Source: an optimization exercise on an open RTL-to-GDS flow (aim: small area and a short achievable clock period). Production flows keep margins and buffers that such runs may drop. Where RTL was checked, it was by simulation tests only, not by an equivalence proof against the original. Some runs may be left out. An edit can pass the tests and still lose a function that they never use. Only the layout flow was run in runs 3 to 9 and 13; the RTL was not checked for function there.

Figure 1. Signal metal coverage by tile (run 1).
The bar under the picture is 50 um long. The die is cut into 34 by 34 equal tiles; dark blue is low, red is high, scaled to the fullest tile. Values are wire area over tile area, all layers added.
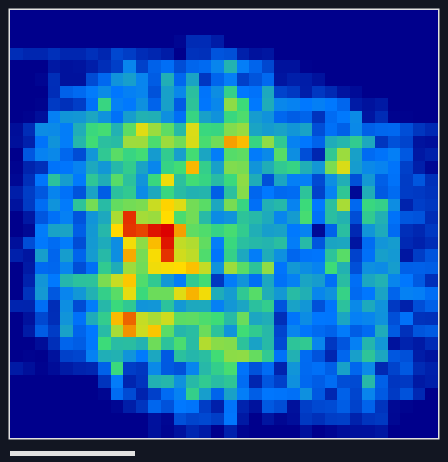
Figure 2. Gate-type map (run 1).
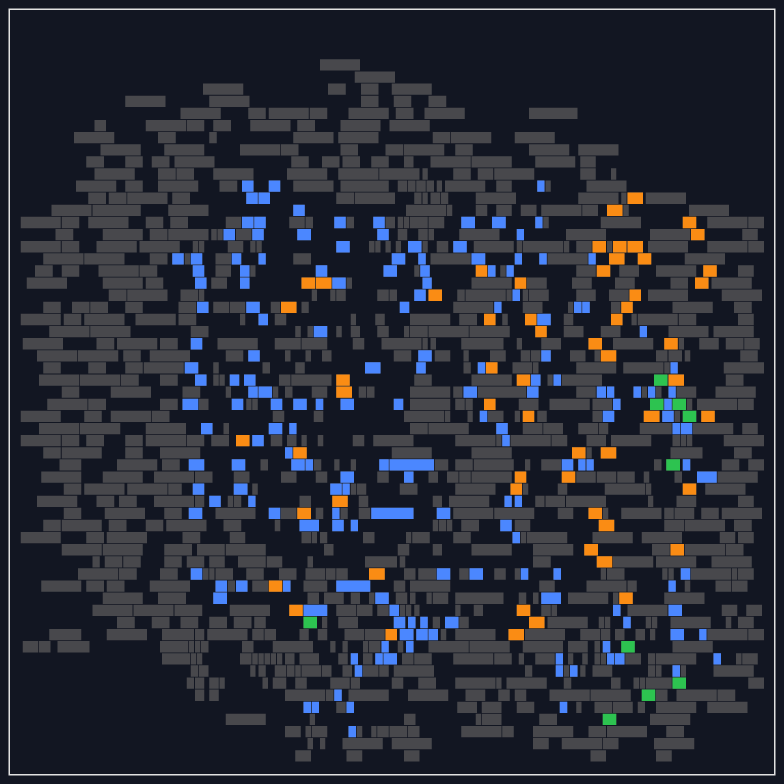
Figure 3. Clock nets (run 1).
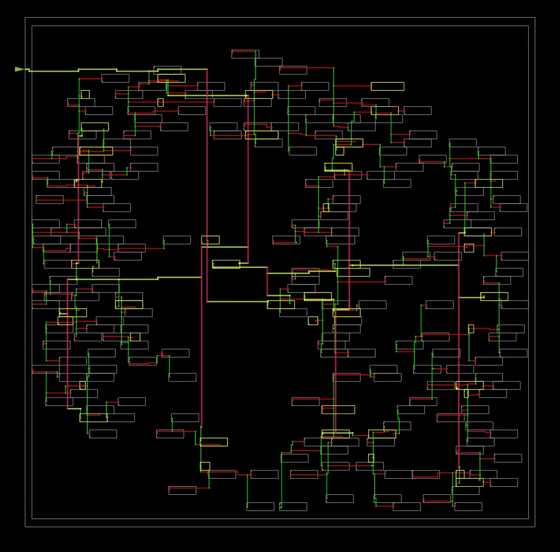
==> flow/design.v <==
`timescale 1ns / 100ps
module P1_Reg_4_bit_async (DataIn, DataOut, en, rst, clk);
    input [3:0] DataIn;
    output [3:0] DataOut;
    input en;
    input rst;
    input clk;
    reg [3:0] DataReg;
    always @(posedge clk or posedge rst)
        if(rst)
            DataReg <= 4'b0;
        else if (en)
            DataReg <= DataIn;
    assign DataOut = DataReg;
endmodule
`timescale 1ns / 100ps
module P1_Reg_5_bit_async (DataIn, DataOut, en, rst, clk);
    input [4:0] DataIn;
    output [4:0] DataOut;
    input en;
    input rst;
    input clk;
    reg [4:0] DataReg;
    always @(posedge clk or posedge rst)
        if(rst)
            DataReg <= 5'b0;
        else if (en)
            DataReg <= DataIn;
    assign DataOut = DataReg;
endmodule
`timescale 1ns / 100ps
module P1_Reg_8_bit_async (DataIn, DataOut, en, rst, clk);
    input [7:0] DataIn;
    output [7:0] DataOut;
    input en;
    input rst;
    input clk;
    reg [7:0] DataReg;
    always @(posedge clk or posedge rst)
  	    if(rst)
            DataReg <= 8'b0;
        else if (en)
            DataReg <= DataIn;
    assign DataOut = DataReg;
endmodule
`timescale 1ns / 100ps
module r_w_enable (
    input       clk,
    input       rst,
    output wire write_en,
    output wire read_en,
    output wire ph0_en,
    output wire ph1_en
);
    reg [1 : 0] counter;
    always @(posedge clk or posedge rst) begin
        if (rst) begin
            counter <= 2'b00;
        end
        else begin
            counter <= counter + 1;
        end
    end
    assign write_en = (counter == 2'b10);
    assign read_en  = (counter == 2'b11);
    assign ph0_en   = (counter == 2'b00);
    assign ph1_en   = (counter == 2'b01);
endmodule
`timescale 1ns / 100ps
module ram #(
    parameter ADDR_WIDTH = 4,   
    parameter DATA_WIDTH = 8   
)(
    input                               clk,     
    input                               rst, 
    input                               write_en,
    input                               read_en,     
    input  [ADDR_WIDTH - 1 : 0]         addr_write, 
    input  [DATA_WIDTH - 1 : 0]         data_in,    
    input  [ADDR_WIDTH - 1 : 0]         addr_read1,   
    input  [ADDR_WIDTH - 1 : 0]         addr_read2, 
    input  [ADDR_WIDTH - 1 : 0]         addr_read3, 
    output reg [DATA_WIDTH - 1 : 0]     data_out1,
    output reg [DATA_WIDTH - 1 : 0]     data_out2, 
    output reg [DATA_WIDTH - 1 : 0]     data_out3  
);
    reg [DATA_WIDTH - 1 : 0]    ram [0 : 13];
    always @(posedge clk or posedge rst) begin
        if (rst) begin
            ram[0]  <= 8'd128;
            ram[1]  <= 8'b0;
            ram[2]  <= 8'b0;
            ram[3]  <= 8'b0;
            ram[4]  <= 8'b0;
            ram[5]  <= 8'b0;
            ram[6]  <= 8'b0;
            ram[7]  <= 8'b0;
            ram[8]  <= 8'b0;
            ram[9]  <= 8'b0;
            ram[10] <= 8'b0;
            ram[11] <= 8'b0;
            ram[12] <= 8'b0;
            ram[13] <= 8'b0;
            data_out1 <= 8'b0;
            data_out2 <= 8'b0;
            data_out3 <= 8'b0;
        end
        else begin
            if (write_en && addr_write) begin
                ram[addr_write] <= data_in;
            end
            else if (read_en) begin
                data_out1 <= ram[addr_read1];
                data_out2 <= ram[addr_read2];
                data_out3 <= ram[addr_read3];
            end
        end
    end
endmodule
`timescale 1ns / 100ps
module Find_Row(height_in, width_in, str_id_1, str_id_2, str_id_3);
    input [4:0] height_in, width_in;
    output reg [3:0] str_id_1, str_id_2, str_id_3;
    always @(*)
    begin
        case (height_in)
            5'd4: {str_id_1, str_id_2, str_id_3}    = {4'd10, 4'd8,  4'd0};
            5'd5: {str_id_1, str_id_2, str_id_3}    = {4'd8,  4'd6,  4'd0};
            5'd6: {str_id_1, str_id_2, str_id_3}    = {4'd6,  4'd4,  4'd0};
            5'd7: {str_id_1, str_id_2, str_id_3}    = {4'd4,  4'd1,  4'd2};
            5'd8: {str_id_1, str_id_2, str_id_3}    = {4'd1,  4'd2,  4'd3};
            5'd9: {str_id_1, str_id_2, str_id_3}    = {4'd3,  4'd5,  4'd0};
            5'd10:{str_id_1, str_id_2, str_id_3}    = {4'd5,  4'd7,  4'd0};
            5'd11:{str_id_1, str_id_2, str_id_3}    = {4'd7,  4'd9,  4'd0};
            5'd12:{str_id_1, str_id_2, str_id_3}    = {4'd9,  4'd0,  4'd0};
            5'd13, 5'd14, 5'd15, 5'd16:  
                  {str_id_1, str_id_2, str_id_3}    = {4'd13, 4'd12, 4'd11};
            default: 
                  {str_id_1, str_id_2, str_id_3}    = {4'd0,  4'd0,  4'd0};
        endcase
    end
endmodule
`timescale 1ns / 100ps
module Min_Occupied_Width_No (
    occupied_width_1,
    occupied_width_2,
    occupied_width_3,
    min_occupied_width_no
);
    input [7:0] occupied_width_1;
    input [7:0] occupied_width_2;
    input [7:0] occupied_width_3;
    output [1:0] min_occupied_width_no; 
    reg [1:0] occupied_width_no;
    always @(*) begin
        if (occupied_width_1 > occupied_width_2) 
            occupied_width_no = (occupied_width_2 > occupied_width_3)? 2'd3 : 2'd2;
        else 
            occupied_width_no = (occupied_width_1 > occupied_width_3)? 2'd3 : 2'd1;
    end
    assign min_occupied_width_no = occupied_width_no;
endmodule
`timescale 1ns / 100ps
module Min_Occupied_Strip_Selector(
    strip_id_1,
    strip_id_2,
    strip_id_3,
    occupied_width_1,
    occupied_width_2,
    occupied_width_3,
    min_occupied_width_no,
    min_occupied_strip_id,
    min_occupied_strip_width
);
    input [3:0] strip_id_1;
    input [3:0] strip_id_2;
    input [3:0] strip_id_3;
    input [7:0] occupied_width_1;
    input [7:0] occupied_width_2;
    input [7:0] occupied_width_3;
    input [1:0] min_occupied_width_no;
    output reg [3:0] min_occupied_strip_id;
    output reg [7:0] min_occupied_strip_width;
    always @* begin
        case(min_occupied_width_no)
            2'd1: begin
                min_occupied_strip_id <= strip_id_1;
                min_occupied_strip_width <= occupied_width_1;
            end
            2'd2: begin
                min_occupied_strip_id <= strip_id_2;
                min_occupied_strip_width <= occupied_width_2;
            end
            2'd3: begin
                min_occupied_strip_id <= strip_id_3;
                min_occupied_strip_width <= occupied_width_3;
            end
            default:begin
                min_occupied_strip_id <= 0;
                min_occupied_strip_width <= 0;
            end
        endcase
    end
endmodule
`timescale 1ns / 100ps
module Strike_Detector(
    min_occupied_strip_width,
    width_in,
    strike_flag,
    new_occupied_strip_width
);
    input [7:0] min_occupied_strip_width;
    input [4:0] width_in;
    output reg strike_flag;
    output reg [7:0] new_occupied_strip_width;
    always @(*) begin
        new_occupied_strip_width = min_occupied_strip_width + {3'b000 , width_in};
        if (new_occupied_strip_width > 8'd128) 
            strike_flag = 1;
        else
            strike_flag = 0;
    end
endmodule
`timescale 1ns / 100ps
module Strike_Counter(
    strike_flag,
    en,
    clk,
    rst,
    strike_count
);
    input strike_flag;
    input en;
    input clk;
    input rst;  
    output reg [3:0] strike_count;
    always @(posedge clk or posedge rst) begin
        if (rst) begin 
            strike_count <= 0;
        end
        else if(en && strike_flag) begin
            strike_count <= strike_count + 1;
        end
    end
endmodule
`timescale 1ns / 100ps
module find_index (
    input [3 : 0]       strip_ID_in,
    input [7 : 0]       occupied_width_in,
    input               strike_flag_in,
    output reg [7 : 0]  x_out,
    output reg [7 : 0]  y_out
);
    always @(*) begin
        if(strike_flag_in) begin
            x_out <= 128;
            y_out <= 128;
        end
        else begin
            case(strip_ID_in)
                'd1:    y_out <= 0; 
                'd2:    y_out <= 8;
                'd3:    y_out <= 16;
                'd4:    y_out <= 25;
                'd5:    y_out <= 32;
                'd6:    y_out <= 42;
                'd7:    y_out <= 48;
                'd8:    y_out <= 59;
                'd9:    y_out <= 64;
                'd10:   y_out <= 76;
                'd11:   y_out <= 80;
                'd12:   y_out <= 96;
                'd13:   y_out <= 112;
                default: y_out <= 0;
            endcase
            if (strip_ID_in == 0)
                x_out <= 0;
            else
                x_out <= occupied_width_in;  
        end
    end
endmodule
`timescale 1ns / 100ps
module M216A_TopModule(
    input           clk_i,    
    input           rst_i,
    input  [4 : 0]  width_i,
    input  [4 : 0]  height_i,
    output [7 : 0]  index_x_o,
    output [7 : 0]  index_y_o,
    output [3 : 0]  strike_o
);
    wire            ph0_en;
    wire            ph1_en;
    wire [4 : 0]    height_input;
    wire [4 : 0]    width_input;
    wire [3 : 0]    internal_str_id_1;
    wire [3 : 0]    internal_str_id_2;
    wire [3 : 0]    internal_str_id_3;
    wire [7 : 0]    occ_width_1_reg;
    wire [7 : 0]    occ_width_2_reg;
    wire [7 : 0]    occ_width_3_reg;
    wire            write_en;
    wire            read_en;
    wire [1 : 0]    min_occupied_width_no_s4;
    wire [3 : 0]    min_occupied_strip_id_s4;   
    wire [7 : 0]    min_occupied_strip_width_s4;
    wire [7 : 0]    min_occupied_strip_width_s5;
    wire [3 : 0]    min_occupied_strip_id_s5; 
    wire [3 : 0]    min_occupied_strip_id;
    wire [7 : 0]    new_occupied_strip_width;
    wire [3 : 0]    strike_count;
    wire            strike_flag_s5;
    wire [7 : 0]    new_occupied_strip_width_s5;
    wire [4 : 0]    width_in_s5;
    wire [7 : 0]    x_index;
    wire [7 : 0]    y_index;
    P1_Reg_5_bit_async height_in_reg (
        .clk        (clk_i          ),
        .en         (ph1_en         ),
        .rst        (rst_i          ), 
        .DataIn     (height_i       ), 
        .DataOut    (height_input   )
    );
    P1_Reg_5_bit_async width_in_reg (
        .clk        (clk_i          ),
        .en         (ph1_en         ),
        .rst        (rst_i          ), 
        .DataIn     (width_i        ), 
        .DataOut    (width_input    )
    );
    Find_Row find_row_stage (
        .height_in  (height_input       ), 
        .width_in   (width_input        ), 
        .str_id_1   (internal_str_id_1  ), 
        .str_id_2   (internal_str_id_2  ), 
        .str_id_3   (internal_str_id_3  )
    );
    r_w_enable r_w_enable_inst (
        .clk        (clk_i                  ),
        .rst        (rst_i                  ),
        .write_en   (write_en               ),
        .read_en    (read_en                ),
        .ph0_en     (ph0_en                 ),
        .ph1_en     (ph1_en                 )
    );
    ram ram (
        .clk        (clk_i                  ),
        .rst        (rst_i                  ),
        .write_en   (write_en && !strike_flag_s5),
        .read_en    (read_en                ),
        .addr_write (min_occupied_strip_id  ),
        .data_in    (new_occupied_strip_width),
        .addr_read1 (internal_str_id_1      ),
        .addr_read2 (internal_str_id_2      ),
        .addr_read3 (internal_str_id_3      ),
        .data_out1  (occ_width_1_reg        ),
        .data_out2  (occ_width_2_reg        ),
        .data_out3  (occ_width_3_reg        )
    );
    Min_Occupied_Width_No  u_Min_Occupied_Width_No (
        .occupied_width_1           (occ_width_1_reg            ),
        .occupied_width_2           (occ_width_2_reg            ),
        .occupied_width_3           (occ_width_3_reg            ),
        .min_occupied_width_no      (min_occupied_width_no_s4   ) 
    );
    Min_Occupied_Strip_Selector  u_Min_Occupied_Strip_Selector (
        .strip_id_1                 (internal_str_id_1          ),
        .strip_id_2                 (internal_str_id_2          ),
        .strip_id_3                 (internal_str_id_3          ),
        .occupied_width_1           (occ_width_1_reg            ),
        .occupied_width_2           (occ_width_2_reg            ),
        .occupied_width_3           (occ_width_3_reg            ),
        .min_occupied_width_no      (min_occupied_width_no_s4   ),
        .min_occupied_strip_id      (min_occupied_strip_id_s4   ),
        .min_occupied_strip_width   (min_occupied_strip_width_s4)
    );
    P1_Reg_4_bit_async  u_min_occupied_strip_id_s4 (
        .clk        (clk_i                      ),
        .en         (ph0_en                     ),
        .rst        (rst_i                      ),
        .DataIn     (min_occupied_strip_id_s4   ),
        .DataOut    (min_occupied_strip_id_s5   )
    );
    P1_Reg_8_bit_async  u_min_occupied_strip_width_s4 (
        .clk        (clk_i                      ),
        .en         (ph0_en                     ),
        .rst        (rst_i                      ),
        .DataIn     (min_occupied_strip_width_s4),
        .DataOut    (min_occupied_strip_width_s5)
    );
    P1_Reg_5_bit_async  u_width_in_s4 (
        .clk        (clk_i                      ),
        .en         (ph0_en                     ),
        .rst        (rst_i                      ),
        .DataIn     (width_input                ),
        .DataOut    (width_in_s5                )
    );
    Strike_Detector  u_Strike_Detector (
        .min_occupied_strip_width   (min_occupied_strip_width_s5),
        .width_in                   (width_in_s5                ),
        .strike_flag                (strike_flag_s5             ),
        .new_occupied_strip_width   (new_occupied_strip_width_s5)
    );
    Strike_Counter  u_Strike_Counter (
        .clk            (clk_i              ),
        .en             (ph1_en             ),
        .rst            (rst_i              ),
        .strike_flag    (strike_flag_s5     ),
        .strike_count   (strike_count       )  
    );
    P1_Reg_4_bit_async  u_min_occupied_strip_id_s5 (
        .clk        (clk_i                      ),
        .en         (ph1_en                     ),
        .rst        (rst_i                      ),            
        .DataIn     (min_occupied_strip_id_s5   ),
        .DataOut    (min_occupied_strip_id      )
    );
    P1_Reg_8_bit_async  u_new_occupied_strip_width_s5 (
        .clk        (clk_i                      ),
        .en         (ph1_en                     ),
        .rst        (rst_i                      ),
        .DataIn     (new_occupied_strip_width_s5),
        .DataOut    (new_occupied_strip_width   )
    );
    find_index find_index_inst (
        .strip_ID_in            (min_occupied_strip_id_s5   ),
        .occupied_width_in      (min_occupied_strip_width_s5),
        .strike_flag_in         (strike_flag_s5             ),
        .x_out                  (x_index                    ),
        .y_out                  (y_index                    )
    );
    P1_Reg_4_bit_async P1_Reg_4_bit_inst4 (
        .clk        (clk_i                      ),
        .en         (ph0_en                     ),
        .rst        (rst_i                      ), 
        .DataIn     (strike_count               ),
        .DataOut    (strike_o                   )
    );
    P1_Reg_8_bit_async P1_Reg_8_bit_inst4 (
        .clk        (clk_i                      ),
        .en         (ph0_en                     ),
        .rst        (rst_i                      ), 
        .DataIn     (x_index                    ),
        .DataOut    (index_x_o                  )
    );
    P1_Reg_8_bit_async P1_Reg_8_bit_inst5 (
        .clk        (clk_i                      ),
        .en         (ph0_en                     ),
        .rst        (rst_i                      ), 
        .DataIn     (y_index                    ),
        .DataOut    (index_y_o                  )
    );
endmodule
==> flow/run.sh <==
#!/bin/bash
# synth_recipe.tcl (not shown) runs the flow's synth.tcl, then flattens the netlist and writes it again
# the make line also repeats each setting of config.mk as NAME=value (left out here)
make -C /OpenROAD-flow-scripts/flow DESIGN_CONFIG=/design/flow/config.mk WORK_HOME=/design/flow/orfs CLKGATE_MAP_FILE= SYNTH_SCRIPT=/design/flow/synth_recipe.tcl finish
==> flow/config.mk <==
export PLATFORM = sky130hd
export DESIGN_NAME = M216A_TopModule
export DESIGN_NICKNAME = M216A_TopModule
export VERILOG_FILES = /design/flow/design.v
export SDC_FILE = /design/flow/constraint.sdc
export NUM_CORES = 4
export LEC_CHECK = 0
export CAP_MARGIN = 20
export CORE_MARGIN = 2
export CORE_UTILIZATION = 40
export SLEW_MARGIN = 20
==> flow/constraint.sdc <==
create_clock -name core_clock -period 3.3 [get_ports {clk_i}]
set_input_delay 0.6600 -clock core_clock [delete_from_list [all_inputs] [get_ports {clk_i}]]
set_output_delay 0.6600 -clock core_clock [all_outputs]
set_load 0.01 [all_outputs]
==> flow_summary.json, run 1 <==
{
  "status": "finished clean",
  "r2r_end": "ram.data_out2[5]",
  "clkTransAtPathRegs_ns": 0.06,
  "cts_max_level": 1,
  "ys_types": 85,
  "synth-edff-count": 0,
  "row_count": 61,
  "cpLargestDelayFamily": "simple AND/OR/NAND/NOR gates",
  "grt_max_degree": 120,
  "grt_pass1_wl_um": 51490,
  "synth_nets": 1070,
  "grt_pass1_vias": 8262,
  "fin_crit_sh": 0.9327,
  "drv_cap": 0,
  "hp-class": "reg2reg",
  "reg2reg_depth": 11,
  "maxSlewHeadroom": 0.3120,
  "hpwl_um": 24830,
  "r2r_start": "height_in_reg.DataReg[1]",
  "fill_cells": 2591,
  "yosysMostFrequentCell": "dfrtp_1",
  "initial_core_util": 0.4048,
  "critPathBufInv": 2,
  "min_from": "ram.ram[0][7]",
  "regMostFlops": "ram.ram",
  "cp_cell_sequence": "inv_1 > ha_1 > ha_1 > mux2i_1 > or2_0 > and2_1 > buf_4 > a32oi_4 > and2_1 > o31ai_1 > o31a_1",
  "ys_ff_latch": 201,
  "tightest_slew_ns": 1.025,
  "synth_top_area_frac": 0.4462,
  "hold_viol": 0,
  "wl_per_cell_um": 22.98,
  "nNetsFinal": 1108,
  "ctsHoldBuffers": 0,
  "largest_reg_flops": 112,
  "maxSlewViolCount": 0,
  "synth_top_cells_by_count": "dfrtp_1 (200), mux2_2 (139), nand2_1 (88), ha_1 (45), inv_1 (40)",
  "slowest_stage": "dfrtp_1",
  "antenna-diode-count": 0,
  "critPathKind": "reg2reg",
  "cp-endpoint": "ram.data_out2[5]",
  "critical-path-max-stage-delay_ns": 0.48,
  "period_needed_ns": 3.078,
  "die-area_um2": 29400,
  "cp-end-kind": "flop",
  "globalplace.congestion": 1.014,
  "drtIter0Drc": 850,
  "core_um2": 27710,
  "ios": 32,
  "die_w_um": 171.5,
  "layout_setup_ws_ns": 0.2220,
  "syn_area_um2": 11220,
  "portBuffers": 31,
  "setup-violations-final": 0
}
About Figure 1:
mean over tiles	0.18
densest ninth of the die	centre
nearly empty tiles	22%
fullest tile	0.75
tiles over half the peak	12%

About Figure 2:
family	colour	cells	most used
xor and xnor cells	green	10	xor2_1
aoi and oai cells	blue	177	o21ai_0
non-inverting ao/oa cells	orange	59	a22o_1

About Figure 3:
clk_skew: 0.01736 ns
Seq cells: 201
clkbuf count: 26
clock sinks: 201

[run 1: metrics by stage]
step	util	area, um^2	hold slack [ns]	cells
2_1_floorplan	-	11220	0.4362	1012
3_3_place_gp	0.4348	12050	0.3762	1402
3_5_place_dp	0.4348	12050	0.3766	1402
4_1_cts	0.4661	12910	0.3854	1446
5_1_grt	0.4661	12910	0.3942	1446
6_report	0.4661	12910	0.3859	1446
[run 1: kinds of logic (layout without fill, tap and decap cells)]
family          Yosys count  count (layout)  share of synthesized area
compound gates          236             236                     0.1587
xor+xnor                 10              10                   0.007810
fa+ha+maj                46              46                    0.05199
buf+inv                 100             156                    0.04083
flops                   201             201                     0.4486
mux                     174             174                     0.1708
simple gates            245             245                     0.1213
[run 1: cell type report]
cell class,instances,area [um^2],share of cell area
multi-input combinational,711,5727,0.4435
sequential,201,5031,0.3896
timing repair buffer,70,653.1,0.05058
clock buffer,26,618.1,0.04787
tap,378,473.0,0.03663
clock inverter,18,249.0,0.01928
inverter,42,161.4,0.01250
[run 1: metal layers]
layer  vias up  part of all wire  global-route usage
li1       3847                 -                   -
met1      4239              0.46              0.3293
met2       284              0.45              0.3583
met3        69             0.059             0.04073
met4         0             0.031             0.07038
met5         -                 0                   0
--- run 2 (changed files replaced; the others as in run 1) ---
==> flow/design.v <==
`timescale 1ns / 100ps
`timescale 1ns / 100ps
`timescale 1ns / 100ps
`timescale 1ns / 100ps
`timescale 1ns / 100ps
`timescale 1ns / 100ps
`timescale 1ns / 100ps
`timescale 1ns / 100ps
`timescale 1ns / 100ps
`timescale 1ns / 100ps
`timescale 1ns / 100ps
`timescale 1ns / 100ps
module M216A_TopModule(
    input           clk_i,
    input           rst_i,
    input  [4 : 0]  width_i,
    input  [4 : 0]  height_i,
    output [7 : 0]  index_x_o,
    output [7 : 0]  index_y_o,
    output [3 : 0]  strike_o
);
    reg  [1:0] ph;
    reg  [1:0] warm;           
    reg  [3:0] h_q;            
    reg  [3:0] w_q;            
    reg  [6:0] min_q;
    reg  [1:0] idx_q;
    reg  [6:0] x_q;
    reg  [6:0] y_q;
    reg        s_q;
    reg  [3:0] cnt_q;
    wire [6:0] occ [1:13];
    wire ph0 = (ph == 2'd0);
    wire live = ph0 && warm[1];
    function [3:0] cand;
        input [3:0] h;
        input [1:0] j;
        begin
            cand = 4'd0;
            case (h)
                4'd4:  cand = (j == 2'd0) ? 4'd10 : (j == 2'd1) ? 4'd8 : 4'd0;
                4'd5:  cand = (j == 2'd0) ? 4'd8  : (j == 2'd1) ? 4'd6 : 4'd0;
                4'd6:  cand = (j == 2'd0) ? 4'd6  : (j == 2'd1) ? 4'd4 : 4'd0;
                4'd7:  cand = (j == 2'd0) ? 4'd4  : (j == 2'd1) ? 4'd1 : 4'd2;
                4'd8:  cand = (j == 2'd0) ? 4'd1  : (j == 2'd1) ? 4'd2 : 4'd3;
                4'd9:  cand = (j == 2'd0) ? 4'd3  : (j == 2'd1) ? 4'd5 : 4'd0;
                4'd10: cand = (j == 2'd0) ? 4'd5  : (j == 2'd1) ? 4'd7 : 4'd0;
                4'd11: cand = (j == 2'd0) ? 4'd7  : (j == 2'd1) ? 4'd9 : 4'd0;
                4'd12: cand = (j == 2'd0) ? 4'd9  : 4'd0;
                default: cand = (j == 2'd0) ? 4'd13 : (j == 2'd1) ? 4'd12 : 4'd11;
            endcase
        end
    endfunction
    function [6:0] ystart;
        input [3:0] id;
        begin
            case (id)
                4'd2:  ystart = 7'd8;
                4'd3:  ystart = 7'd16;
                4'd4:  ystart = 7'd25;
                4'd5:  ystart = 7'd32;
                4'd6:  ystart = 7'd42;
                4'd7:  ystart = 7'd48;
                4'd8:  ystart = 7'd59;
                4'd9:  ystart = 7'd64;
                4'd10: ystart = 7'd76;
                4'd11: ystart = 7'd80;
                4'd12: ystart = 7'd96;
                4'd13: ystart = 7'd112;
                default: ystart = 7'd0;
            endcase
        end
    endfunction
    wire [1:0] rj = ph - 2'd1;
    wire [3:0] rid = cand(h_q, rj);
    reg  [6:0] rd;
    integer i;
    always @(*) begin
        rd = 7'd0;
        for (i = 1; i <= 13; i = i + 1)
            if (rid == i) rd = occ[i];
    end
    wire upd = (ph == 2'd1) || ((rid != 4'd0) && (rd < min_q));
    wire [3:0] win_id = cand(h_q, idx_q);
    wire [4:0] w5 = {(w_q == 4'd0), w_q};
    wire [7:0] sum = {1'b0, min_q} + {3'b000, w5};
    wire strike = (sum > 8'd128);
    wire [6:0] nocc = sum[6:0] | {7{sum[7]}};
    always @(posedge clk_i) begin
        if (rst_i) begin
            ph <= 2'd0;
            warm <= 2'd0;
            x_q <= 7'd0;
            y_q <= 7'd0;
            s_q <= 1'b0;
            cnt_q <= 4'd0;
        end else begin
            ph <= ph + 2'd1;
            if (ph0 && !warm[1]) warm <= warm + 2'd1;
            if (live) begin
                x_q <= strike ? 7'd0 : min_q;
                y_q <= strike ? 7'd0 : ystart(win_id);
                s_q <= strike;
                if (strike) cnt_q <= cnt_q + 4'd1;
            end
        end
    end
    always @(posedge clk_i) begin
        if (ph0) begin
            h_q <= height_i[3:0];
            w_q <= width_i[3:0];
        end
        if (ph != 2'd0 && upd) begin
            min_q <= rd;
            idx_q <= rj;
        end
    end
    genvar g;
    generate
        for (g = 1; g <= 13; g = g + 1) begin : strip
            reg [6:0] v;
            always @(posedge clk_i) begin
                if (rst_i)
                    v <= 7'd0;
                else if (live && !strike && win_id == g)
                    v <= nocc;
            end
            assign occ[g] = v;
        end
    endgenerate
    assign index_x_o = {s_q, x_q};
    assign index_y_o = {s_q, y_q};
    assign strike_o  = cnt_q;
endmodule
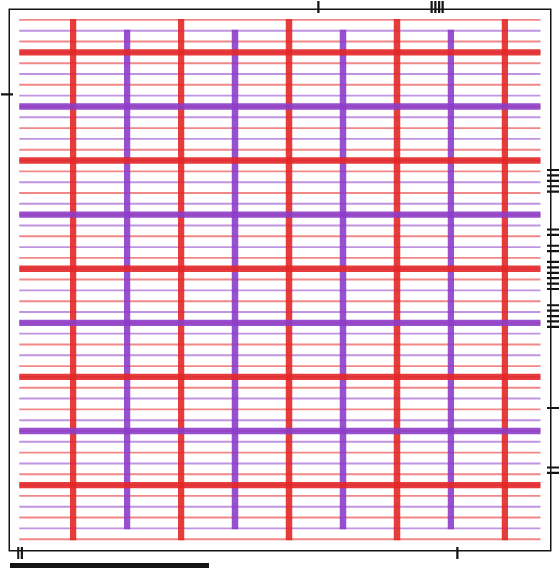
Figure 4: run 2, PDN straps and rails.
The bar under the picture is 50 um long. Pins as bars on the die edge.
net	colour
VDD	purple
VSS	red
met5 straps	9
met4 straps	9
signal pins	32
rows	48
core area: 17,120 um^2
die width: 135.8 um

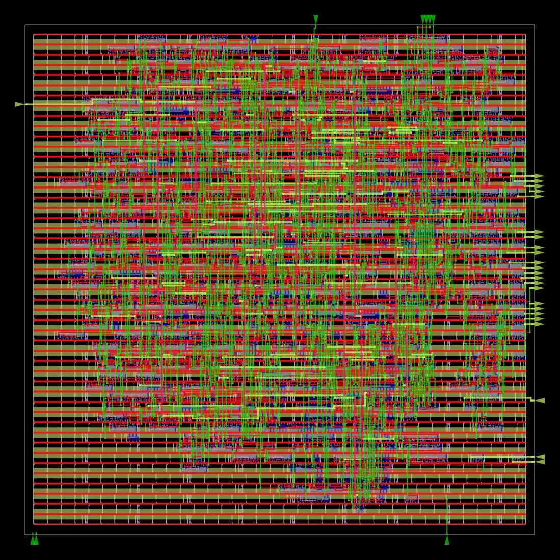
Figure 5: run 2, routing view.
DRT met1 WL: 8139 um
routed len/inst: 17.84 um
met3 WL post-DR: 1182 um
routed wire length: 19,410 um

==> flow_summary.json, run 2 <==
{
  "seq_cell_count": 131,
  "status": "finished with violations",
  "globalplace.congestion": 0.9013,
  "regMostFlops": "strip.v",
  "maxSlewHeadroom": 0.5106,
  "synth_nets": 777,
  "reg2reg_depth": 20,
  "tightest_slew_ns": 0.7340,
  "hpwl_um": 13530,
  "drtIter0Drc": 422,
  "multi_input_area_um2": 4090,
  "largest_reg_flops": 91,
  "layout_setup_ws_ns": -0.6387,
  "synthSimpleGateAreaFrac": 0.1942,
  "setup-violations-final": 9,
  "cp-end-kind": "flop",
  "top_usage_layer": "met2",
  "grt_use_met2": 0.3608,
  "antenna-diode-count": 0,
  "ff_latch_area_um2": 2798,
  "critPathKind": "reg2reg",
  "grt_max_degree": 68,
  "so.violations": "setup timing",
  "nWellTaps": 225,
  "ys_types": 77,
  "period_needed_ns": 3.939,
  "clkCellAreaFrac": 0.06438,
  "grt_use_met3": 0.04078,
  "drv_cap": 0,
  "portBuffers": 29,
  "critical-path-max-stage-delay_ns": 0.50,
  "comb.multi_input.count": 534,
  "syn_area_um2": 6945,
  "ys_ff_latch": 131,
  "dp.cells": 1028,
  "yosysMostFrequentCell": "nor2_1",
  "grt_pass1_wl_um": 30530,
  "synth_top_family_by_area": "simple AND/OR/NAND/NOR gates",
  "cts_max_level": 4,
  "wl_met2_um": 9439,
  "hold_viol": 0,
  "non_clock_buffer_count": 141,
  "synth_top_cells_by_count": "nor2_1 (129), dfxtp_1 (114), mux2i_1 (98), nand2_1 (59), a21oi_1 (37)",
  "synth_compound_area_frac": 0.1252,
  "maxSlewViolCount": 0,
  "synth_top_area_frac": 0.3286,
  "stdcell_count": 1088,
  "synth.area.mux_share": 0.1726,
  "inv_count": 25,
  "synth_xor_xnor_area_share": 0.008827
}
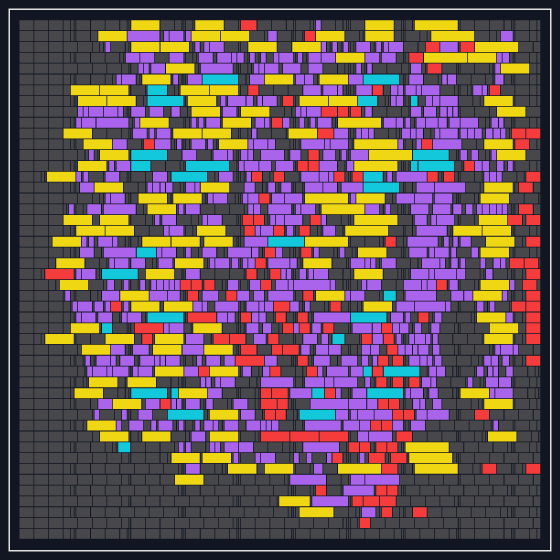
Figure 6: run 2, cell classes on the final placement.
Fill, decap, tap and diode cells in grey.
class	colour	cells
remaining buffers and delay cells	red	141
combinational and other logic	purple	559
sequential cells	yellow	131
clock drivers and dummy loads	cyan	32
final instance area: 9134 um^2
final core occ: 0.5336
proportion of cell area occupied by registers: 0.3063
Row Count: 48

run 2: path summary, 6_finish.rpt:
path | slack (ns) | endpoint
setup / recovery | -0.64 | min_q[4]
hold / removal | 0.45 | x_q[4]
setup reg to reg | -0.64 | min_q[4]
hold reg to reg | 0.45 | x_q[4]
run 2: critical path: cells and delay by family (launching register included):
family / cells / cell delay [ns]
simple gates: 6 / 0.90
mux: 1 / 0.07
flops: 1 / 0.50
buf+inv: 5 / 0.71
fa+ha+maj: 1 / 0.24
compound gates: 7 / 1.21
run 2: what timing repair did:
item	CTS	global route
gates resized for setup	39	32
pin swaps	8	7
buffers inserted	20	8
setup endpoints to repair	20	53
cloned	0	0
endpoints found under the hold margin	0	0
--- run 3 (changed files replaced; the others as in run 2) ---
==> flow/design.v <==
`timescale 1ns / 100ps
`timescale 1ns / 100ps
`timescale 1ns / 100ps
`timescale 1ns / 100ps
`timescale 1ns / 100ps
`timescale 1ns / 100ps
`timescale 1ns / 100ps
`timescale 1ns / 100ps
`timescale 1ns / 100ps
`timescale 1ns / 100ps
`timescale 1ns / 100ps
`timescale 1ns / 100ps
module M216A_TopModule(
    input           clk_i,
    input           rst_i,
    input  [4 : 0]  width_i,
    input  [4 : 0]  height_i,
    output [7 : 0]  index_x_o,
    output [7 : 0]  index_y_o,
    output [3 : 0]  strike_o
);
    reg  [1:0] ph;
    reg  [1:0] warm;           
    reg  [3:0] h_q;            
    reg  [3:0] w_q;            
    reg  [6:0] a_q, b_q, c_q;
    reg  [6:0] mn_q;
    reg  [1:0] idx_q;
    reg  [6:0] nocc_q;
    reg        strike_q;
    reg  [6:0] x_q;
    reg  [6:0] y_q;
    reg        s_q;
    reg  [3:0] cnt_q;
    wire [6:0] occ [1:13];
    wire [12:0] won;
    wire ph0  = (ph == 2'd0);
    wire live = ph0 & warm[1];
    wire nrst = ~rst_i;
    wire k4  = (h_q == 4'd4);
    wire k5  = (h_q == 4'd5);
    wire k6  = (h_q == 4'd6);
    wire k7  = (h_q == 4'd7);
    wire k8  = (h_q == 4'd8);
    wire k9  = (h_q == 4'd9);
    wire k10 = (h_q == 4'd10);
    wire k11 = (h_q == 4'd11);
    wire k12 = (h_q == 4'd12);
    wire k13 = ~(k4 | k5 | k6 | k7 | k8 | k9 | k10 | k11 | k12);
    wire [12:0] sel0 = {k13, 1'b0, 1'b0, k4, k12, k5, k11, k6, k10, k7, k9, 1'b0, k8};
    wire [12:0] sel1 = {1'b0, k13, 1'b0, 1'b0, k11, k4, k10, k5, k9, k6, 1'b0, k8, k7};
    wire [12:0] sel2 = {1'b0, 1'b0, k13, 1'b0, 1'b0, 1'b0, 1'b0, 1'b0, 1'b0, 1'b0, k8, k7, 1'b0};
    wire has1 = ~k12;
    wire has2 = k7 | k8 | k13;
    wire [6:0] ys [1:13];
    assign ys[1]  = 7'd0;
    assign ys[2]  = 7'd8;
    assign ys[3]  = 7'd16;
    assign ys[4]  = 7'd25;
    assign ys[5]  = 7'd32;
    assign ys[6]  = 7'd42;
    assign ys[7]  = 7'd48;
    assign ys[8]  = 7'd59;
    assign ys[9]  = 7'd64;
    assign ys[10] = 7'd76;
    assign ys[11] = 7'd80;
    assign ys[12] = 7'd96;
    assign ys[13] = 7'd112;
    reg  [6:0] rd0, rd1, rd2, ywin;
    integer i;
    always @(*) begin
        rd0 = 7'd0;
        rd1 = 7'd0;
        rd2 = 7'd0;
        ywin = 7'd0;
        for (i = 1; i <= 13; i = i + 1) begin
            rd0 = rd0 | (occ[i] & {7{sel0[i-1]}});
            rd1 = rd1 | (occ[i] & {7{sel1[i-1]}});
            rd2 = rd2 | (occ[i] & {7{sel2[i-1]}});
            ywin = ywin | (ys[i] & {7{won[i-1]}});
        end
    end
    function lt7;
        input [6:0] a;
        input [6:0] b;
        integer k;
        reg r;
        begin
            r = 1'b0;
            for (k = 0; k < 7; k = k + 1)
                r = (~a[k] & b[k]) | ((~a[k] | b[k]) & r);
            lt7 = r;
        end
    endfunction
    wire b_lt_a = lt7(b_q, a_q);
    wire c_lt_a = lt7(c_q, a_q);
    wire c_lt_b = lt7(c_q, b_q);
    wire pick_c = has2 & c_lt_a & c_lt_b;
    wire pick_b = has1 & b_lt_a & ~pick_c;
    wire [6:0] mn_d = pick_c ? c_q : pick_b ? b_q : a_q;
    wire [1:0] idx_d = {pick_c, pick_b};
    wire [4:0] w5  = {(w_q == 4'd0), w_q};
    wire [7:0] sum = {1'b0, mn_q} + {3'b000, w5};
    assign won = (sel0 & {13{idx_q == 2'd0}}) | (sel1 & {13{idx_q[0]}}) | (sel2 & {13{idx_q[1]}});
    wire       ld_out = rst_i | live;
    wire       keep   = nrst & ~strike_q;
    wire [6:0] nocc_r = nocc_q & {7{nrst}};
    always @(posedge clk_i) begin
        a_q <= rd0;
        b_q <= rd1;
        c_q <= rd2;
        mn_q <= mn_d;
        idx_q <= idx_d;
        nocc_q <= sum[6:0] | {7{sum[7]}};
        strike_q <= (sum > 8'd128);
        ph <= (ph + 2'd1) & {2{nrst}};
        if (rst_i | (ph0 & ~warm[1]))
            warm <= (warm + 2'd1) & {2{nrst}};
        if (ld_out) begin
            x_q <= mn_q & {7{keep}};
            y_q <= ywin & {7{keep}};
            s_q <= strike_q & nrst;
        end
        if (rst_i | (live & strike_q))
            cnt_q <= (cnt_q + 4'd1) & {4{nrst}};
        if (ph0) begin
            h_q <= height_i[3:0];
            w_q <= width_i[3:0];
        end
    end
    genvar g;
    generate
        for (g = 1; g <= 13; g = g + 1) begin : strip
            reg [6:0] v;
            always @(posedge clk_i)
                if (rst_i | (live & ~strike_q & won[g-1]))
                    v <= nocc_r;
            assign occ[g] = v;
        end
    endgenerate
    assign index_x_o = {s_q, x_q};
    assign index_y_o = {s_q, y_q};
    assign strike_o  = cnt_q;
endmodule
==> flow/config.mk <==
export PLATFORM = sky130hd
export DESIGN_NAME = M216A_TopModule
export DESIGN_NICKNAME = M216A_TopModule
export VERILOG_FILES = /design/flow/design.v
export SDC_FILE = /design/flow/constraint.sdc
export NUM_CORES = 4
export LEC_CHECK = 0
export ABC_AREA = 1
export CAP_MARGIN = 20
export CORE_MARGIN = 2
export CORE_UTILIZATION = 40
export SLEW_MARGIN = 20
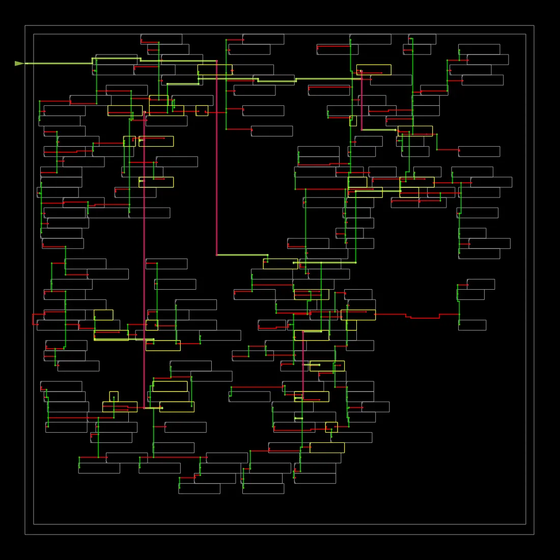
Figure 7: run 3, clock nets.
Seq cells: 160
Worst-Skew Late Latency: 0.43 ns
CTS buffer count: 17
clock sinks: 160

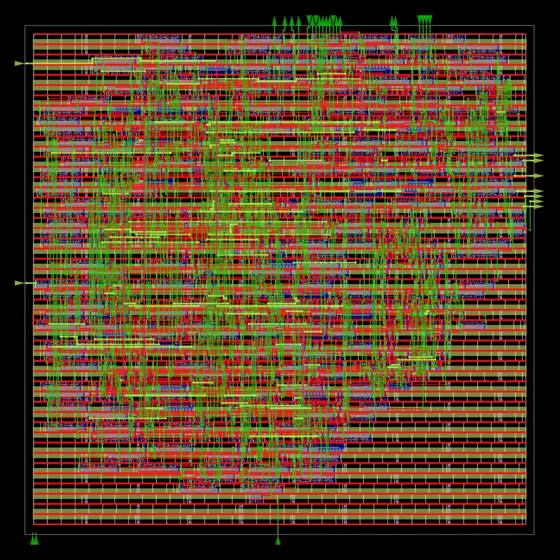
Figure 8: run 3, routing view.
Via Count: 4,989
routed wire length: 18,170 um
gr usage total: 0.2086

==> flow_summary.json, run 3 <==
{
  "cts_setup_buffers": 0,
  "row_count": 48,
  "tightest_slew_ns": 0.7023,
  "inv_count": 130,
  "synth_nets": 696,
  "drv_cap": 0,
  "critPathKind": "reg2reg",
  "r2r_end": "strip[4].v[0]",
  "grt_max_degree": 23,
  "drtIter0Drc": 415,
  "regMostFlops": "strip.v",
  "period_needed_ns": 2.493,
  "synth_top_area_frac": 0.5203,
  "rrSetupSlack_ns": 0.81,
  "yosysMostFrequentCell": "inv_1",
  "clkCellAreaFrac": 0.07746,
  "ys_ff_latch": 160,
  "status": "finished clean",
  "antenna-diode-count": 0,
  "nWellTaps": 225,
  "dp.cells": 933,
  "largest_reg_flops": 91,
  "final_area_um2": 8189,
  "core_um2": 17120,
  "cp-end-kind": "flop",
  "ff_latch_area_um2": 4404,
  "maxSlewHeadroom": 0.5275,
  "ys_types": 42,
  "hpwl_um": 12890,
  "layout_setup_ws_ns": 0.8066,
  "cp-endpoint": "strip[4].v[0]",
  "fin_util": 0.4784,
  "hold_viol": 0,
  "non_clock_buffer_count": 53
}
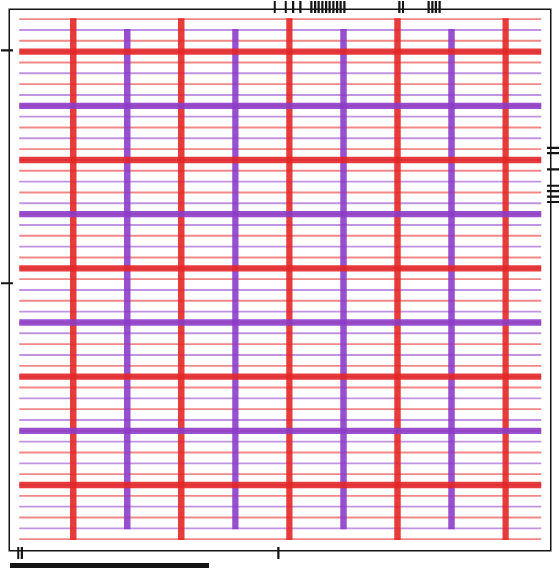
Figure 9: run 3, PDN straps and rails.
The bar under the picture is 50 um long. Pins as bars on the die edge.
net	colour
VSS	red
VDD	purple
met5 straps	9
met4 straps	9
rows	48
signal pins	32
chip height: 135.6 um
die width: 135.6 um

## run 3: changes by cell type after synthesis, sizes merged, moves of 15 or more
cell	change
a21oi	-21
buf	-15
clkbuf	-18
dfxtp	-74
edfxtp	+103
inv	+105
mux2i	-99
nand2	+68
nand3	+21
nor2	-72
o22ai	+28
## run 3: logic make-up (layout without fill, tap and decap cells)
group                      after synthesis  count (layout)  share of synthesized area
and+or+nand+nor                        237             237                     0.1483
DFF                                    160             160                     0.6360
buffers and inverters                  151             215                    0.08853
AOI/OAI and AO/OA                      115             115                     0.1053
adders and majority gates                8               8                    0.01554
xor gates and xnor gates                 5               5                   0.006323
## run 3: layer usage
metal,part of all wire,vias to the layer above,global-route usage,wire (um)
met3,0.055,16,0.03442,994
li1,-,2394,-,-
met1,0.44,2427,0.2832,7961
met5,0,-,0,0
met2,0.50,152,0.3426,9002
met4,0.012,0,0.06771,213
## run 3: worst max-delay path: stages (launching register included)
cell	delay (ns)
edfxtp_1	0.46
nor2_4	0.42
nand2_1	0.46
o22ai_1	0.30
inv_1	0.11
o21ai_0	0.22
buf_4	0.23
==> run 4, diff against run 3 <==
--- a/flow/config.mk
+++ b/flow/config.mk
@@ -9,4 +9,5 @@
 export CAP_MARGIN = 20
 export CORE_MARGIN = 2
 export CORE_UTILIZATION = 40
+export SETUP_SLACK_MARGIN = 1.6
 export SLEW_MARGIN = 20
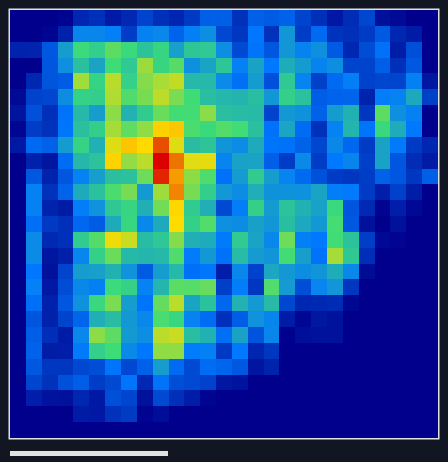
Figure 10: run 4, signal metal coverage by tile.
The bar under the picture is 50 um long. The die is cut into 27 by 27 equal tiles; dark blue is low, red is high, scaled to the fullest tile. Values are wire area over tile area, all layers added.
mean over tiles	0.18
fullest tile	0.80
densest ninth of the die	centre
emptiest ninth of the die	south-east
tiles over half the peak	11%

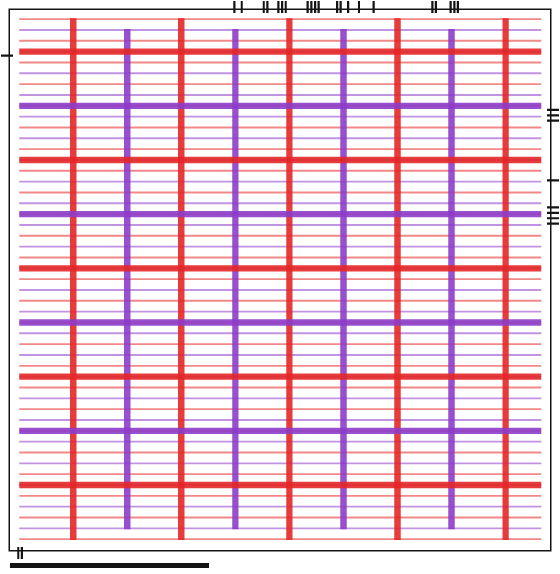
Figure 11: run 4, PDN straps and rails.
The bar under the picture is 50 um long. Pins as bars on the die edge.
net	colour
VSS	red
VDD	purple
met1 rails	49
met5 straps	9
met4 straps	9
signal pins	32
rows	48

==> flow_summary.json, run 4 <==
{
  "grt_max_degree": 17,
  "ys_ff_latch": 160,
  "tightest_slew_ns": 0.8076,
  "place_area_um2": 7616,
  "maxUsedRoutingLayer": "met4",
  "status": "finished clean",
  "rrSetupSlack_ns": 1.27,
  "final_area_um2": 10040,
  "globalRouteMet1Util": 0.2873,
  "dp.cells": 921,
  "synth_nets": 696,
  "clock-sinks": 160,
  "wl_met3_um": 1108,
  "hpwl_um": 12660,
  "cpLargestDelayFamily": "flip-flops",
  "synth_top_area_frac": 0.5203,
  "cp.depth": 7,
  "die_w_um": 135.6,
  "cp-end-kind": "flop",
  "r2r_end": "strip[5].v[5]",
  "layout_setup_ws_ns": 1.268,
  "grtUsageTotal": 0.2194,
  "row_count": 48,
  "drtIter0Drc": 575,
  "ys_types": 42,
  "largest_reg_flops": 91,
  "slowest_stage": "edfxtp_1",
  "critPathBufInv": 3,
  "top_usage_layer": "met2",
  "finalWirelength_um": 21030,
  "drt-met1-wl_um": 8723,
  "wl_met2_um": 10500,
  "cts_setup_buffers": 69,
  "critical-path-max-stage-delay_ns": 0.52,
  "yosysMostFrequentCell": "inv_1",
  "cp-endpoint": "strip[5].v[5]",
  "dieHeight_um": 135.6,
  "vias": 5623,
  "antenna-diode-count": 0,
  "regMostFlops": "strip.v",
  "drv_cap": 0,
  "grt_use_met3": 0.04340,
  "grt_use_met2": 0.3662,
  "core_um2": 17120,
  "cts_buffers": 17,
  "fin_util": 0.5866,
  "cp_cell_sequence": "inv_1 > nor2_4 > nand2_1 > buf_6 > o22ai_4 > inv_2 > o21ai_4",
  "period_needed_ns": 2.032
}
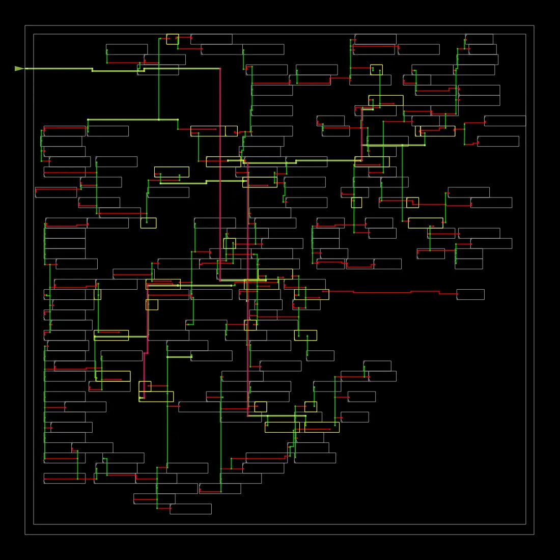
Figure 12: run 4, clock nets.
clk_skew: 0.01196 ns
clkbuf count: 18

run 4: changes by cell type in the layout (fill, tap and decap cells not counted), sizes merged, moves of 3 or more:
| cell | previous run | this run |
|---|---|---|
| buf | 24 | 125 |
| clkinvlp | 1 | 4 |
| clkdlybuf4s50 | 29 | 9 |
| clkinv | 2 | 8 |
run 4: kinds of logic (layout without fill, tap and decap cells):
| group | Yosys count | after routing | synth area share |
|---|---|---|---|
| XOR/XNOR | 5 | 5 | 0.006323 |
| flip-flops | 160 | 160 | 0.6360 |
| AO/OA/AOI/OAI | 115 | 115 | 0.1053 |
| buffers and inverters | 151 | 305 | 0.08853 |
| adder cells (fa/ha/maj) | 8 | 8 | 0.01554 |
| AND/OR/NAND/NOR | 237 | 239 | 0.1483 |
run 4: layout make-up:
cell class	instances	area (um^2)
Inverter	130	526.8
Clock inverter	14	127.6
Tap cell	225	281.5
Fill cell	1331	7077
Timing Repair Buffer	141	1421
Sequential cell	160	4404
Clock buffer	18	429.2
Multi-Input combinational cell	367	2821
Timing Repair inverter	2	27.53
==> run 5, diff against run 4 <==
--- a/flow/config.mk
+++ b/flow/config.mk
@@ -9,5 +9,7 @@
 export CAP_MARGIN = 20
 export CORE_MARGIN = 2
 export CORE_UTILIZATION = 40
+export CTS_BUF_LIST = sky130_fd_sc_hd__clkbuf_4 sky130_fd_sc_hd__clkbuf_8
+export CTS_CLUSTER_SIZE = 30
 export SETUP_SLACK_MARGIN = 1.6
 export SLEW_MARGIN = 20
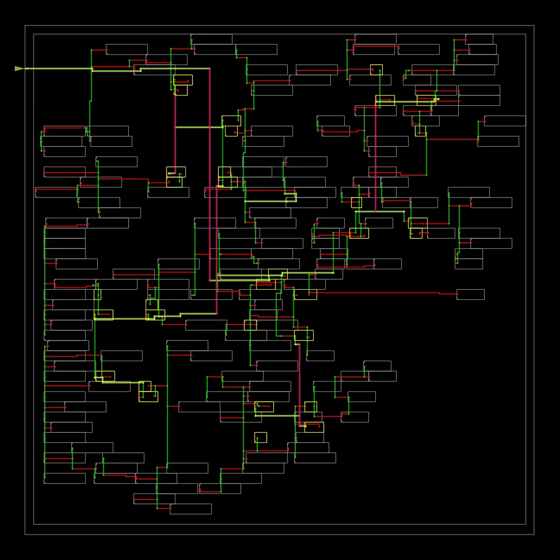
Figure 13: run 5, clock nets.
clk_skew: 0.01178 ns
Worst-Skew Late Latency: 0.47 ns

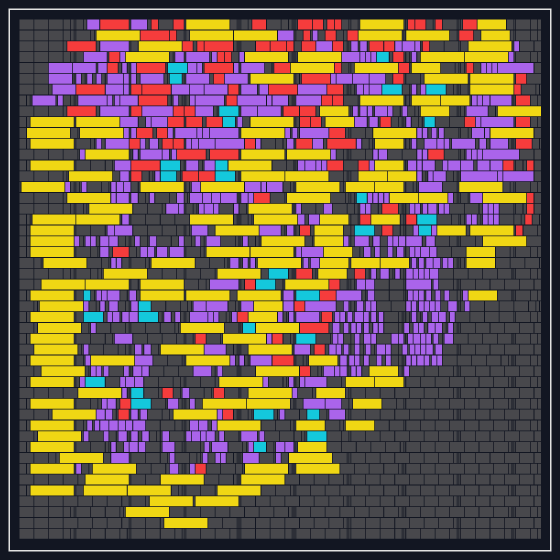
Figure 14: run 5, cell classes on the final placement.
Fill, decap, tap and diode cells in grey.
class	colour	cells
sequential cells	yellow	160
clock drivers and dummy loads	cyan	32
combinational and other logic	purple	502
remaining buffers and delay cells	red	123
final instance area: 9482 um^2
proportion of cell area occupied by registers: 0.4645
final core occ: 0.5539

==> flow_summary.json, run 5 <==
{
  "status": "finished clean",
  "wl_met3_um": 1084,
  "wl_met2_um": 9944,
  "synth_nets": 696,
  "synth_fa_ha_area_frac": 0.01554,
  "synth_compound_area_frac": 0.1053,
  "synth_xor_xnor_area_share": 0.006323,
  "cts_buffers": 17,
  "ys_ff_latch": 160,
  "die_w_um": 135.6,
  "dp.cells": 921,
  "regMostFlops": "strip.v",
  "grtUsageTotal": 0.2191,
  "grt_use_met3": 0.03966,
  "synth.area.mux_share": 0,
  "largest_reg_flops": 91,
  "drv_cap": 0,
  "min_delay_worst_endpoint": "ph[0]",
  "antenna-diode-count": 0,
  "grt_use_met2": 0.3659,
  "cp-endpoint": "b_q[0]",
  "globalRouteMet1Util": 0.2866,
  "r2r_end": "b_q[0]",
  "rrSetupSlack_ns": 1.32,
  "period_needed_ns": 1.976,
  "layout_setup_ws_ns": 1.324,
  "place_area_um2": 7616,
  "synthSimpleGateAreaFrac": 0.1483,
  "vias": 5452,
  "cp-end-kind": "flop",
  "tightest_slew_ns": 0.7299,
  "core_um2": 17120,
  "drtIter0Drc": 472,
  "top_usage_layer": "met2",
  "synth_top_area_frac": 0.5203,
  "hpwl_um": 12660
}
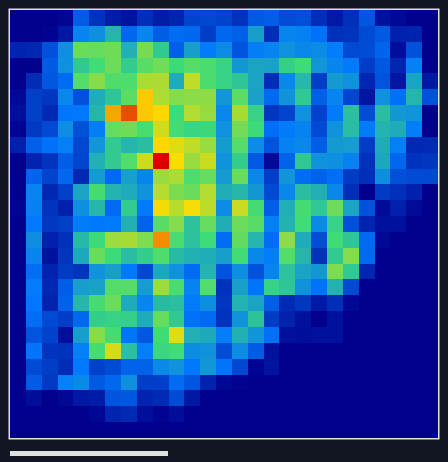
Figure 15: run 5, signal metal coverage by tile.
The bar under the picture is 50 um long. The die is cut into 27 by 27 equal tiles; dark blue is low, red is high, scaled to the fullest tile. Values are wire area over tile area, all layers added.
emptiest ninth of the die	south-east
mean over tiles	0.17
tiles over half the peak	14%
densest ninth of the die	centre
nearly empty tiles	25%
fullest tile	0.74

==> run 5: critical path, cell delays in order (launching register included) <==
cell	delay (ns)
edfxtp_1	0.48
buf_6	0.18
inv_2	0.06
nor2_4	0.06
nand2_2	0.10
buf_6	0.13
buf_12	0.12
nor2_1	0.05
a311oi_2	0.38
nand4_1	0.24
==> run 5: layout make-up <==
class                           count  area, um^2
Clock inverter                     14       127.6
Sequential cell                   160        4404
Clock buffer                       18       241.5
Timing Repair inverter              2       20.02
Timing Repair Buffer              123        1195
Multi-Input combinational cell    370        2685
Fill cell                        1417        7635
Tap cell                          225       281.5
Inverter                          130       526.8
==> run 5: cells by family after synthesis <==
kind of cell / Yosys count
and+or+nand+nor: 237
buffers and inverters: 151
xor gates and xnor gates: 5
adders and majority gates: 8
AOI/OAI and AO/OA: 115
DFF: 160
==> run 5: timing repair <==
action,4_1_cts,5_1_grt
pin swaps,35,47
endpoints found under the hold margin,0,0
endpoints found under the setup margin,188,145
cloned,6,1
buffers inserted,53,29
resized for setup,165,83
==> run 6, diff against run 5 <==
--- a/flow/design.v
+++ b/flow/design.v
@@ -25,7 +25,8 @@
     reg  [3:0] w_q;            
     reg  [6:0] a_q, b_q, c_q;
     reg  [6:0] mn_q;
-    reg  [1:0] idx_q;
+    reg  [3:0] id_q;           
+    reg        clr;            
     reg  [6:0] nocc_q;
     reg        strike_q;
     reg  [6:0] x_q;
@@ -52,6 +53,14 @@
     wire [12:0] sel2 = {1'b0, 1'b0, k13, 1'b0, 1'b0, 1'b0, 1'b0, 1'b0, 1'b0, 1'b0, k8, k7, 1'b0};
     wire has1 = ~k12;
     wire has2 = k7 | k8 | k13;
+    wire [3:0] id0 = ({4{k4}}  & 4'd10) | ({4{k5}}  & 4'd8) | ({4{k6}}  & 4'd6) |
+                     ({4{k7}}  & 4'd4)  | ({4{k8}}  & 4'd1) | ({4{k9}}  & 4'd3) |
+                     ({4{k10}} & 4'd5)  | ({4{k11}} & 4'd7) | ({4{k12}} & 4'd9) |
+                     ({4{k13}} & 4'd13);
+    wire [3:0] id1 = ({4{k4}}  & 4'd8)  | ({4{k5}}  & 4'd6) | ({4{k6}}  & 4'd4) |
+                     ({4{k7}}  & 4'd1)  | ({4{k8}}  & 4'd2) | ({4{k9}}  & 4'd5) |
+                     ({4{k10}} & 4'd7)  | ({4{k11}} & 4'd9) | ({4{k13}} & 4'd12);
+    wire [3:0] id2 = ({4{k7}}  & 4'd2)  | ({4{k8}}  & 4'd3) | ({4{k13}} & 4'd11);
     wire [6:0] ys [1:13];
     assign ys[1]  = 7'd0;
     assign ys[2]  = 7'd8;
@@ -98,24 +107,30 @@
     wire pick_c = has2 & c_lt_a & c_lt_b;
     wire pick_b = has1 & b_lt_a & ~pick_c;
     wire [6:0] mn_d = pick_c ? c_q : pick_b ? b_q : a_q;
-    wire [1:0] idx_d = {pick_c, pick_b};
+    wire [3:0] id_d = pick_c ? id2 : pick_b ? id1 : id0;
     wire [4:0] w5  = {(w_q == 4'd0), w_q};
     wire [7:0] sum = {1'b0, mn_q} + {3'b000, w5};
-    assign won = (sel0 & {13{idx_q == 2'd0}}) | (sel1 & {13{idx_q[0]}}) | (sel2 & {13{idx_q[1]}});
+    genvar g;
+    generate
+        for (g = 1; g <= 13; g = g + 1) begin : dec
+            assign won[g-1] = (id_q == g);
+        end
+    endgenerate
     wire       ld_out = rst_i | live;
     wire       keep   = nrst & ~strike_q;
-    wire [6:0] nocc_r = nocc_q & {7{nrst}};
+    wire [6:0] nocc_r = nocc_q & {7{~clr}};
     always @(posedge clk_i) begin
         a_q <= rd0;
         b_q <= rd1;
         c_q <= rd2;
         mn_q <= mn_d;
-        idx_q <= idx_d;
+        id_q <= id_d;
         nocc_q <= sum[6:0] | {7{sum[7]}};
         strike_q <= (sum > 8'd128);
         ph <= (ph + 2'd1) & {2{nrst}};
         if (rst_i | (ph0 & ~warm[1]))
             warm <= (warm + 2'd1) & {2{nrst}};
+        clr <= rst_i | ~warm[1];
         if (ld_out) begin
             x_q <= mn_q & {7{keep}};
             y_q <= ywin & {7{keep}};
@@ -128,12 +143,11 @@
             w_q <= width_i[3:0];
         end
     end
-    genvar g;
     generate
         for (g = 1; g <= 13; g = g + 1) begin : strip
             reg [6:0] v;
             always @(posedge clk_i)
-                if (rst_i | (live & ~strike_q & won[g-1]))
+                if (clr | (live & ~strike_q & won[g-1]))
                     v <= nocc_r;
             assign occ[g] = v;
         end
--- a/flow/config.mk
+++ b/flow/config.mk
@@ -11,5 +11,6 @@
 export CORE_UTILIZATION = 40
 export CTS_BUF_LIST = sky130_fd_sc_hd__clkbuf_4 sky130_fd_sc_hd__clkbuf_8
 export CTS_CLUSTER_SIZE = 30
-export SETUP_SLACK_MARGIN = 1.6
+export SETUP_SLACK_MARGIN = 1.7
 export SLEW_MARGIN = 20
+export TNS_END_PERCENT = 0
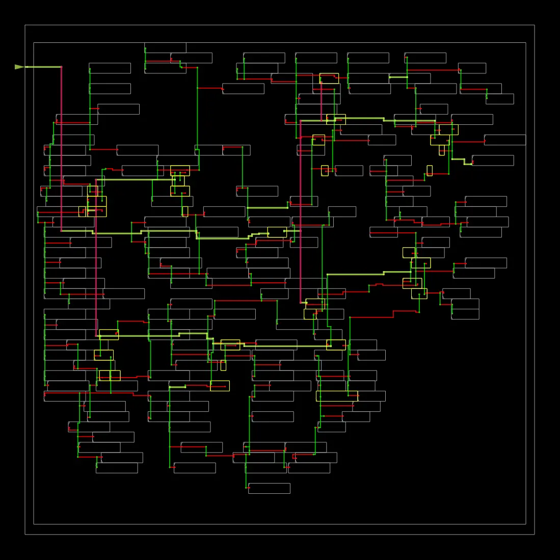
Figure 16: run 6, clock nets.
Worst-Skew Late Latency: 0.46 ns
clk_skew: 0.01389 ns
clkbuf count: 19
Seq cells: 163

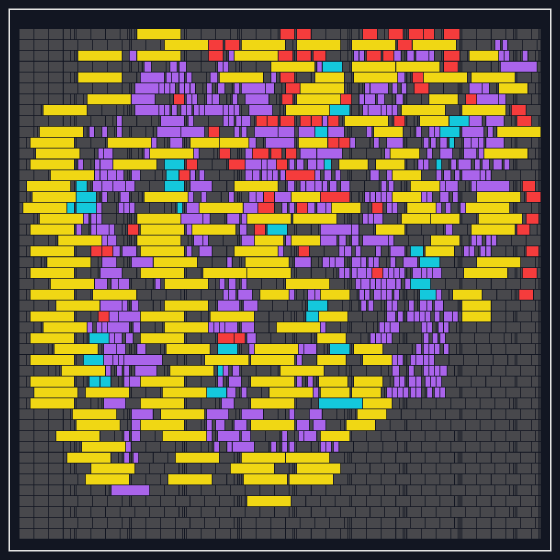
Figure 17: run 6, cell classes on the final placement.
Fill, decap, tap and diode cells in grey.
class	colour	cells
remaining buffers and delay cells	red	68
sequential cells	yellow	163
clock drivers and dummy loads	cyan	32
combinational and other logic	purple	472

==> flow_summary.json, run 6 <==
{
  "buffer_area_frac": 0.07330,
  "core_um2": 16700,
  "slowest_stage": "edfxtp_1",
  "synthSimpleGateAreaFrac": 0.1375,
  "cts-resized-gates": 90,
  "synth_fa_ha_area_frac": 0.01562,
  "ff_latch_area_um2": 4464,
  "seq_share": 0.5284,
  "die_w_um": 135.2,
  "multi_input_area_share": 0.2716,
  "min_delay_worst_endpoint": "ph[0]",
  "final_area_um2": 8449,
  "comb.multi_input.count": 360,
  "fin_util": 0.5059,
  "synth_nets": 670,
  "period_needed_ns": 1.914,
  "cpLargestDelayFamily": "buffers and inverters",
  "clkCellAreaFrac": 0.04235,
  "place_area_um2": 7564,
  "status": "finished clean",
  "critical-path-max-stage-delay_ns": 0.49
}
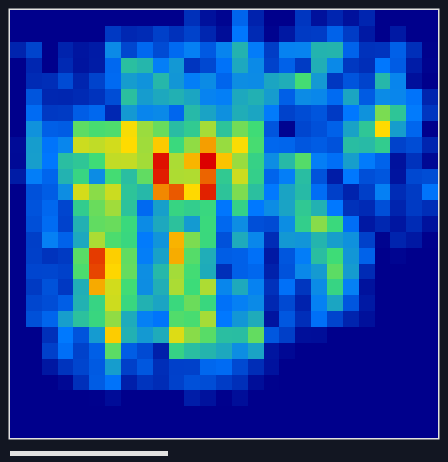
Figure 18: run 6, signal metal coverage by tile.
The bar under the picture is 50 um long. The die is cut into 27 by 27 equal tiles; dark blue is low, red is high, scaled to the fullest tile. Values are wire area over tile area, all layers added.
emptiest ninth of the die	south-east
nearly empty tiles	27%
fullest tile	0.75
mean over tiles	0.17
tiles over half the peak	12%
densest ninth of the die	centre
Via Count: 5,161
routed wire length: 18,660 um
gr usage total: 0.2114
routed len/inst: 19.54 um

==> run 6: cell count changes after synthesis, sizes merged, moves of 4 or more <==
cell / change
a221oi: +21
nand3: -21
inv: -18
o22ai: -13
a21oi: +7
o21ai: -7
nor2: +6
o211ai: -5
a32o: +4
nand2: +4
==> run 6: logic make-up after synthesis <==
| kind of cell | Yosys count |
|---|---|
| and+or+nand+nor | 224 |
| AOI/OAI and AO/OA | 121 |
| xor gates and xnor gates | 5 |
| adders and majority gates | 8 |
| buffers and inverters | 129 |
| DFF | 163 |
==> run 6: per-layer routing <==
metal,wire (um),share of wire,up-vias,GRT usage
met5,0,0,-,0
met4,592,0.032,0,0.09144
met3,1303,0.070,49,0.04415
met2,8630,0.46,223,0.3311
met1,8132,0.44,2491,0.2862
li1,-,-,2398,-
==> run 7, diff against run 6 <==
--- a/flow/config.mk
+++ b/flow/config.mk
@@ -13,4 +13,4 @@
 export CTS_CLUSTER_SIZE = 30
 export SETUP_SLACK_MARGIN = 1.7
 export SLEW_MARGIN = 20
-export TNS_END_PERCENT = 0
+export TNS_END_PERCENT = 5
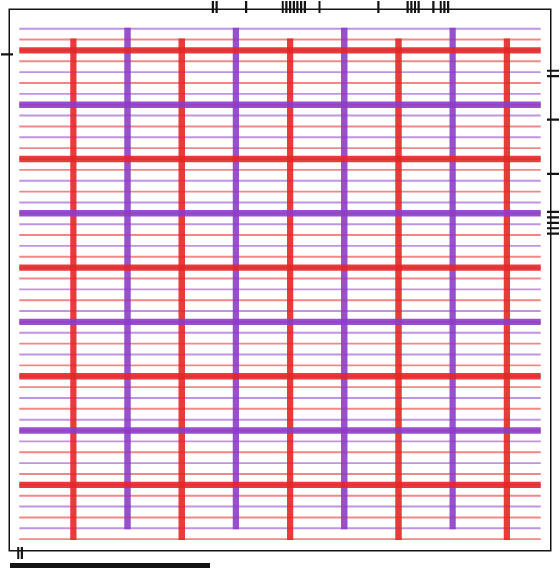
Figure 19: run 7, PDN straps and rails.
The bar under the picture is 50 um long. Pins as bars on the die edge.
net	colour
VSS	red
VDD	purple
rows	47
met5 straps	9

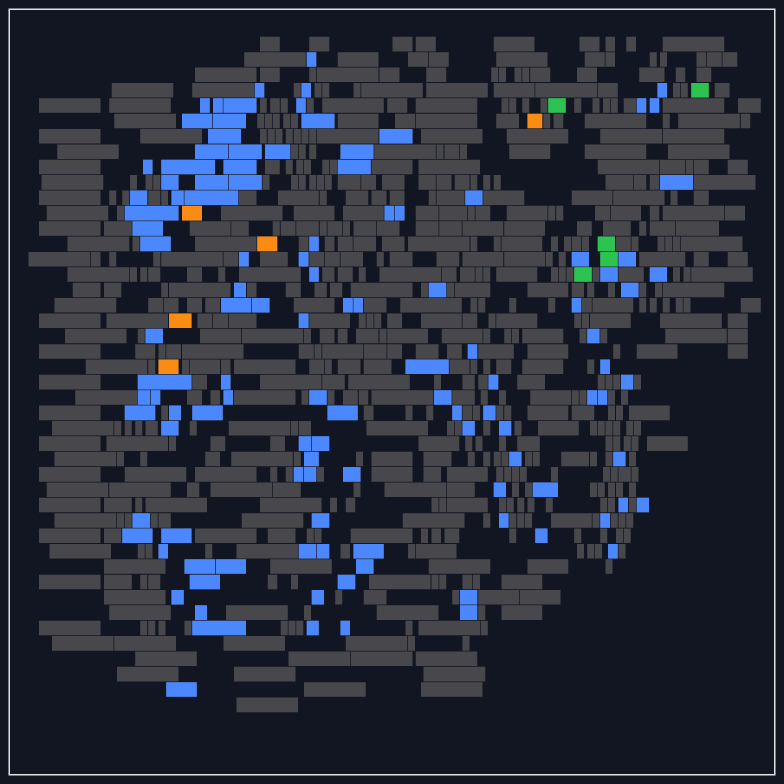
Figure 20: run 7, gate-type map.
family	colour	cells
non-inverting ao/oa cells	orange	5
xor and xnor cells	green	5
aoi and oai cells	blue	116

==> flow_summary.json, run 7 <==
{
  "status": "finished clean",
  "finalWirelength_um": 18870,
  "die_w_um": 135.2,
  "place_area_um2": 7555,
  "maxUsedRoutingLayer": "met5",
  "grtUsageTotal": 0.2078,
  "setup.worst_path.start": "h_q[0]",
  "antenna_found_initial": 1,
  "clock_skew_ns": 0.01328,
  "core_um2": 16700,
  "synth_nets": 670,
  "final_area_um2": 8837,
  "vias": 5206,
  "drive_gt1_frac": 0.2450,
  "wl_per_cell_um": 19.36,
  "slowest_stage": "edfxtp_1",
  "drt-met1-wl_um": 7841,
  "period_needed_ns": 1.852,
  "clk-insertion-delay-late_ns": 0.46,
  "wl_met3_um": 1348,
  "cts-resized-gates": 106,
  "wl_met2_um": 9119,
  "fin_util": 0.5291,
  "drc": 0,
  "holdPathStages": 1,
  "min_delay_worst_endpoint": "ph[0]",
  "viasPerCell": 5.339,
  "critical-path-max-stage-delay_ns": 0.50
}
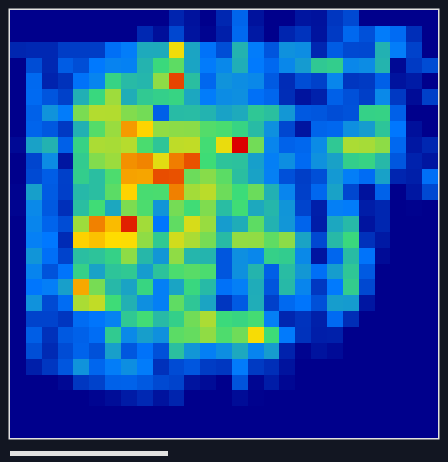
Figure 21: run 7, signal metal coverage by tile.
The bar under the picture is 50 um long. The die is cut into 27 by 27 equal tiles; dark blue is low, red is high, scaled to the fullest tile. Values are wire area over tile area, all layers added.
emptiest ninth of the die	south-east
tiles over half the peak	15%
fullest tile	0.71
mean over tiles	0.17
densest ninth of the die	centre
nearly empty tiles	27%

[run 7: cell counts after synthesis]
No cell type changed its count.
[run 7: routing by layer]
metal	up-vias	GRT usage
met5	-	0
met2	214	0.3407
met1	2511	0.2719
met4	2	0.07060
li1	2437	-
met3	42	0.05013
[run 7: logic make-up (layout without fill, tap and decap cells)]
| group | Yosys count | after routing | synth area share |
|---|---|---|---|
| buf+inv | 129 | 233 | 0.07410 |
| simple gates | 224 | 225 | 0.1375 |
| flops | 163 | 163 | 0.6480 |
| xor+xnor | 5 | 5 | 0.006358 |
| compound gates | 121 | 121 | 0.1184 |
| fa+ha+maj | 8 | 8 | 0.01562 |
[run 7: area by class of cell]
type / count / area (um^2)
clock buffers: 17 / 234.0
clock inverters: 15 / 145.1
fillers: 1458 / 7864
inverters: 112 / 460.4
multi-input cells: 359 / 2460
flip-flops and latches: 163 / 4464
well taps: 220 / 275.3
repair buffers: 89 / 798.3
[run 7: worst max-delay path: cells and delay by family (launching register included)]
kind / cells / cell delay, ns
DFF: 1 / 0.50
AOI/OAI and AO/OA: 2 / 0.60
buffers and inverters: 3 / 0.48
and+or+nand+nor: 2 / 0.13
--- run 8 (changed files replaced; the others as in run 7) ---
==> flow/design.v <==
`timescale 1ns / 100ps
`timescale 1ns / 100ps
`timescale 1ns / 100ps
`timescale 1ns / 100ps
`timescale 1ns / 100ps
`timescale 1ns / 100ps
`timescale 1ns / 100ps
`timescale 1ns / 100ps
`timescale 1ns / 100ps
`timescale 1ns / 100ps
`timescale 1ns / 100ps
`timescale 1ns / 100ps
module M216A_TopModule(
    input           clk_i,
    input           rst_i,
    input  [4 : 0]  width_i,
    input  [4 : 0]  height_i,
    output [7 : 0]  index_x_o,
    output [7 : 0]  index_y_o,
    output [3 : 0]  strike_o
);
    reg  [1:0] ph;
    reg  [1:0] warm;           
    reg        clr;            
    reg  [3:0] h_q;            
    reg  [3:0] w_q;            
    reg  [6:0] a_q, b_q, c_q;
    reg        pb_q, pc_q;
    reg  [7:0] sum_q;
    reg  [6:0] x_q;
    reg  [6:0] y_q;
    reg        s_q;
    reg  [3:0] cnt_q;
    wire [6:0] occ [1:13];
    wire ph0  = (ph == 2'd0);
    wire live = ph0 & warm[1];
    wire nrst = ~rst_i;
    wire k4  = (h_q == 4'd4);
    wire k5  = (h_q == 4'd5);
    wire k6  = (h_q == 4'd6);
    wire k7  = (h_q == 4'd7);
    wire k8  = (h_q == 4'd8);
    wire k9  = (h_q == 4'd9);
    wire k10 = (h_q == 4'd10);
    wire k11 = (h_q == 4'd11);
    wire k12 = (h_q == 4'd12);
    wire k13 = ~(k4 | k5 | k6 | k7 | k8 | k9 | k10 | k11 | k12);
    wire [12:0] sel0 = {k13, 1'b0, 1'b0, k4, k12, k5, k11, k6, k10, k7, k9, 1'b0, k8};
    wire [12:0] sel1 = {1'b0, k13, 1'b0, 1'b0, k11, k4, k10, k5, k9, k6, 1'b0, k8, k7};
    wire [12:0] sel2 = {1'b0, 1'b0, k13, 1'b0, 1'b0, 1'b0, 1'b0, 1'b0, 1'b0, 1'b0, k8, k7, 1'b0};
    wire has1 = ~k12;
    wire has2 = k7 | k8 | k13;
    wire [12:0] won = (sel0 & {13{~pb_q & ~pc_q}}) | (sel1 & {13{pb_q}}) | (sel2 & {13{pc_q}});
    wire [6:0] ys [1:13];
    assign ys[1]  = 7'd0;
    assign ys[2]  = 7'd8;
    assign ys[3]  = 7'd16;
    assign ys[4]  = 7'd25;
    assign ys[5]  = 7'd32;
    assign ys[6]  = 7'd42;
    assign ys[7]  = 7'd48;
    assign ys[8]  = 7'd59;
    assign ys[9]  = 7'd64;
    assign ys[10] = 7'd76;
    assign ys[11] = 7'd80;
    assign ys[12] = 7'd96;
    assign ys[13] = 7'd112;
    reg  [6:0] rd0, rd1, rd2, ywin;
    integer i;
    always @(*) begin
        rd0 = 7'd0;
        rd1 = 7'd0;
        rd2 = 7'd0;
        ywin = 7'd0;
        for (i = 1; i <= 13; i = i + 1) begin
            rd0 = rd0 | (occ[i] & {7{sel0[i-1]}});
            rd1 = rd1 | (occ[i] & {7{sel1[i-1]}});
            rd2 = rd2 | (occ[i] & {7{sel2[i-1]}});
            ywin = ywin | (ys[i] & {7{won[i-1]}});
        end
    end
    function lt7;
        input [6:0] a;
        input [6:0] b;
        integer k;
        reg r;
        begin
            r = 1'b0;
            for (k = 0; k < 7; k = k + 1)
                r = (~a[k] & b[k]) | ((~a[k] | b[k]) & r);
            lt7 = r;
        end
    endfunction
    wire pc_d = has2 & lt7(c_q, a_q) & lt7(c_q, b_q);
    wire pb_d = has1 & lt7(b_q, a_q) & ~pc_d;
    wire [6:0] mn = pc_q ? c_q : pb_q ? b_q : a_q;
    wire [4:0] w5 = {(w_q == 4'd0), w_q};
    wire strike = sum_q[7] & (sum_q[6:0] != 7'd0);
    wire [6:0] nocc_r = (sum_q[6:0] | {7{sum_q[7]}}) & {7{~clr}};
    wire ld_out = rst_i | live;
    wire keep   = nrst & ~strike;
    always @(posedge clk_i) begin
        a_q <= rd0;
        b_q <= rd1;
        c_q <= rd2;
        pb_q <= pb_d;
        pc_q <= pc_d;
        sum_q <= {1'b0, mn} + {3'b000, w5};
        ph <= (ph + 2'd1) & {2{nrst}};
        if (rst_i | (ph0 & ~warm[1]))
            warm <= (warm + 2'd1) & {2{nrst}};
        clr <= rst_i | ~warm[1];
        if (ld_out) begin
            x_q <= mn & {7{keep}};
            y_q <= ywin & {7{keep}};
            s_q <= strike & nrst;
        end
        if (rst_i | (live & strike))
            cnt_q <= (cnt_q + 4'd1) & {4{nrst}};
        if (ph0) begin
            h_q <= height_i[3:0];
            w_q <= width_i[3:0];
        end
    end
    genvar g;
    generate
        for (g = 1; g <= 13; g = g + 1) begin : strip
            reg [6:0] v;
            always @(posedge clk_i)
                if (clr | (live & ~strike & won[g-1]))
                    v <= nocc_r;
            assign occ[g] = v;
        end
    endgenerate
    assign index_x_o = {s_q, x_q};
    assign index_y_o = {s_q, y_q};
    assign strike_o  = cnt_q;
endmodule
==> flow/config.mk <==
export PLATFORM = sky130hd
export DESIGN_NAME = M216A_TopModule
export DESIGN_NICKNAME = M216A_TopModule
export VERILOG_FILES = /design/flow/design.v
export SDC_FILE = /design/flow/constraint.sdc
export NUM_CORES = 4
export LEC_CHECK = 0
export ABC_AREA = 1
export CAP_MARGIN = 20
export CORE_MARGIN = 2
export CORE_UTILIZATION = 40
export CTS_BUF_LIST = sky130_fd_sc_hd__clkbuf_4 sky130_fd_sc_hd__clkbuf_8
export CTS_CLUSTER_SIZE = 30
export SETUP_SLACK_MARGIN = 1.7
export SLEW_MARGIN = 20
export TNS_END_PERCENT = 0
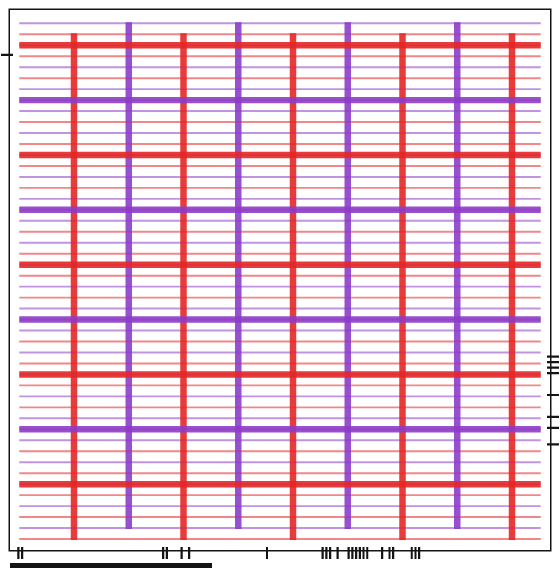
Figure 22: run 8, PDN straps and rails.
The bar under the picture is 50 um long. Pins as bars on the die edge.
net	colour
VDD	purple
VSS	red
rows	47
signal pins	32
met5 straps	9
die width: 133.9 um
core area: 16,520 um^2
chip height: 133.9 um

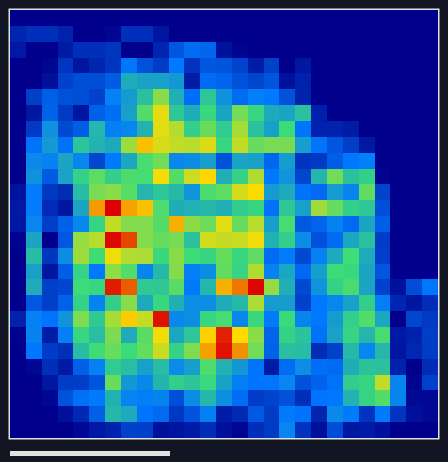
Figure 23: run 8, signal metal coverage by tile.
The bar under the picture is 50 um long. The die is cut into 27 by 27 equal tiles; dark blue is low, red is high, scaled to the fullest tile. Values are wire area over tile area, all layers added.
mean over tiles	0.16
densest ninth of the die	centre
tiles over half the peak	17%
routed len/inst: 18.69 um
gr usage total: 0.2011
Via Count: 5,048
routed wire length: 18,000 um

==> flow_summary.json, run 8 <==
{
  "status": "finished clean",
  "ys_ff_latch": 154,
  "yosysWarnings": 1,
  "holdPathStages": 1,
  "place_area_um2": 7397,
  "clock_skew_ns": 0.01184,
  "viasPerCell": 5.242,
  "globalRouteMet1Util": 0.2777,
  "globalplace.congestion": 0.8948,
  "period_needed_ns": 1.902,
  "dp.cells": 887,
  "critPathBufInv": 2,
  "nNetsFinal": 750,
  "synthCells": 650,
  "synth-edff-count": 120,
  "cpLargestDelayFamily": "simple AND/OR/NAND/NOR gates",
  "wl_met3_um": 1270,
  "first_pass_iters": 5,
  "synth_nets": 670,
  "ff_latch_area_um2": 4293,
  "rsz0062_at_grt": "yes",
  "hpwl_um": 11920,
  "wl_met2_um": 8562,
  "fill_cells": 1427,
  "avgSynthCellArea_um2": 10.38,
  "critical-path-max-stage-delay_ns": 0.48,
  "grt_use_met2": 0.3211,
  "maxSlewViolCount": 0,
  "fin_util": 0.5179,
  "final_area_um2": 8558,
  "drv_cap": 0,
  "ios": 32,
  "cts_max_level": 4,
  "layout_setup_ws_ns": 1.398,
  "grt_use_met3": 0.04422,
  "cts-resized-gates": 65,
  "maxUsedRoutingLayer": "met4",
  "grt_pass1_wl_um": 26680,
  "slowest_stage": "edfxtp_1",
  "drc": 0,
  "cp.depth": 6,
  "drive_gt1_frac": 0.2127,
  "multi_input_area_um2": 2321,
  "drt-met1-wl_um": 7904,
  "cp_cell_sequence": "nor2_2 > nand2_4 > o22ai_2 > inv_1 > o21ai_4 > buf_12",
  "top_usage_layer": "met2",
  "antenna_found_initial": 0
}
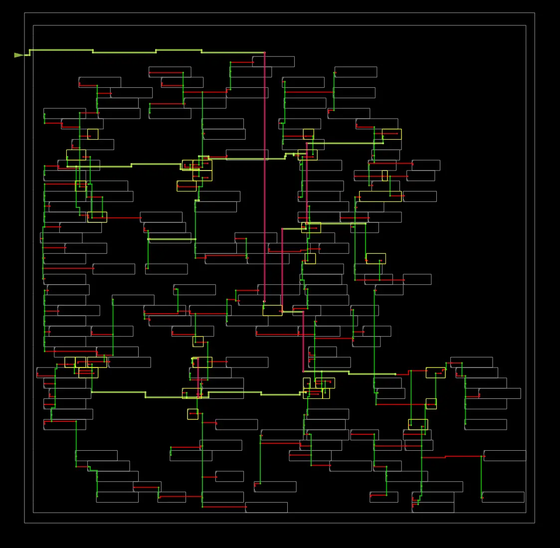
Figure 24: run 8, clock nets.
Worst-Skew Late Latency: 0.45 ns
clock sinks: 154

run 8: final timing paths:
kind	startpoint	to	slack, ns
worst min register to register	ph[0]	ph[0]	0.41
worst min-delay path	ph[0]	ph[0]	0.41
worst max-delay path	h_q[0]	strip[4].v[2]	1.40
worst max register to register	h_q[0]	strip[4].v[2]	1.40
run 8: worst register-to-register path, cell delays in order, from the launching register on:
cell      delay, ns
edfxtp_1       0.48
nor2_2         0.34
nand2_4        0.21
o22ai_2        0.20
inv_1          0.10
o21ai_4        0.15
buf_12         0.15
run 8: cell type report:
type,instances,share of cell area
clock buffer,28,0.03772
timing repair inverter,1,0.0005848
sequential,154,0.5016
inverter,113,0.05365
timing repair buffer,82,0.09795
tap,220,0.03216
clock inverter,4,0.005117
multi-input combinational,361,0.2712
run 8: cell families (layout without fill, tap and decap cells):
family,Yosys count,in the layout,share of synthesized area
AND/OR/NAND/NOR,207,207,0.1313
flip-flops,154,154,0.6351
AO/OA/AOI/OAI,139,139,0.1250
buffers and inverters,135,228,0.08347
adder cells (fa/ha/maj),8,8,0.01595
XOR/XNOR,7,7,0.009089
==> run 9, diff against run 8 <==
--- a/flow/config.mk
+++ b/flow/config.mk
@@ -9,8 +9,9 @@
 export CAP_MARGIN = 20
 export CORE_MARGIN = 2
 export CORE_UTILIZATION = 40
-export CTS_BUF_LIST = sky130_fd_sc_hd__clkbuf_4 sky130_fd_sc_hd__clkbuf_8
-export CTS_CLUSTER_SIZE = 30
+export CTS_BUF_LIST = sky130_fd_sc_hd__clkbuf_16
+export CTS_CLUSTER_DIAMETER = 200
+export CTS_CLUSTER_SIZE = 40
 export SETUP_SLACK_MARGIN = 1.7
 export SLEW_MARGIN = 20
 export TNS_END_PERCENT = 0
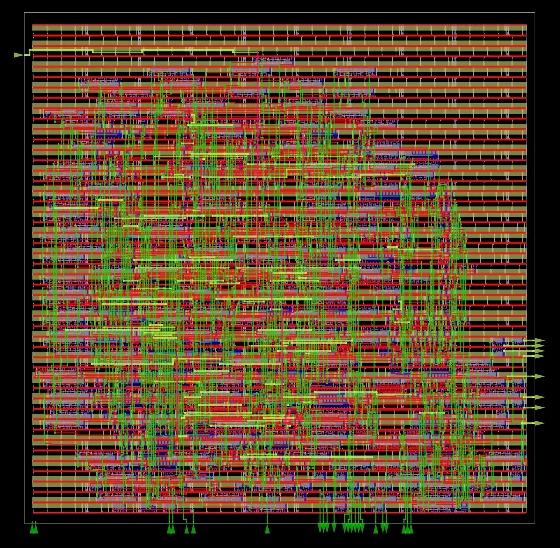
Figure 25: run 9, routing view.
Top Layer Used: met4
routed wire length: 17,860 um
routed len/inst: 18.45 um

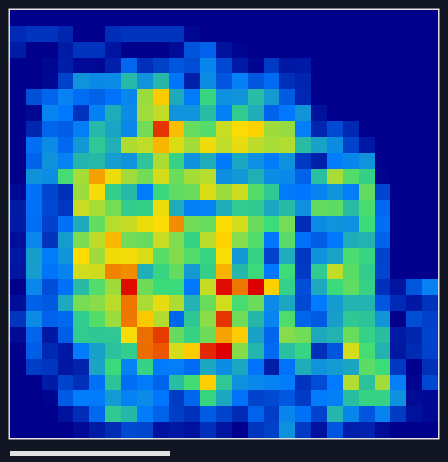
Figure 26: run 9, signal metal coverage by tile.
The bar under the picture is 50 um long. The die is cut into 27 by 27 equal tiles; dark blue is low, red is high, scaled to the fullest tile. Values are wire area over tile area, all layers added.
fullest tile	0.56
emptiest ninth of the die	north-east
nearly empty tiles	23%
tiles over half the peak	21%
densest ninth of the die	centre
mean over tiles	0.16
Via Count: 5,065
gr usage total: 0.2014

==> flow_summary.json, run 9 <==
{
  "synth_top_family_by_area": "simple AND/OR/NAND/NOR gates",
  "r2r_start": "h_q[3]",
  "fill_cells": 1395,
  "ios": 32,
  "setup.worst_path.start": "h_q[3]",
  "synthSimpleGateAreaFrac": 0.1313,
  "status": "finished clean",
  "min_delay_worst_endpoint": "ph[0]",
  "critical-path-max-stage-delay_ns": 0.40,
  "synth_compound_area_frac": 0.1250,
  "dieHeight_um": 133.9,
  "yosysWarnings": 1,
  "synthCells": 650,
  "drv_cap": 0,
  "cp_cell_sequence": "buf_4 > nor2_4 > buf_4 > nand2_8 > buf_4 > o22ai_4 > inv_1 > o21ai_4 > buf_12",
  "viasPerCell": 5.232,
  "period_needed_ns": 1.930,
  "die_w_um": 133.9,
  "drive_gt1_frac": 0.1992,
  "layout_setup_ws_ns": 1.370,
  "first_pass_iters": 5,
  "synth_nets": 670,
  "core_um2": 16520,
  "final_area_um2": 8703,
  "hpwl_um": 11920,
  "rsz0062_at_grt": "yes",
  "place_area_um2": 7397,
  "cp-endpoint": "strip[4].v[2]",
  "slowest_stage": "edfxtp_1",
  "avgSynthCellArea_um2": 10.38
}
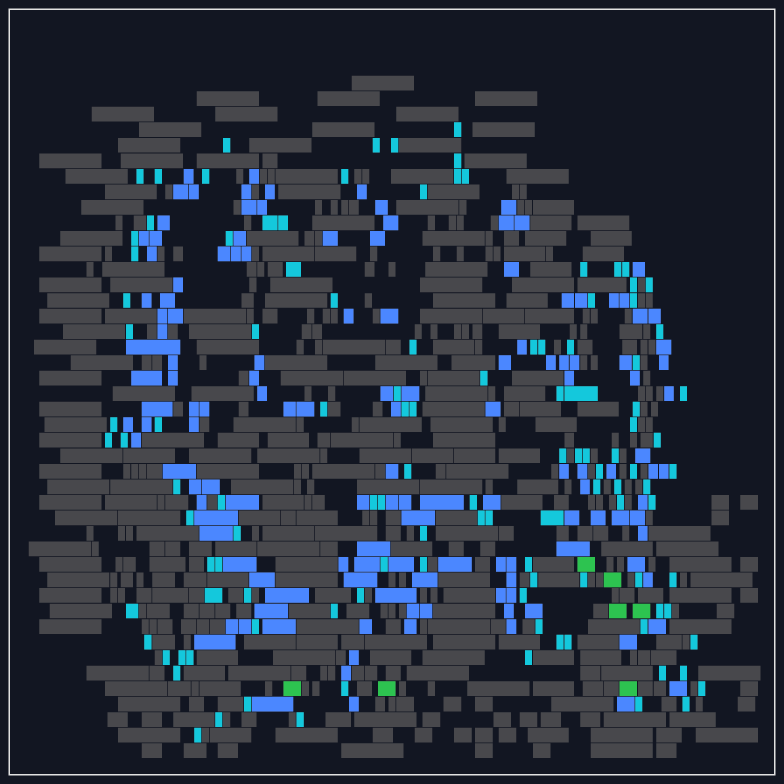
Figure 27: run 9, gate-type map.
family	colour	cells	most used
aoi and oai cells	blue	137	o21ai_0
xor and xnor cells	green	7	xor2_1
inv cells	cyan	114	inv_1

run 9: cell families (layout without fill, tap and decap cells):
group                    after synthesis  in the layout
flip-flops                           154            154
adder cells (fa/ha/maj)                8              8
buffers and inverters                135            233
XOR/XNOR                               7              7
AO/OA/AOI/OAI                        139            139
AND/OR/NAND/NOR                      207            207
run 9: routing by layer:
layer | up-vias | GRT usage | routed length [um]
met1 | 2492 | 0.2767 | 7993
li1 | 2397 | - | -
met4 | 0 | 0.06915 | 173
met5 | - | 0 | 0
met3 | 18 | 0.04044 | 1027
met2 | 158 | 0.3208 | 8664
run 9: critical path, delay by kind of cell, from the launching register on:
family / cells / cell delay (ns)
simple gates: 2 / 0.21
flops: 1 / 0.40
buf+inv: 5 / 0.72
compound gates: 2 / 0.30
run 9: cell type report:
cell class,instances,area [um^2],area share
multi-input combinational,361,2311,0.2655
timing repair inverter,1,5.005,0.0005750
sequential,154,4293,0.4932
clock buffer,17,425.4,0.04888
timing repair buffer,87,849.6,0.09761
inverter,113,459.2,0.05276
clock inverter,15,85.08,0.009776
tap,220,275.3,0.03163
==> run 10, diff against run 9 <==
--- a/flow/design.v
+++ b/flow/design.v
@@ -22,7 +22,7 @@
     reg  [1:0] ph;
     reg  [1:0] warm;           
     reg        clr;            
-    reg  [3:0] h_q;            
+    reg  [9:0] k_q;            
     reg  [3:0] w_q;            
     reg  [6:0] a_q, b_q, c_q;
     reg        pb_q, pc_q;
@@ -35,16 +35,28 @@
     wire ph0  = (ph == 2'd0);
     wire live = ph0 & warm[1];
     wire nrst = ~rst_i;
-    wire k4  = (h_q == 4'd4);
-    wire k5  = (h_q == 4'd5);
-    wire k6  = (h_q == 4'd6);
-    wire k7  = (h_q == 4'd7);
-    wire k8  = (h_q == 4'd8);
-    wire k9  = (h_q == 4'd9);
-    wire k10 = (h_q == 4'd10);
-    wire k11 = (h_q == 4'd11);
-    wire k12 = (h_q == 4'd12);
-    wire k13 = ~(k4 | k5 | k6 | k7 | k8 | k9 | k10 | k11 | k12);
+    wire [3:0] hi = height_i[3:0];
+    wire [9:0] k_d;
+    assign k_d[0] = (hi == 4'd4);
+    assign k_d[1] = (hi == 4'd5);
+    assign k_d[2] = (hi == 4'd6);
+    assign k_d[3] = (hi == 4'd7);
+    assign k_d[4] = (hi == 4'd8);
+    assign k_d[5] = (hi == 4'd9);
+    assign k_d[6] = (hi == 4'd10);
+    assign k_d[7] = (hi == 4'd11);
+    assign k_d[8] = (hi == 4'd12);
+    assign k_d[9] = ~|k_d[8:0];
+    wire k4  = k_q[0];
+    wire k5  = k_q[1];
+    wire k6  = k_q[2];
+    wire k7  = k_q[3];
+    wire k8  = k_q[4];
+    wire k9  = k_q[5];
+    wire k10 = k_q[6];
+    wire k11 = k_q[7];
+    wire k12 = k_q[8];
+    wire k13 = k_q[9];
     wire [12:0] sel0 = {k13, 1'b0, 1'b0, k4, k12, k5, k11, k6, k10, k7, k9, 1'b0, k8};
     wire [12:0] sel1 = {1'b0, k13, 1'b0, 1'b0, k11, k4, k10, k5, k9, k6, 1'b0, k8, k7};
     wire [12:0] sel2 = {1'b0, 1'b0, k13, 1'b0, 1'b0, 1'b0, 1'b0, 1'b0, 1'b0, 1'b0, k8, k7, 1'b0};
@@ -118,7 +130,7 @@
         if (rst_i | (live & strike))
             cnt_q <= (cnt_q + 4'd1) & {4{nrst}};
         if (ph0) begin
-            h_q <= height_i[3:0];
+            k_q <= k_d;
             w_q <= width_i[3:0];
         end
     end
--- a/flow/config.mk
+++ b/flow/config.mk
@@ -9,9 +9,8 @@
 export CAP_MARGIN = 20
 export CORE_MARGIN = 2
 export CORE_UTILIZATION = 40
-export CTS_BUF_LIST = sky130_fd_sc_hd__clkbuf_16
-export CTS_CLUSTER_DIAMETER = 200
-export CTS_CLUSTER_SIZE = 40
+export CTS_BUF_LIST = sky130_fd_sc_hd__clkbuf_4 sky130_fd_sc_hd__clkbuf_8
+export CTS_CLUSTER_SIZE = 30
 export SETUP_SLACK_MARGIN = 1.7
 export SLEW_MARGIN = 20
 export TNS_END_PERCENT = 0
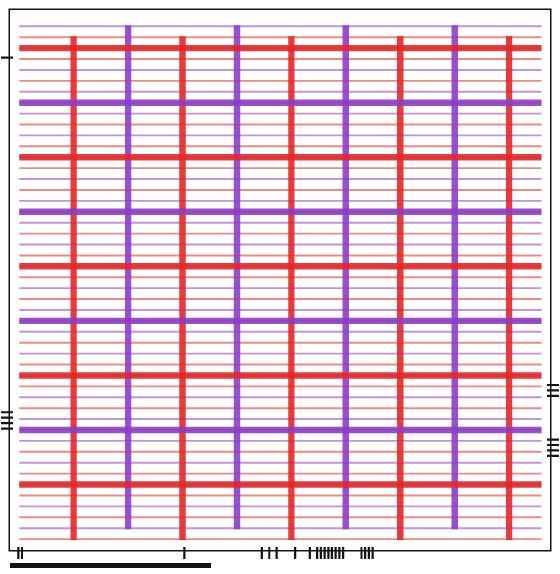
Figure 28: run 10, PDN straps and rails.
The bar under the picture is 50 um long. Pins as bars on the die edge.
net	colour
VDD	purple
VSS	red
signal pins	32
met5 straps	9
met4 straps	9
chip height: 134.6 um
die width: 134.6 um

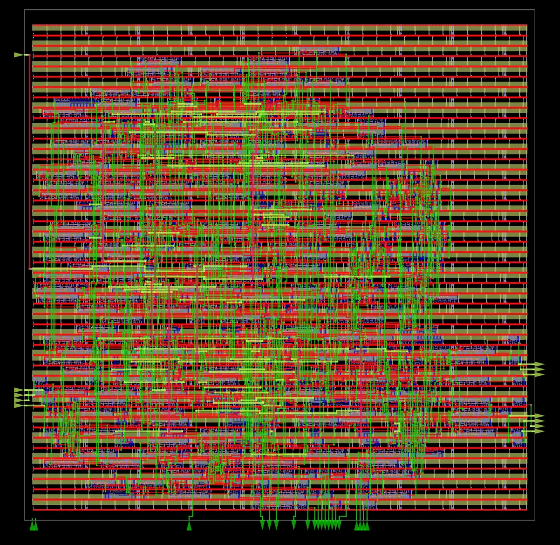
Figure 29: run 10, routing view.
routed wire length: 16,270 um
routed len/inst: 18.35 um
met2 wire length: 7862 um
gr usage total: 0.1885
DRT met1 WL: 7046 um

==> flow_summary.json, run 10 <==
{
  "status": "finished clean",
  "hpwl_um": 10700,
  "fill_cells": 1466,
  "cp_cell_sequence": "dlygate4sd2_1",
  "viasPerCell": 5.282,
  "critical-path-max-stage-delay_ns": 0.44,
  "grt_use_met3": 0.04730,
  "period_needed_ns": 1.877,
  "vias": 4685,
  "cpLargestDelayFamily": "flip-flops",
  "critPathBufInv": 1,
  "first_pass_iters": 5,
  "place_area_um2": 7289,
  "globalRouteMet1Util": 0.2454,
  "synthCells": 603,
  "drive_gt1_frac": 0.1574,
  "final_area_um2": 8033,
  "ios": 32,
  "layout_setup_ws_ns": 1.423,
  "synth_nets": 623,
  "core_um2": 16640,
  "yosysWarnings": 1,
  "drv_cap": 0
}
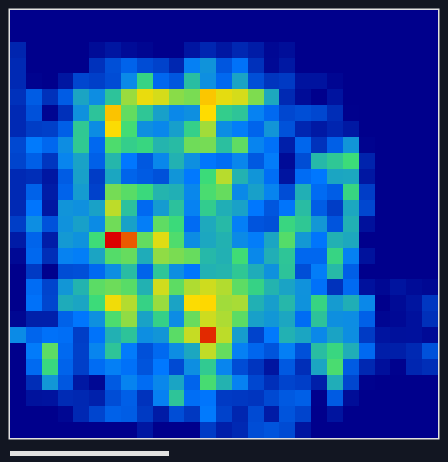
Figure 30: run 10, signal metal coverage by tile.
The bar under the picture is 50 um long. The die is cut into 27 by 27 equal tiles; dark blue is low, red is high, scaled to the fullest tile. Values are wire area over tile area, all layers added.
densest ninth of the die	centre
mean over tiles	0.14
fullest tile	0.70

run 10: cell types whose count changed after synthesis, sizes merged, moves of 6 or more:
cell    delta
a211oi     -6
a221oi    +16
a22o      +16
edfxtp     +6
inv       -33
nand2     +16
nand3      -9
nand4     +12
nor2      -21
o211ai     -6
o21ai     -19
o22ai     -15
run 10: path summary, 6_finish.rpt:
check           start     endpoint  slack [ns]  cells past startpoint
max          cnt_q[2]  strike_o[2]        1.42                      1
min             ph[0]        ph[0]        0.41                      1
max reg2reg      pb_q     sum_q[6]        1.44                     11
min reg2reg     ph[0]        ph[0]        0.41                      1
run 10: cell families after synthesis:
group                      count (synthesis)  synth area share
buffers and inverters                    104           0.06838
AOI/OAI and AO/OA                        118            0.1259
xor gates and xnor gates                   7          0.008983
adders and majority gates                  8           0.01576
DFF                                      160            0.6541
and+or+nand+nor                          206            0.1269
run 10: final cells by class:
type | count | area, um^2 | share of cell area
clock buffer | 17 | 234.0 | 0.02913
clock inverter | 15 | 180.2 | 0.02243
inverter | 79 | 311.5 | 0.03879
multi-input combinational | 339 | 2058 | 0.2562
sequential | 160 | 4469 | 0.5564
tap | 220 | 275.3 | 0.03427
timing repair buffer | 57 | 504.2 | 0.06277
==> run 11, diff against run 10 <==
--- a/flow/config.mk
+++ b/flow/config.mk
@@ -5,7 +5,6 @@
 export SDC_FILE = /design/flow/constraint.sdc
 export NUM_CORES = 4
 export LEC_CHECK = 0
-export ABC_AREA = 1
 export CAP_MARGIN = 20
 export CORE_MARGIN = 2
 export CORE_UTILIZATION = 40
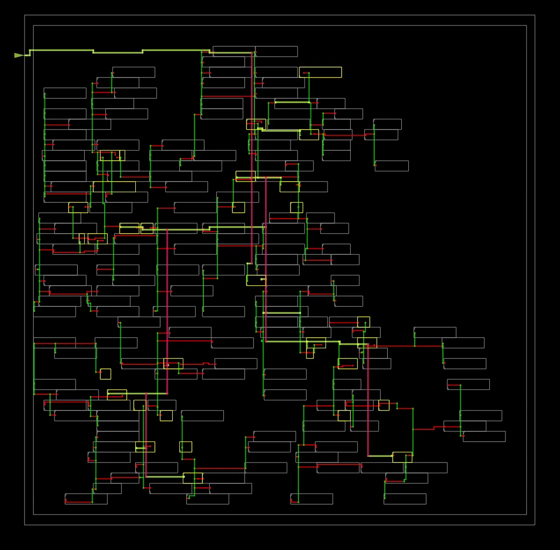
Figure 31: run 11, clock nets.
clk_skew: 0.01106 ns
Seq cells: 160
clock sinks: 160
clkbuf count: 17

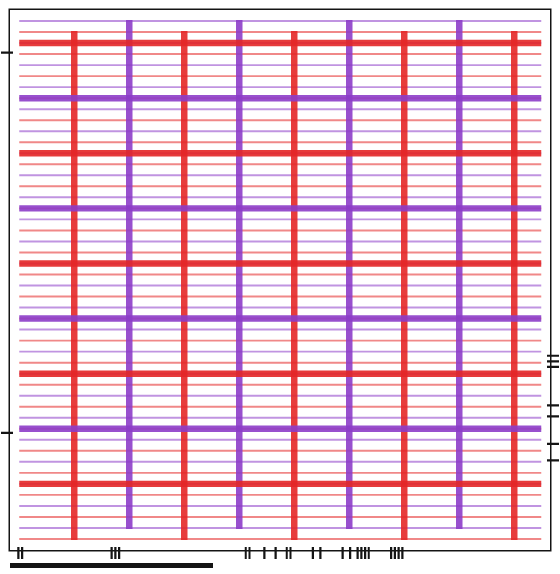
Figure 32: run 11, PDN straps and rails.
The bar under the picture is 50 um long. Pins as bars on the die edge.
net	colour
VSS	red
VDD	purple
rows	47
met4 straps	9
met5 straps	9
core area: 16,470 um^2

==> flow_summary.json, run 11 <==
{
  "largestClassByArea": "sequential cells",
  "cp.depth": 5,
  "drv_cap": 0,
  "vias": 4291,
  "finalWirelength_um": 14730,
  "synth-edff-count": 126,
  "die_w_um": 133.3,
  "seq_share": 0.5778,
  "drc": 0,
  "wl_per_cell_um": 19.43,
  "dieHeight_um": 133.3,
  "ff_latch_area_um2": 4472,
  "critical-path-max-stage-delay_ns": 0.54,
  "ios": 32,
  "grtUsageTotal": 0.1719,
  "status": "finished clean",
  "multi_input_area_um2": 2125,
  "avgSynthCellArea_um2": 13.32,
  "rrSetupSlack_ns": 1.09,
  "yosysWarnings": 1,
  "globalRouteMet1Util": 0.2355,
  "cts_buffers": 17,
  "layout_setup_ws_ns": 1.095,
  "final_area_um2": 7739,
  "reg2reg_depth": 5,
  "place_area_um2": 7264,
  "nWellTaps": 220,
  "first_pass_iters": 6,
  "synthCells": 502,
  "setup.worst_path.start": "sum_q[3]",
  "period_needed_ns": 2.205,
  "cts-resized-gates": 7,
  "cpLargestDelayFamily": "compound AO/OA/AOI/OAI gates",
  "non_clock_buffer_count": 39,
  "buffer_area_frac": 0.04931,
  "cp_max_fo": 10,
  "cts_tree": "yes",
  "r2r_end": "strip[6].v[3]",
  "min_delay_worst_endpoint": "ph[0]",
  "drive_gt1_frac": 0.1338,
  "critPathBufInv": 1,
  "synth_nets": 522,
  "layout_common_cells": "edfxtp_1 (126), nor2_1 (44), a22oi_1 (37), dfxtp_1 (32), clkdlybuf4s50_1 (29)",
  "ys.flop_type": "edfxtp_1",
  "comb.multi_input.count": 282,
  "cp-endpoint": "strip[6].v[3]",
  "grt_use_met3": 0.03272,
  "inv_count": 25,
  "hpwl_um": 10130,
  "viasPerCell": 5.661,
  "holdPathStages": 1,
  "min_from": "ph[0]",
  "clkCellAreaFrac": 0.05061,
  "fill_cells": 1474,
  "cts_buffer_depth": 2,
  "r2r_start": "sum_q[3]",
  "cp_cell_sequence": "or4_4 > o41ai_4 > nand3_4 > buf_12 > o21bai_4"
}
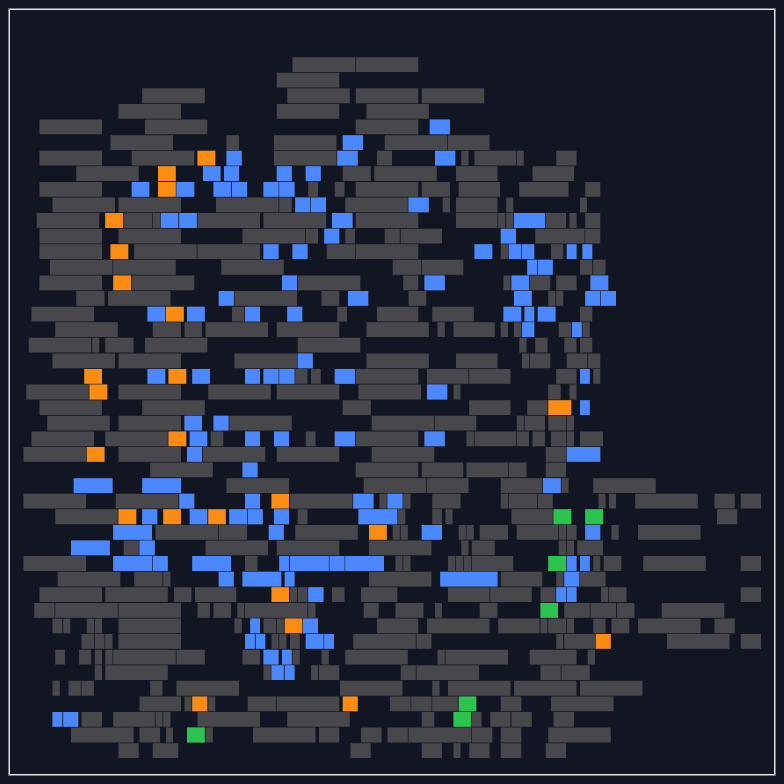
Figure 33: run 11, gate-type map.
family	colour	cells	most used
xor and xnor cells	green	7	xnor2_1
non-inverting ao/oa cells	orange	23	a22o_1
aoi and oai cells	blue	119	a22oi_1
Finished Layout Cells: 758
commonest non-fill, non-tap cell in the layout: edfxtp_1
multi-input combinational area share: 0.2745

[run 11: cell types whose count changed in the layout (fill, tap and decap cells not counted), sizes merged, moves of 14 or more]
cell           delta
nand2           -125
o21ai            -20
dlygate4sd2      -20
a222oi           +14
clkdlybuf4s50    +20
nor2             +19
a22oi            +35
buf              -18
inv              -56
[run 11: layer usage]
metal / part of all wire / routed length [um] / vias to the layer above
met5: 0 / 0 / -
met4: 0.023 / 340 / 0
met3: 0.052 / 772 / 22
met2: 0.47 / 6983 / 157
met1: 0.45 / 6633 / 2114
li1: - / - / 1998
[run 11: logic make-up after synthesis]
kind of cell,share of synthesized area
buffers and inverters,0.03612
AOI/OAI and AO/OA,0.1679
muxes,0.01048
adders and majority gates,0.02208
DFF,0.6678
xor gates and xnor gates,0.009171
and+or+nand+nor,0.08647
==> run 12, diff against run 11 <==
==> flow/flow/run.sh (new file) <==
#!/bin/bash
# Standard ORFS layout with three changes: sizing may change a cell's footprint,
# the port buffers are buf_2 cells, and CTS adds no dummy loads.
set -euo pipefail
bash standard.sh synth > synth.log 2>&1
bash standard.sh MATCH_CELL_FOOTPRINT=0 \
  "BUFFER_PORTS_ARGS=-buffer_cell sky130_fd_sc_hd__buf_2" \
  "CTS_ARGS=-sink_clustering_enable -repair_clock_nets -dont_use_dummy_load -sink_clustering_size 30 -buf_list {sky130_fd_sc_hd__clkbuf_4 sky130_fd_sc_hd__clkbuf_8}" \
  finish > layout.log 2>&1
==> flow/standard.sh (new file) <==
#!/bin/bash
# synth_recipe.tcl (not shown) runs the flow's synth.tcl, then flattens the netlist and writes it again
# the make line also repeats each setting of config.mk as NAME=value (left out here)
make -C /OpenROAD-flow-scripts/flow DESIGN_CONFIG=/design/flow/config.mk WORK_HOME=/design/flow/orfs CLKGATE_MAP_FILE= SYNTH_SCRIPT=/design/flow/synth_recipe.tcl "${@:-finish}"
--- a/flow/config.mk
+++ b/flow/config.mk
@@ -5,6 +5,7 @@
 export SDC_FILE = /design/flow/constraint.sdc
 export NUM_CORES = 4
 export LEC_CHECK = 0
+export ABC_AREA = 1
 export CAP_MARGIN = 20
 export CORE_MARGIN = 2
 export CORE_UTILIZATION = 40
removed: flow/run.sh
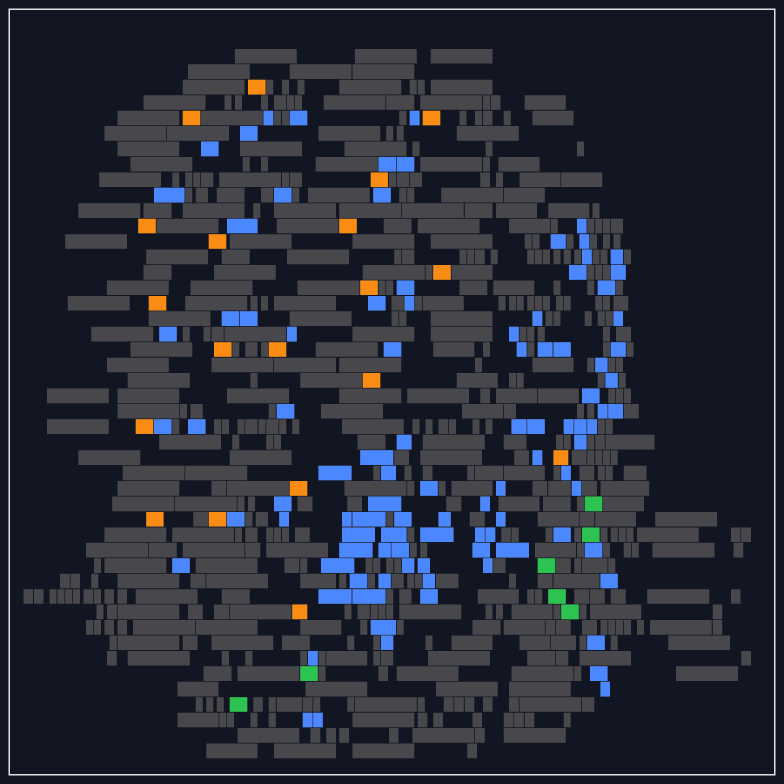
Figure 34: run 12, gate-type map.
family	colour	cells	most used
aoi and oai cells	blue	99	a221oi_1
non-inverting ao/oa cells	orange	19	a22o_1
xor and xnor cells	green	7	xor2_1

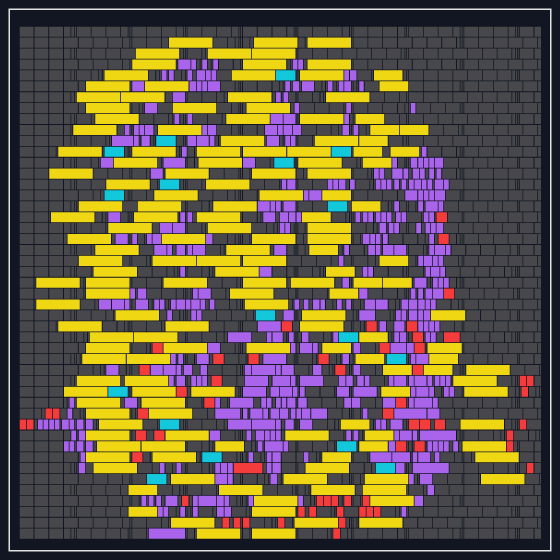
Figure 35: run 12, cell classes on the final placement.
Fill, decap, tap and diode cells in grey.
class	colour	cells
sequential cells	yellow	160
clock drivers	cyan	17
combinational and other logic	purple	418
remaining buffers and delay cells	red	61

==> flow_summary.json, run 12 <==
{
  "buffer_area_frac": 0.05168,
  "yosysWarnings": 1,
  "cts_buffer_depth": 2,
  "die_w_um": 134.6,
  "layout_common_cells": "nand2_1 (136), edfxtp_1 (126), inv_1 (73), dfxtp_1 (32), buf_4 (30)",
  "vias": 4755,
  "cpLargestDelayFamily": "buffers and inverters",
  "seq_share": 0.5754,
  "clock-sinks": 160,
  "min_delay_worst_endpoint": "w_q[3]",
  "drc": 0,
  "viasPerCell": 5.428,
  "non_clock_buffer_count": 61,
  "avgSynthCellArea_um2": 11.32,
  "min_from": "width_i[3]",
  "wl_per_cell_um": 18.55,
  "status": "finished clean",
  "dieHeight_um": 134.6,
  "synth_nets": 623,
  "multi_input_area_um2": 2074,
  "layout_setup_ws_ns": 1.431,
  "hpwl_um": 10860,
  "globalRouteMet1Util": 0.2488,
  "clkbuf_count": 17,
  "drv_cap": 0,
  "fill_cells": 1488,
  "nWellTaps": 220,
  "grt_use_met3": 0.04692,
  "multi_input_area_share": 0.2669,
  "maxUsedRoutingLayer": "met4",
  "synthCells": 603
}
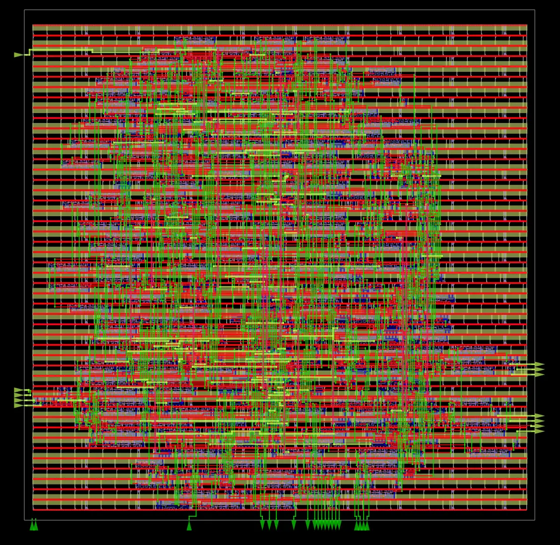
Figure 36: run 12, routing view.
DRT met1 WL: 6900 um
met2 wire length: 7787 um
gr usage total: 0.1922
met3 WL post-DR: 1015 um

==> run 12: cell count changes after synthesis, moves of 13 or more <==
cell	delta
a222oi_1	-14
a22oi_1	-35
clkbuf_1	-22
inv_1	+51
nand2_1	+123
nor2_1	-20
o21ai_2	+13
==> run 12: repair_timing <==
item                       4_1_cts  5_1_grt
pin swaps                       14        7
setup endpoints to repair      189      209
buffers inserted                24        1
gates resized for setup         32        2
==> run 12: how the worst max path moves through the flow <==
stage                     startpoint              to  slack, ns  cells past startpoint
final                       sum_q[5]  strip[13].v[3]       1.43                      7
after global routing            pb_q        sum_q[6]       1.31                     11
after CTS                       pb_q        sum_q[6]       1.45                     11
after detailed placement        pb_q        sum_q[6]       0.81                     11
after global placement          pb_q        sum_q[6]       0.91                     11
after floorplan                 pc_q        sum_q[6]       1.46                     11
==> run 12: logic make-up (layout without fill, tap and decap cells) <==
logic type	after synthesis	in the layout	share of synthesized area
simple gates	206	206	0.1269
flops	160	160	0.6541
compound gates	118	118	0.1259
buf+inv	104	157	0.06838
fa+ha+maj	8	8	0.01576
xor+xnor	7	7	0.008983
==> run 13, diff against run 12 <==
--- a/flow/design.v
+++ b/flow/design.v
@@ -27,6 +27,8 @@
     reg  [6:0] a_q, b_q, c_q;
     reg        pb_q, pc_q;
     reg  [7:0] sum_q;
+    reg        strike_q;
+    reg  [3:0] id_q;
     reg  [6:0] x_q;
     reg  [6:0] y_q;
     reg        s_q;
@@ -62,7 +64,21 @@
     wire [12:0] sel2 = {1'b0, 1'b0, k13, 1'b0, 1'b0, 1'b0, 1'b0, 1'b0, 1'b0, 1'b0, k8, k7, 1'b0};
     wire has1 = ~k12;
     wire has2 = k7 | k8 | k13;
-    wire [12:0] won = (sel0 & {13{~pb_q & ~pc_q}}) | (sel1 & {13{pb_q}}) | (sel2 & {13{pc_q}});
+    wire [3:0] id0 = ({4{k4}}  & 4'd10) | ({4{k5}}  & 4'd8) | ({4{k6}}  & 4'd6) |
+                     ({4{k7}}  & 4'd4)  | ({4{k8}}  & 4'd1) | ({4{k9}}  & 4'd3) |
+                     ({4{k10}} & 4'd5)  | ({4{k11}} & 4'd7) | ({4{k12}} & 4'd9) |
+                     ({4{k13}} & 4'd13);
+    wire [3:0] id1 = ({4{k4}}  & 4'd8)  | ({4{k5}}  & 4'd6) | ({4{k6}}  & 4'd4) |
+                     ({4{k7}}  & 4'd1)  | ({4{k8}}  & 4'd2) | ({4{k9}}  & 4'd5) |
+                     ({4{k10}} & 4'd7)  | ({4{k11}} & 4'd9) | ({4{k13}} & 4'd12);
+    wire [3:0] id2 = ({4{k7}}  & 4'd2)  | ({4{k8}}  & 4'd3) | ({4{k13}} & 4'd11);
+    wire [12:0] won;
+    genvar g;
+    generate
+        for (g = 1; g <= 13; g = g + 1) begin : dec
+            assign won[g-1] = (id_q == g);
+        end
+    endgenerate
     wire [6:0] ys [1:13];
     assign ys[1]  = 7'd0;
     assign ys[2]  = 7'd8;
@@ -107,7 +123,8 @@
     wire pb_d = has1 & lt7(b_q, a_q) & ~pc_d;
     wire [6:0] mn = pc_q ? c_q : pb_q ? b_q : a_q;
     wire [4:0] w5 = {(w_q == 4'd0), w_q};
-    wire strike = sum_q[7] & (sum_q[6:0] != 7'd0);
+    wire [6:0] thr = 7'd1 - {2'b00, w5};           
+    wire strike = strike_q;
     wire [6:0] nocc_r = (sum_q[6:0] | {7{sum_q[7]}}) & {7{~clr}};
     wire ld_out = rst_i | live;
     wire keep   = nrst & ~strike;
@@ -118,6 +135,8 @@
         pb_q <= pb_d;
         pc_q <= pc_d;
         sum_q <= {1'b0, mn} + {3'b000, w5};
+        strike_q <= ~lt7(mn, thr);                   
+        id_q <= pc_q ? id2 : pb_q ? id1 : id0;
         ph <= (ph + 2'd1) & {2{nrst}};
         if (rst_i | (ph0 & ~warm[1]))
             warm <= (warm + 2'd1) & {2{nrst}};
@@ -134,7 +153,6 @@
             w_q <= width_i[3:0];
         end
     end
-    genvar g;
     generate
         for (g = 1; g <= 13; g = g + 1) begin : strip
             reg [6:0] v;
==> flow/run.sh (new file) <==
#!/bin/bash
# synth_recipe.tcl (not shown) runs the flow's synth.tcl, then flattens the netlist and writes it again
# the make line also repeats each setting of config.mk as NAME=value (left out here)
make -C /OpenROAD-flow-scripts/flow DESIGN_CONFIG=/design/flow/config.mk WORK_HOME=/design/flow/orfs CLKGATE_MAP_FILE= SYNTH_SCRIPT=/design/flow/synth_recipe.tcl finish
removed: flow/flow/run.sh
removed: flow/standard.sh
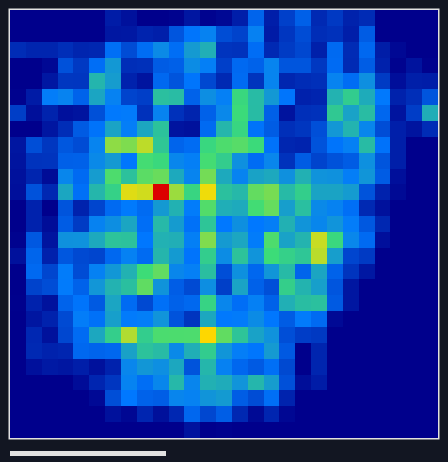
Figure 37: run 13, signal metal coverage by tile.
The bar under the picture is 50 um long. The die is cut into 27 by 27 equal tiles; dark blue is low, red is high, scaled to the fullest tile. Values are wire area over tile area, all layers added.
nearly empty tiles	25%
emptiest ninth of the die	south-east
densest ninth of the die	centre

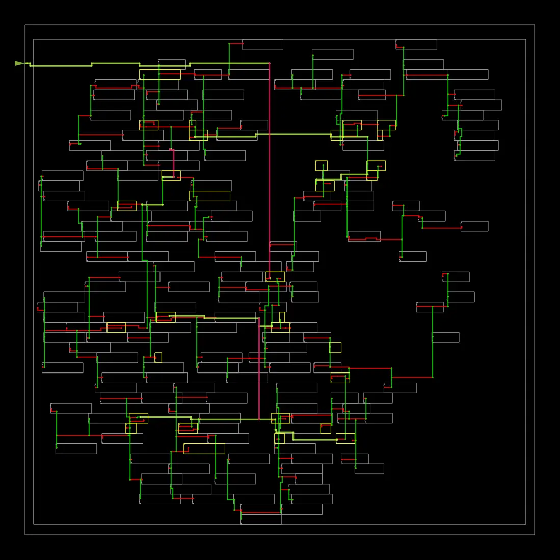
Figure 38: run 13, clock nets.
clock sinks: 165
Seq cells: 165

==> flow_summary.json, run 13 <==
{
  "status": "finished clean",
  "layout_common_cells": "nand2_1 (183), edfxtp_1 (126), inv_1 (68), nor2_1 (51), dfxtp_1 (35)",
  "wl_met3_um": 1139,
  "cts_buffer_depth": 2,
  "hpwl_um": 11300,
  "cts_root_buffer": "clkbuf_8",
  "cts_buffers": 17,
  "grtUsageTotal": 0.1888,
  "non_clock_buffer_count": 49,
  "critPathLaunchType": "flop",
  "multi_input_area_um2": 2344,
  "drc": 0,
  "dieHeight_um": 137.1,
  "layout_setup_ws_ns": 1.435,
  "maxSlewViolCount": 0,
  "yosysWarnings": 1,
  "maxUsedRoutingLayer": "met4",
  "wl_met2_um": 8052,
  "syn_area_um2": 7089,
  "required_ns": 3.40,
  "final_area_um2": 8312,
  "vias": 5001,
  "cts-resized-gates": 39,
  "die_w_um": 137.1,
  "synthCells": 676,
  "drt-met1-wl_um": 7350,
  "fill_cells": 1590,
  "clkbuf_count": 18,
  "globalRouteMet1Util": 0.2589,
  "multi_input_area_share": 0.2820,
  "buffer_area_frac": 0.05148,
  "avgSynthCellArea_um2": 10.49
}
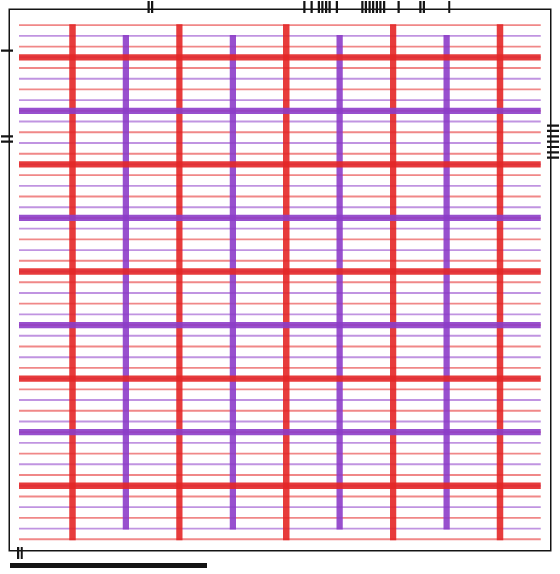
Figure 39: run 13, PDN straps and rails.
The bar under the picture is 50 um long. Pins as bars on the die edge.
net	colour
VDD	purple
VSS	red
met1 rails	49
met4 straps	9
signal pins	32
rows	48

-- run 13: cell types whose count changed in the layout (fill, tap and decap cells not counted), moves of 6 or more --
cell,before,now
buf_2,29,0
dlygate4sd2_1,0,20
nand2_1,136,183
buf_4,30,19
clkdlybuf4s50_1,0,9
nor2_1,25,51
a22o_1,17,11
-- run 13: cells by family (layout without fill, tap and decap cells) --
kind of cell,Yosys count,after routing,synth area share
and+or+nand+nor,297,297,0.1756
DFF,165,165,0.6438
buffers and inverters,99,153,0.05736
AOI/OAI and AO/OA,96,96,0.09231
adders and majority gates,12,12,0.02224
xor gates and xnor gates,7,7,0.008648
-- run 13: stage by stage --
stage / std cells
floorplan: 676
global placement: 908
detailed placement: 908
CTS: 952
global route: 955
finish: 955
-- run 13: final timing paths --
kind / cells after the start / end / slack, ns / start
hold reg to reg: 1 / ph[0] / 0.43 / ph[0]
setup reg to reg: 5 / strip[10].v[6] / 1.43 / ph[0]
hold / removal: 1 / ph[0] / 0.43 / ph[0]
setup / recovery: 5 / strip[10].v[6] / 1.43 / ph[0]

## Gallery

Clock nets.
panel A
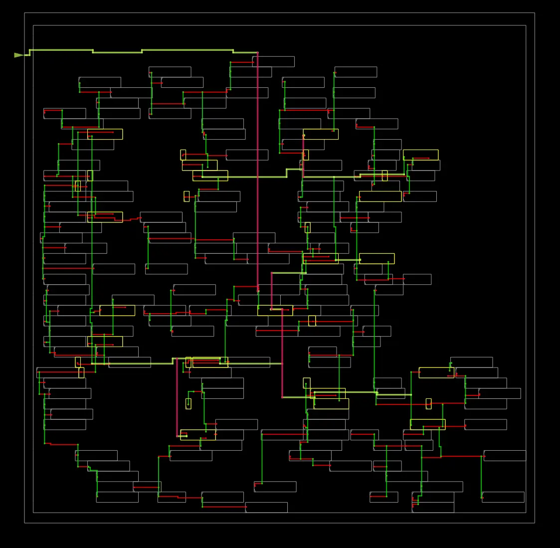
panel B
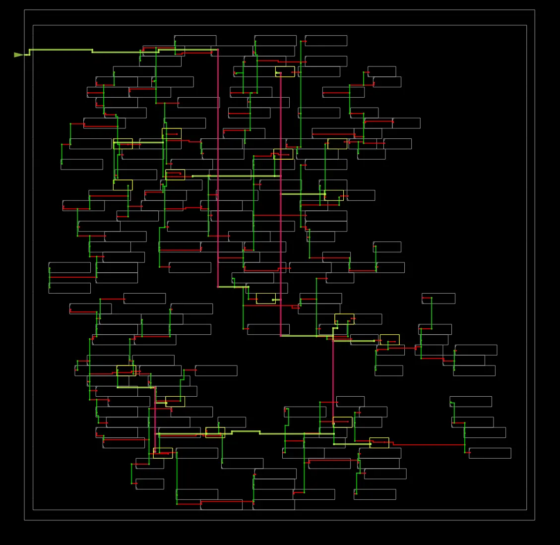
panel C
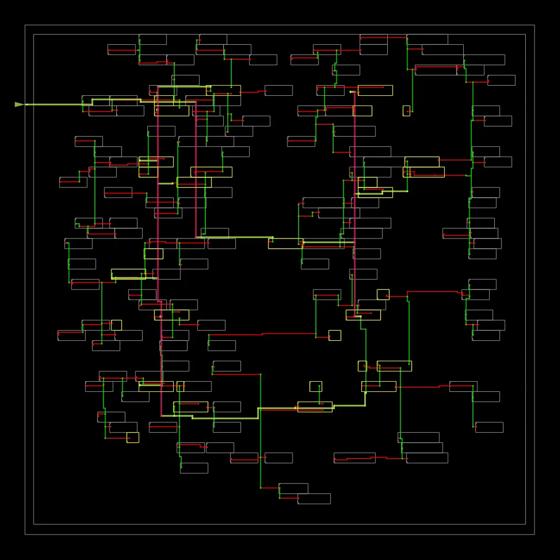
panel D
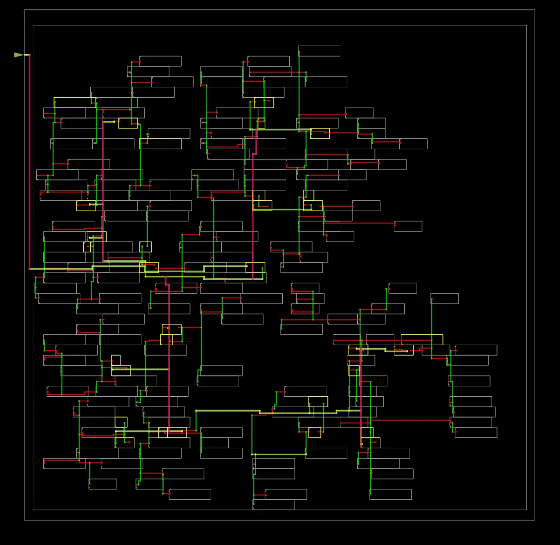
panel E
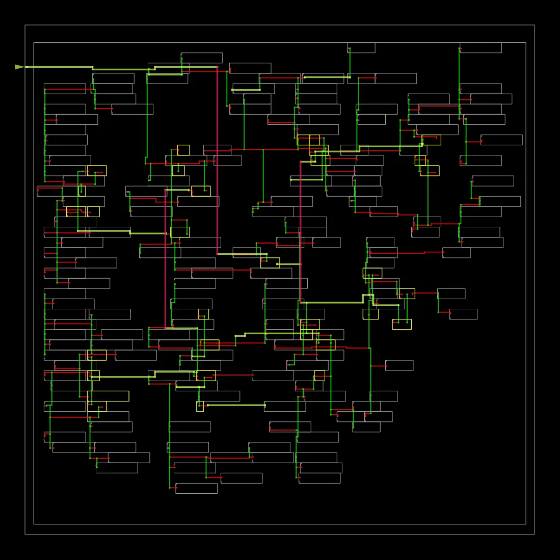
Panel E is run 7.
Panel A is run 9.
Panel D is run 10.
Panel B is run 12.
Panel C is run 2.
Of these, fewest sequential cells: panel C
Of these, most clock buffers: panel C


## Gallery

Cell classes on the final placement.
Fill, decap, tap and diode cells in grey.
image #1
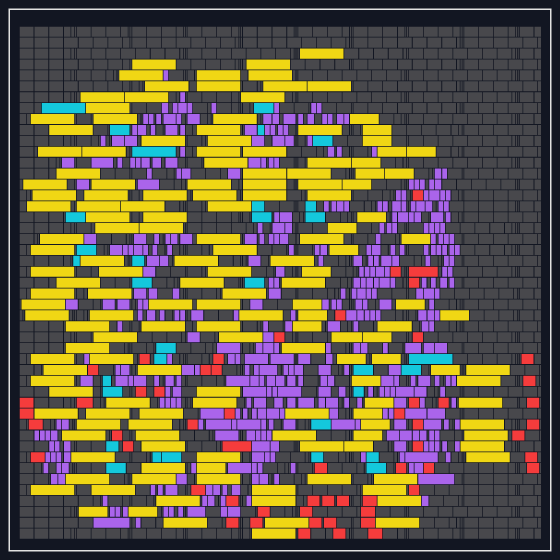
image #2
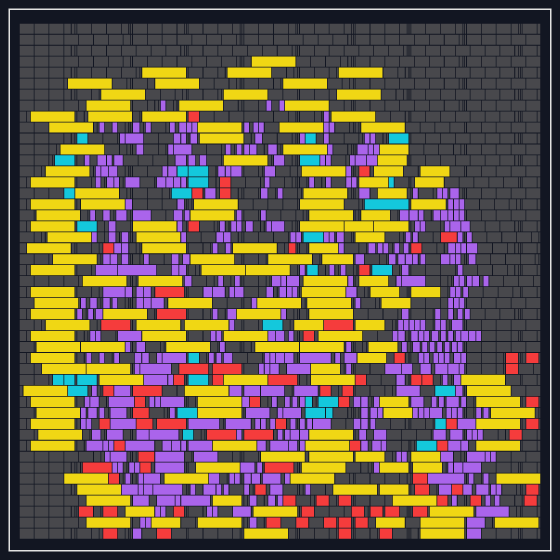
image #3
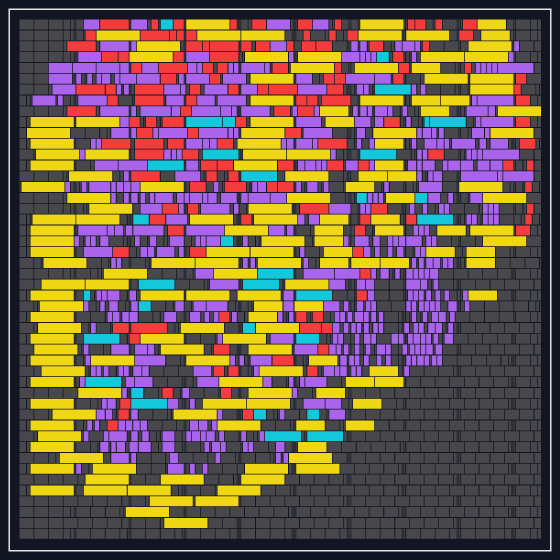
image #4
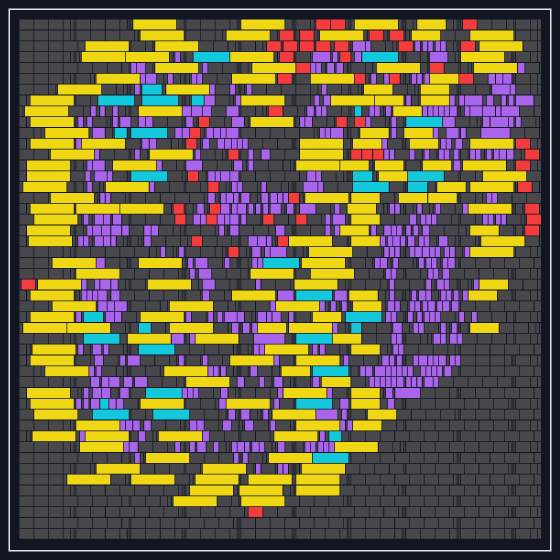
image #5
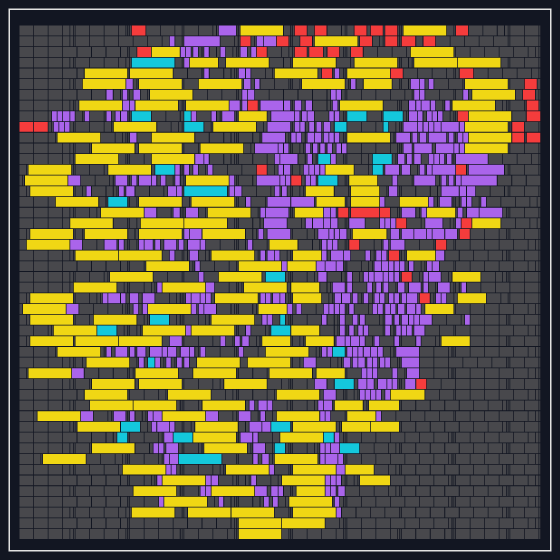
image #6
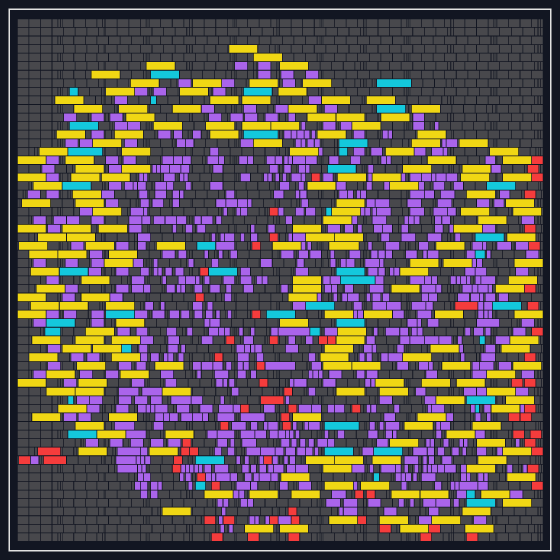
image #5: run 13
image #3: run 4
image #2: run 8
image #1: run 10
image #4: run 3
image #6: run 1
Of these, most cells: image #6
Of these, most sequential cells: image #6

Key to image #3:
class	colour	cells
sequential cells	yellow	160
combinational and other logic	purple	499
remaining buffers and delay cells	red	141
clock drivers and dummy loads	cyan	32

## afterwards: timing with drivers on the ports
Ports are ideal in the flow. The routed layouts listed here were re-timed in OpenROAD. Step 1 assumes that a clkbuf_16 drives the clock port and a buf_2 every other input. Step 2 adds t to the input delays and takes it off the output delays; t is the mean of the earliest and latest rising clock arrival at the registers after step 1. Input paths then give back, and output paths get back, about the clock's delay inside the block. Three values: ideal, step 1, step 2; two values: the first two.
run | shift t [ns] | setup slack, ns | slew at the worst register clock pin (ns) | worst slew at a driven data input, ns
run 1 | 0.573 | 0.222 / 0.222 / 0.222 | 0.07 / 0.07 | 0.03
run 2 | 0.459 | -0.639 / -0.639 / -0.639 | 0.06 / 0.06 | 0.03
run 3 | 0.467 | 0.807 / 0.807 / 0.807 | 0.07 / 0.07 | 0.04
run 4 | 0.473 | 1.268 / 1.268 / 1.048 | 0.07 / 0.07 | 0.03
run 5 | 0.503 | 1.324 / 1.324 / 0.950 | 0.10 / 0.10 | 0.03
run 6 | 0.489 | 1.386 / 1.386 / 1.090 | 0.09 / 0.09 | 0.04
run 7 | 0.494 | 1.448 / 1.448 / 1.088 | 0.10 / 0.10 | 0.03
run 8 | 0.485 | 1.398 / 1.398 / 0.980 | 0.08 / 0.08 | 0.05
run 9 | 0.463 | 1.370 / 1.370 / 1.105 | 0.06 / 0.06 | 0.05
run 10 | 0.494 | 1.423 / 1.389 / 0.989 | 0.09 / 0.09 | 0.03
run 11 | 0.484 | 1.095 / 1.095 / 0.956 | 0.09 / 0.09 | 0.04
run 12 | 0.474 | 1.431 / 1.431 / 1.377 | 0.09 / 0.09 | 0.03
run 13 | 0.487 | 1.435 / 1.403 / 1.064 | 0.08 / 0.08 | 0.03
For run 10, which loses most, drivers alone change the setup slack by -0.034 ns; drivers and shift together by -0.434 ns.
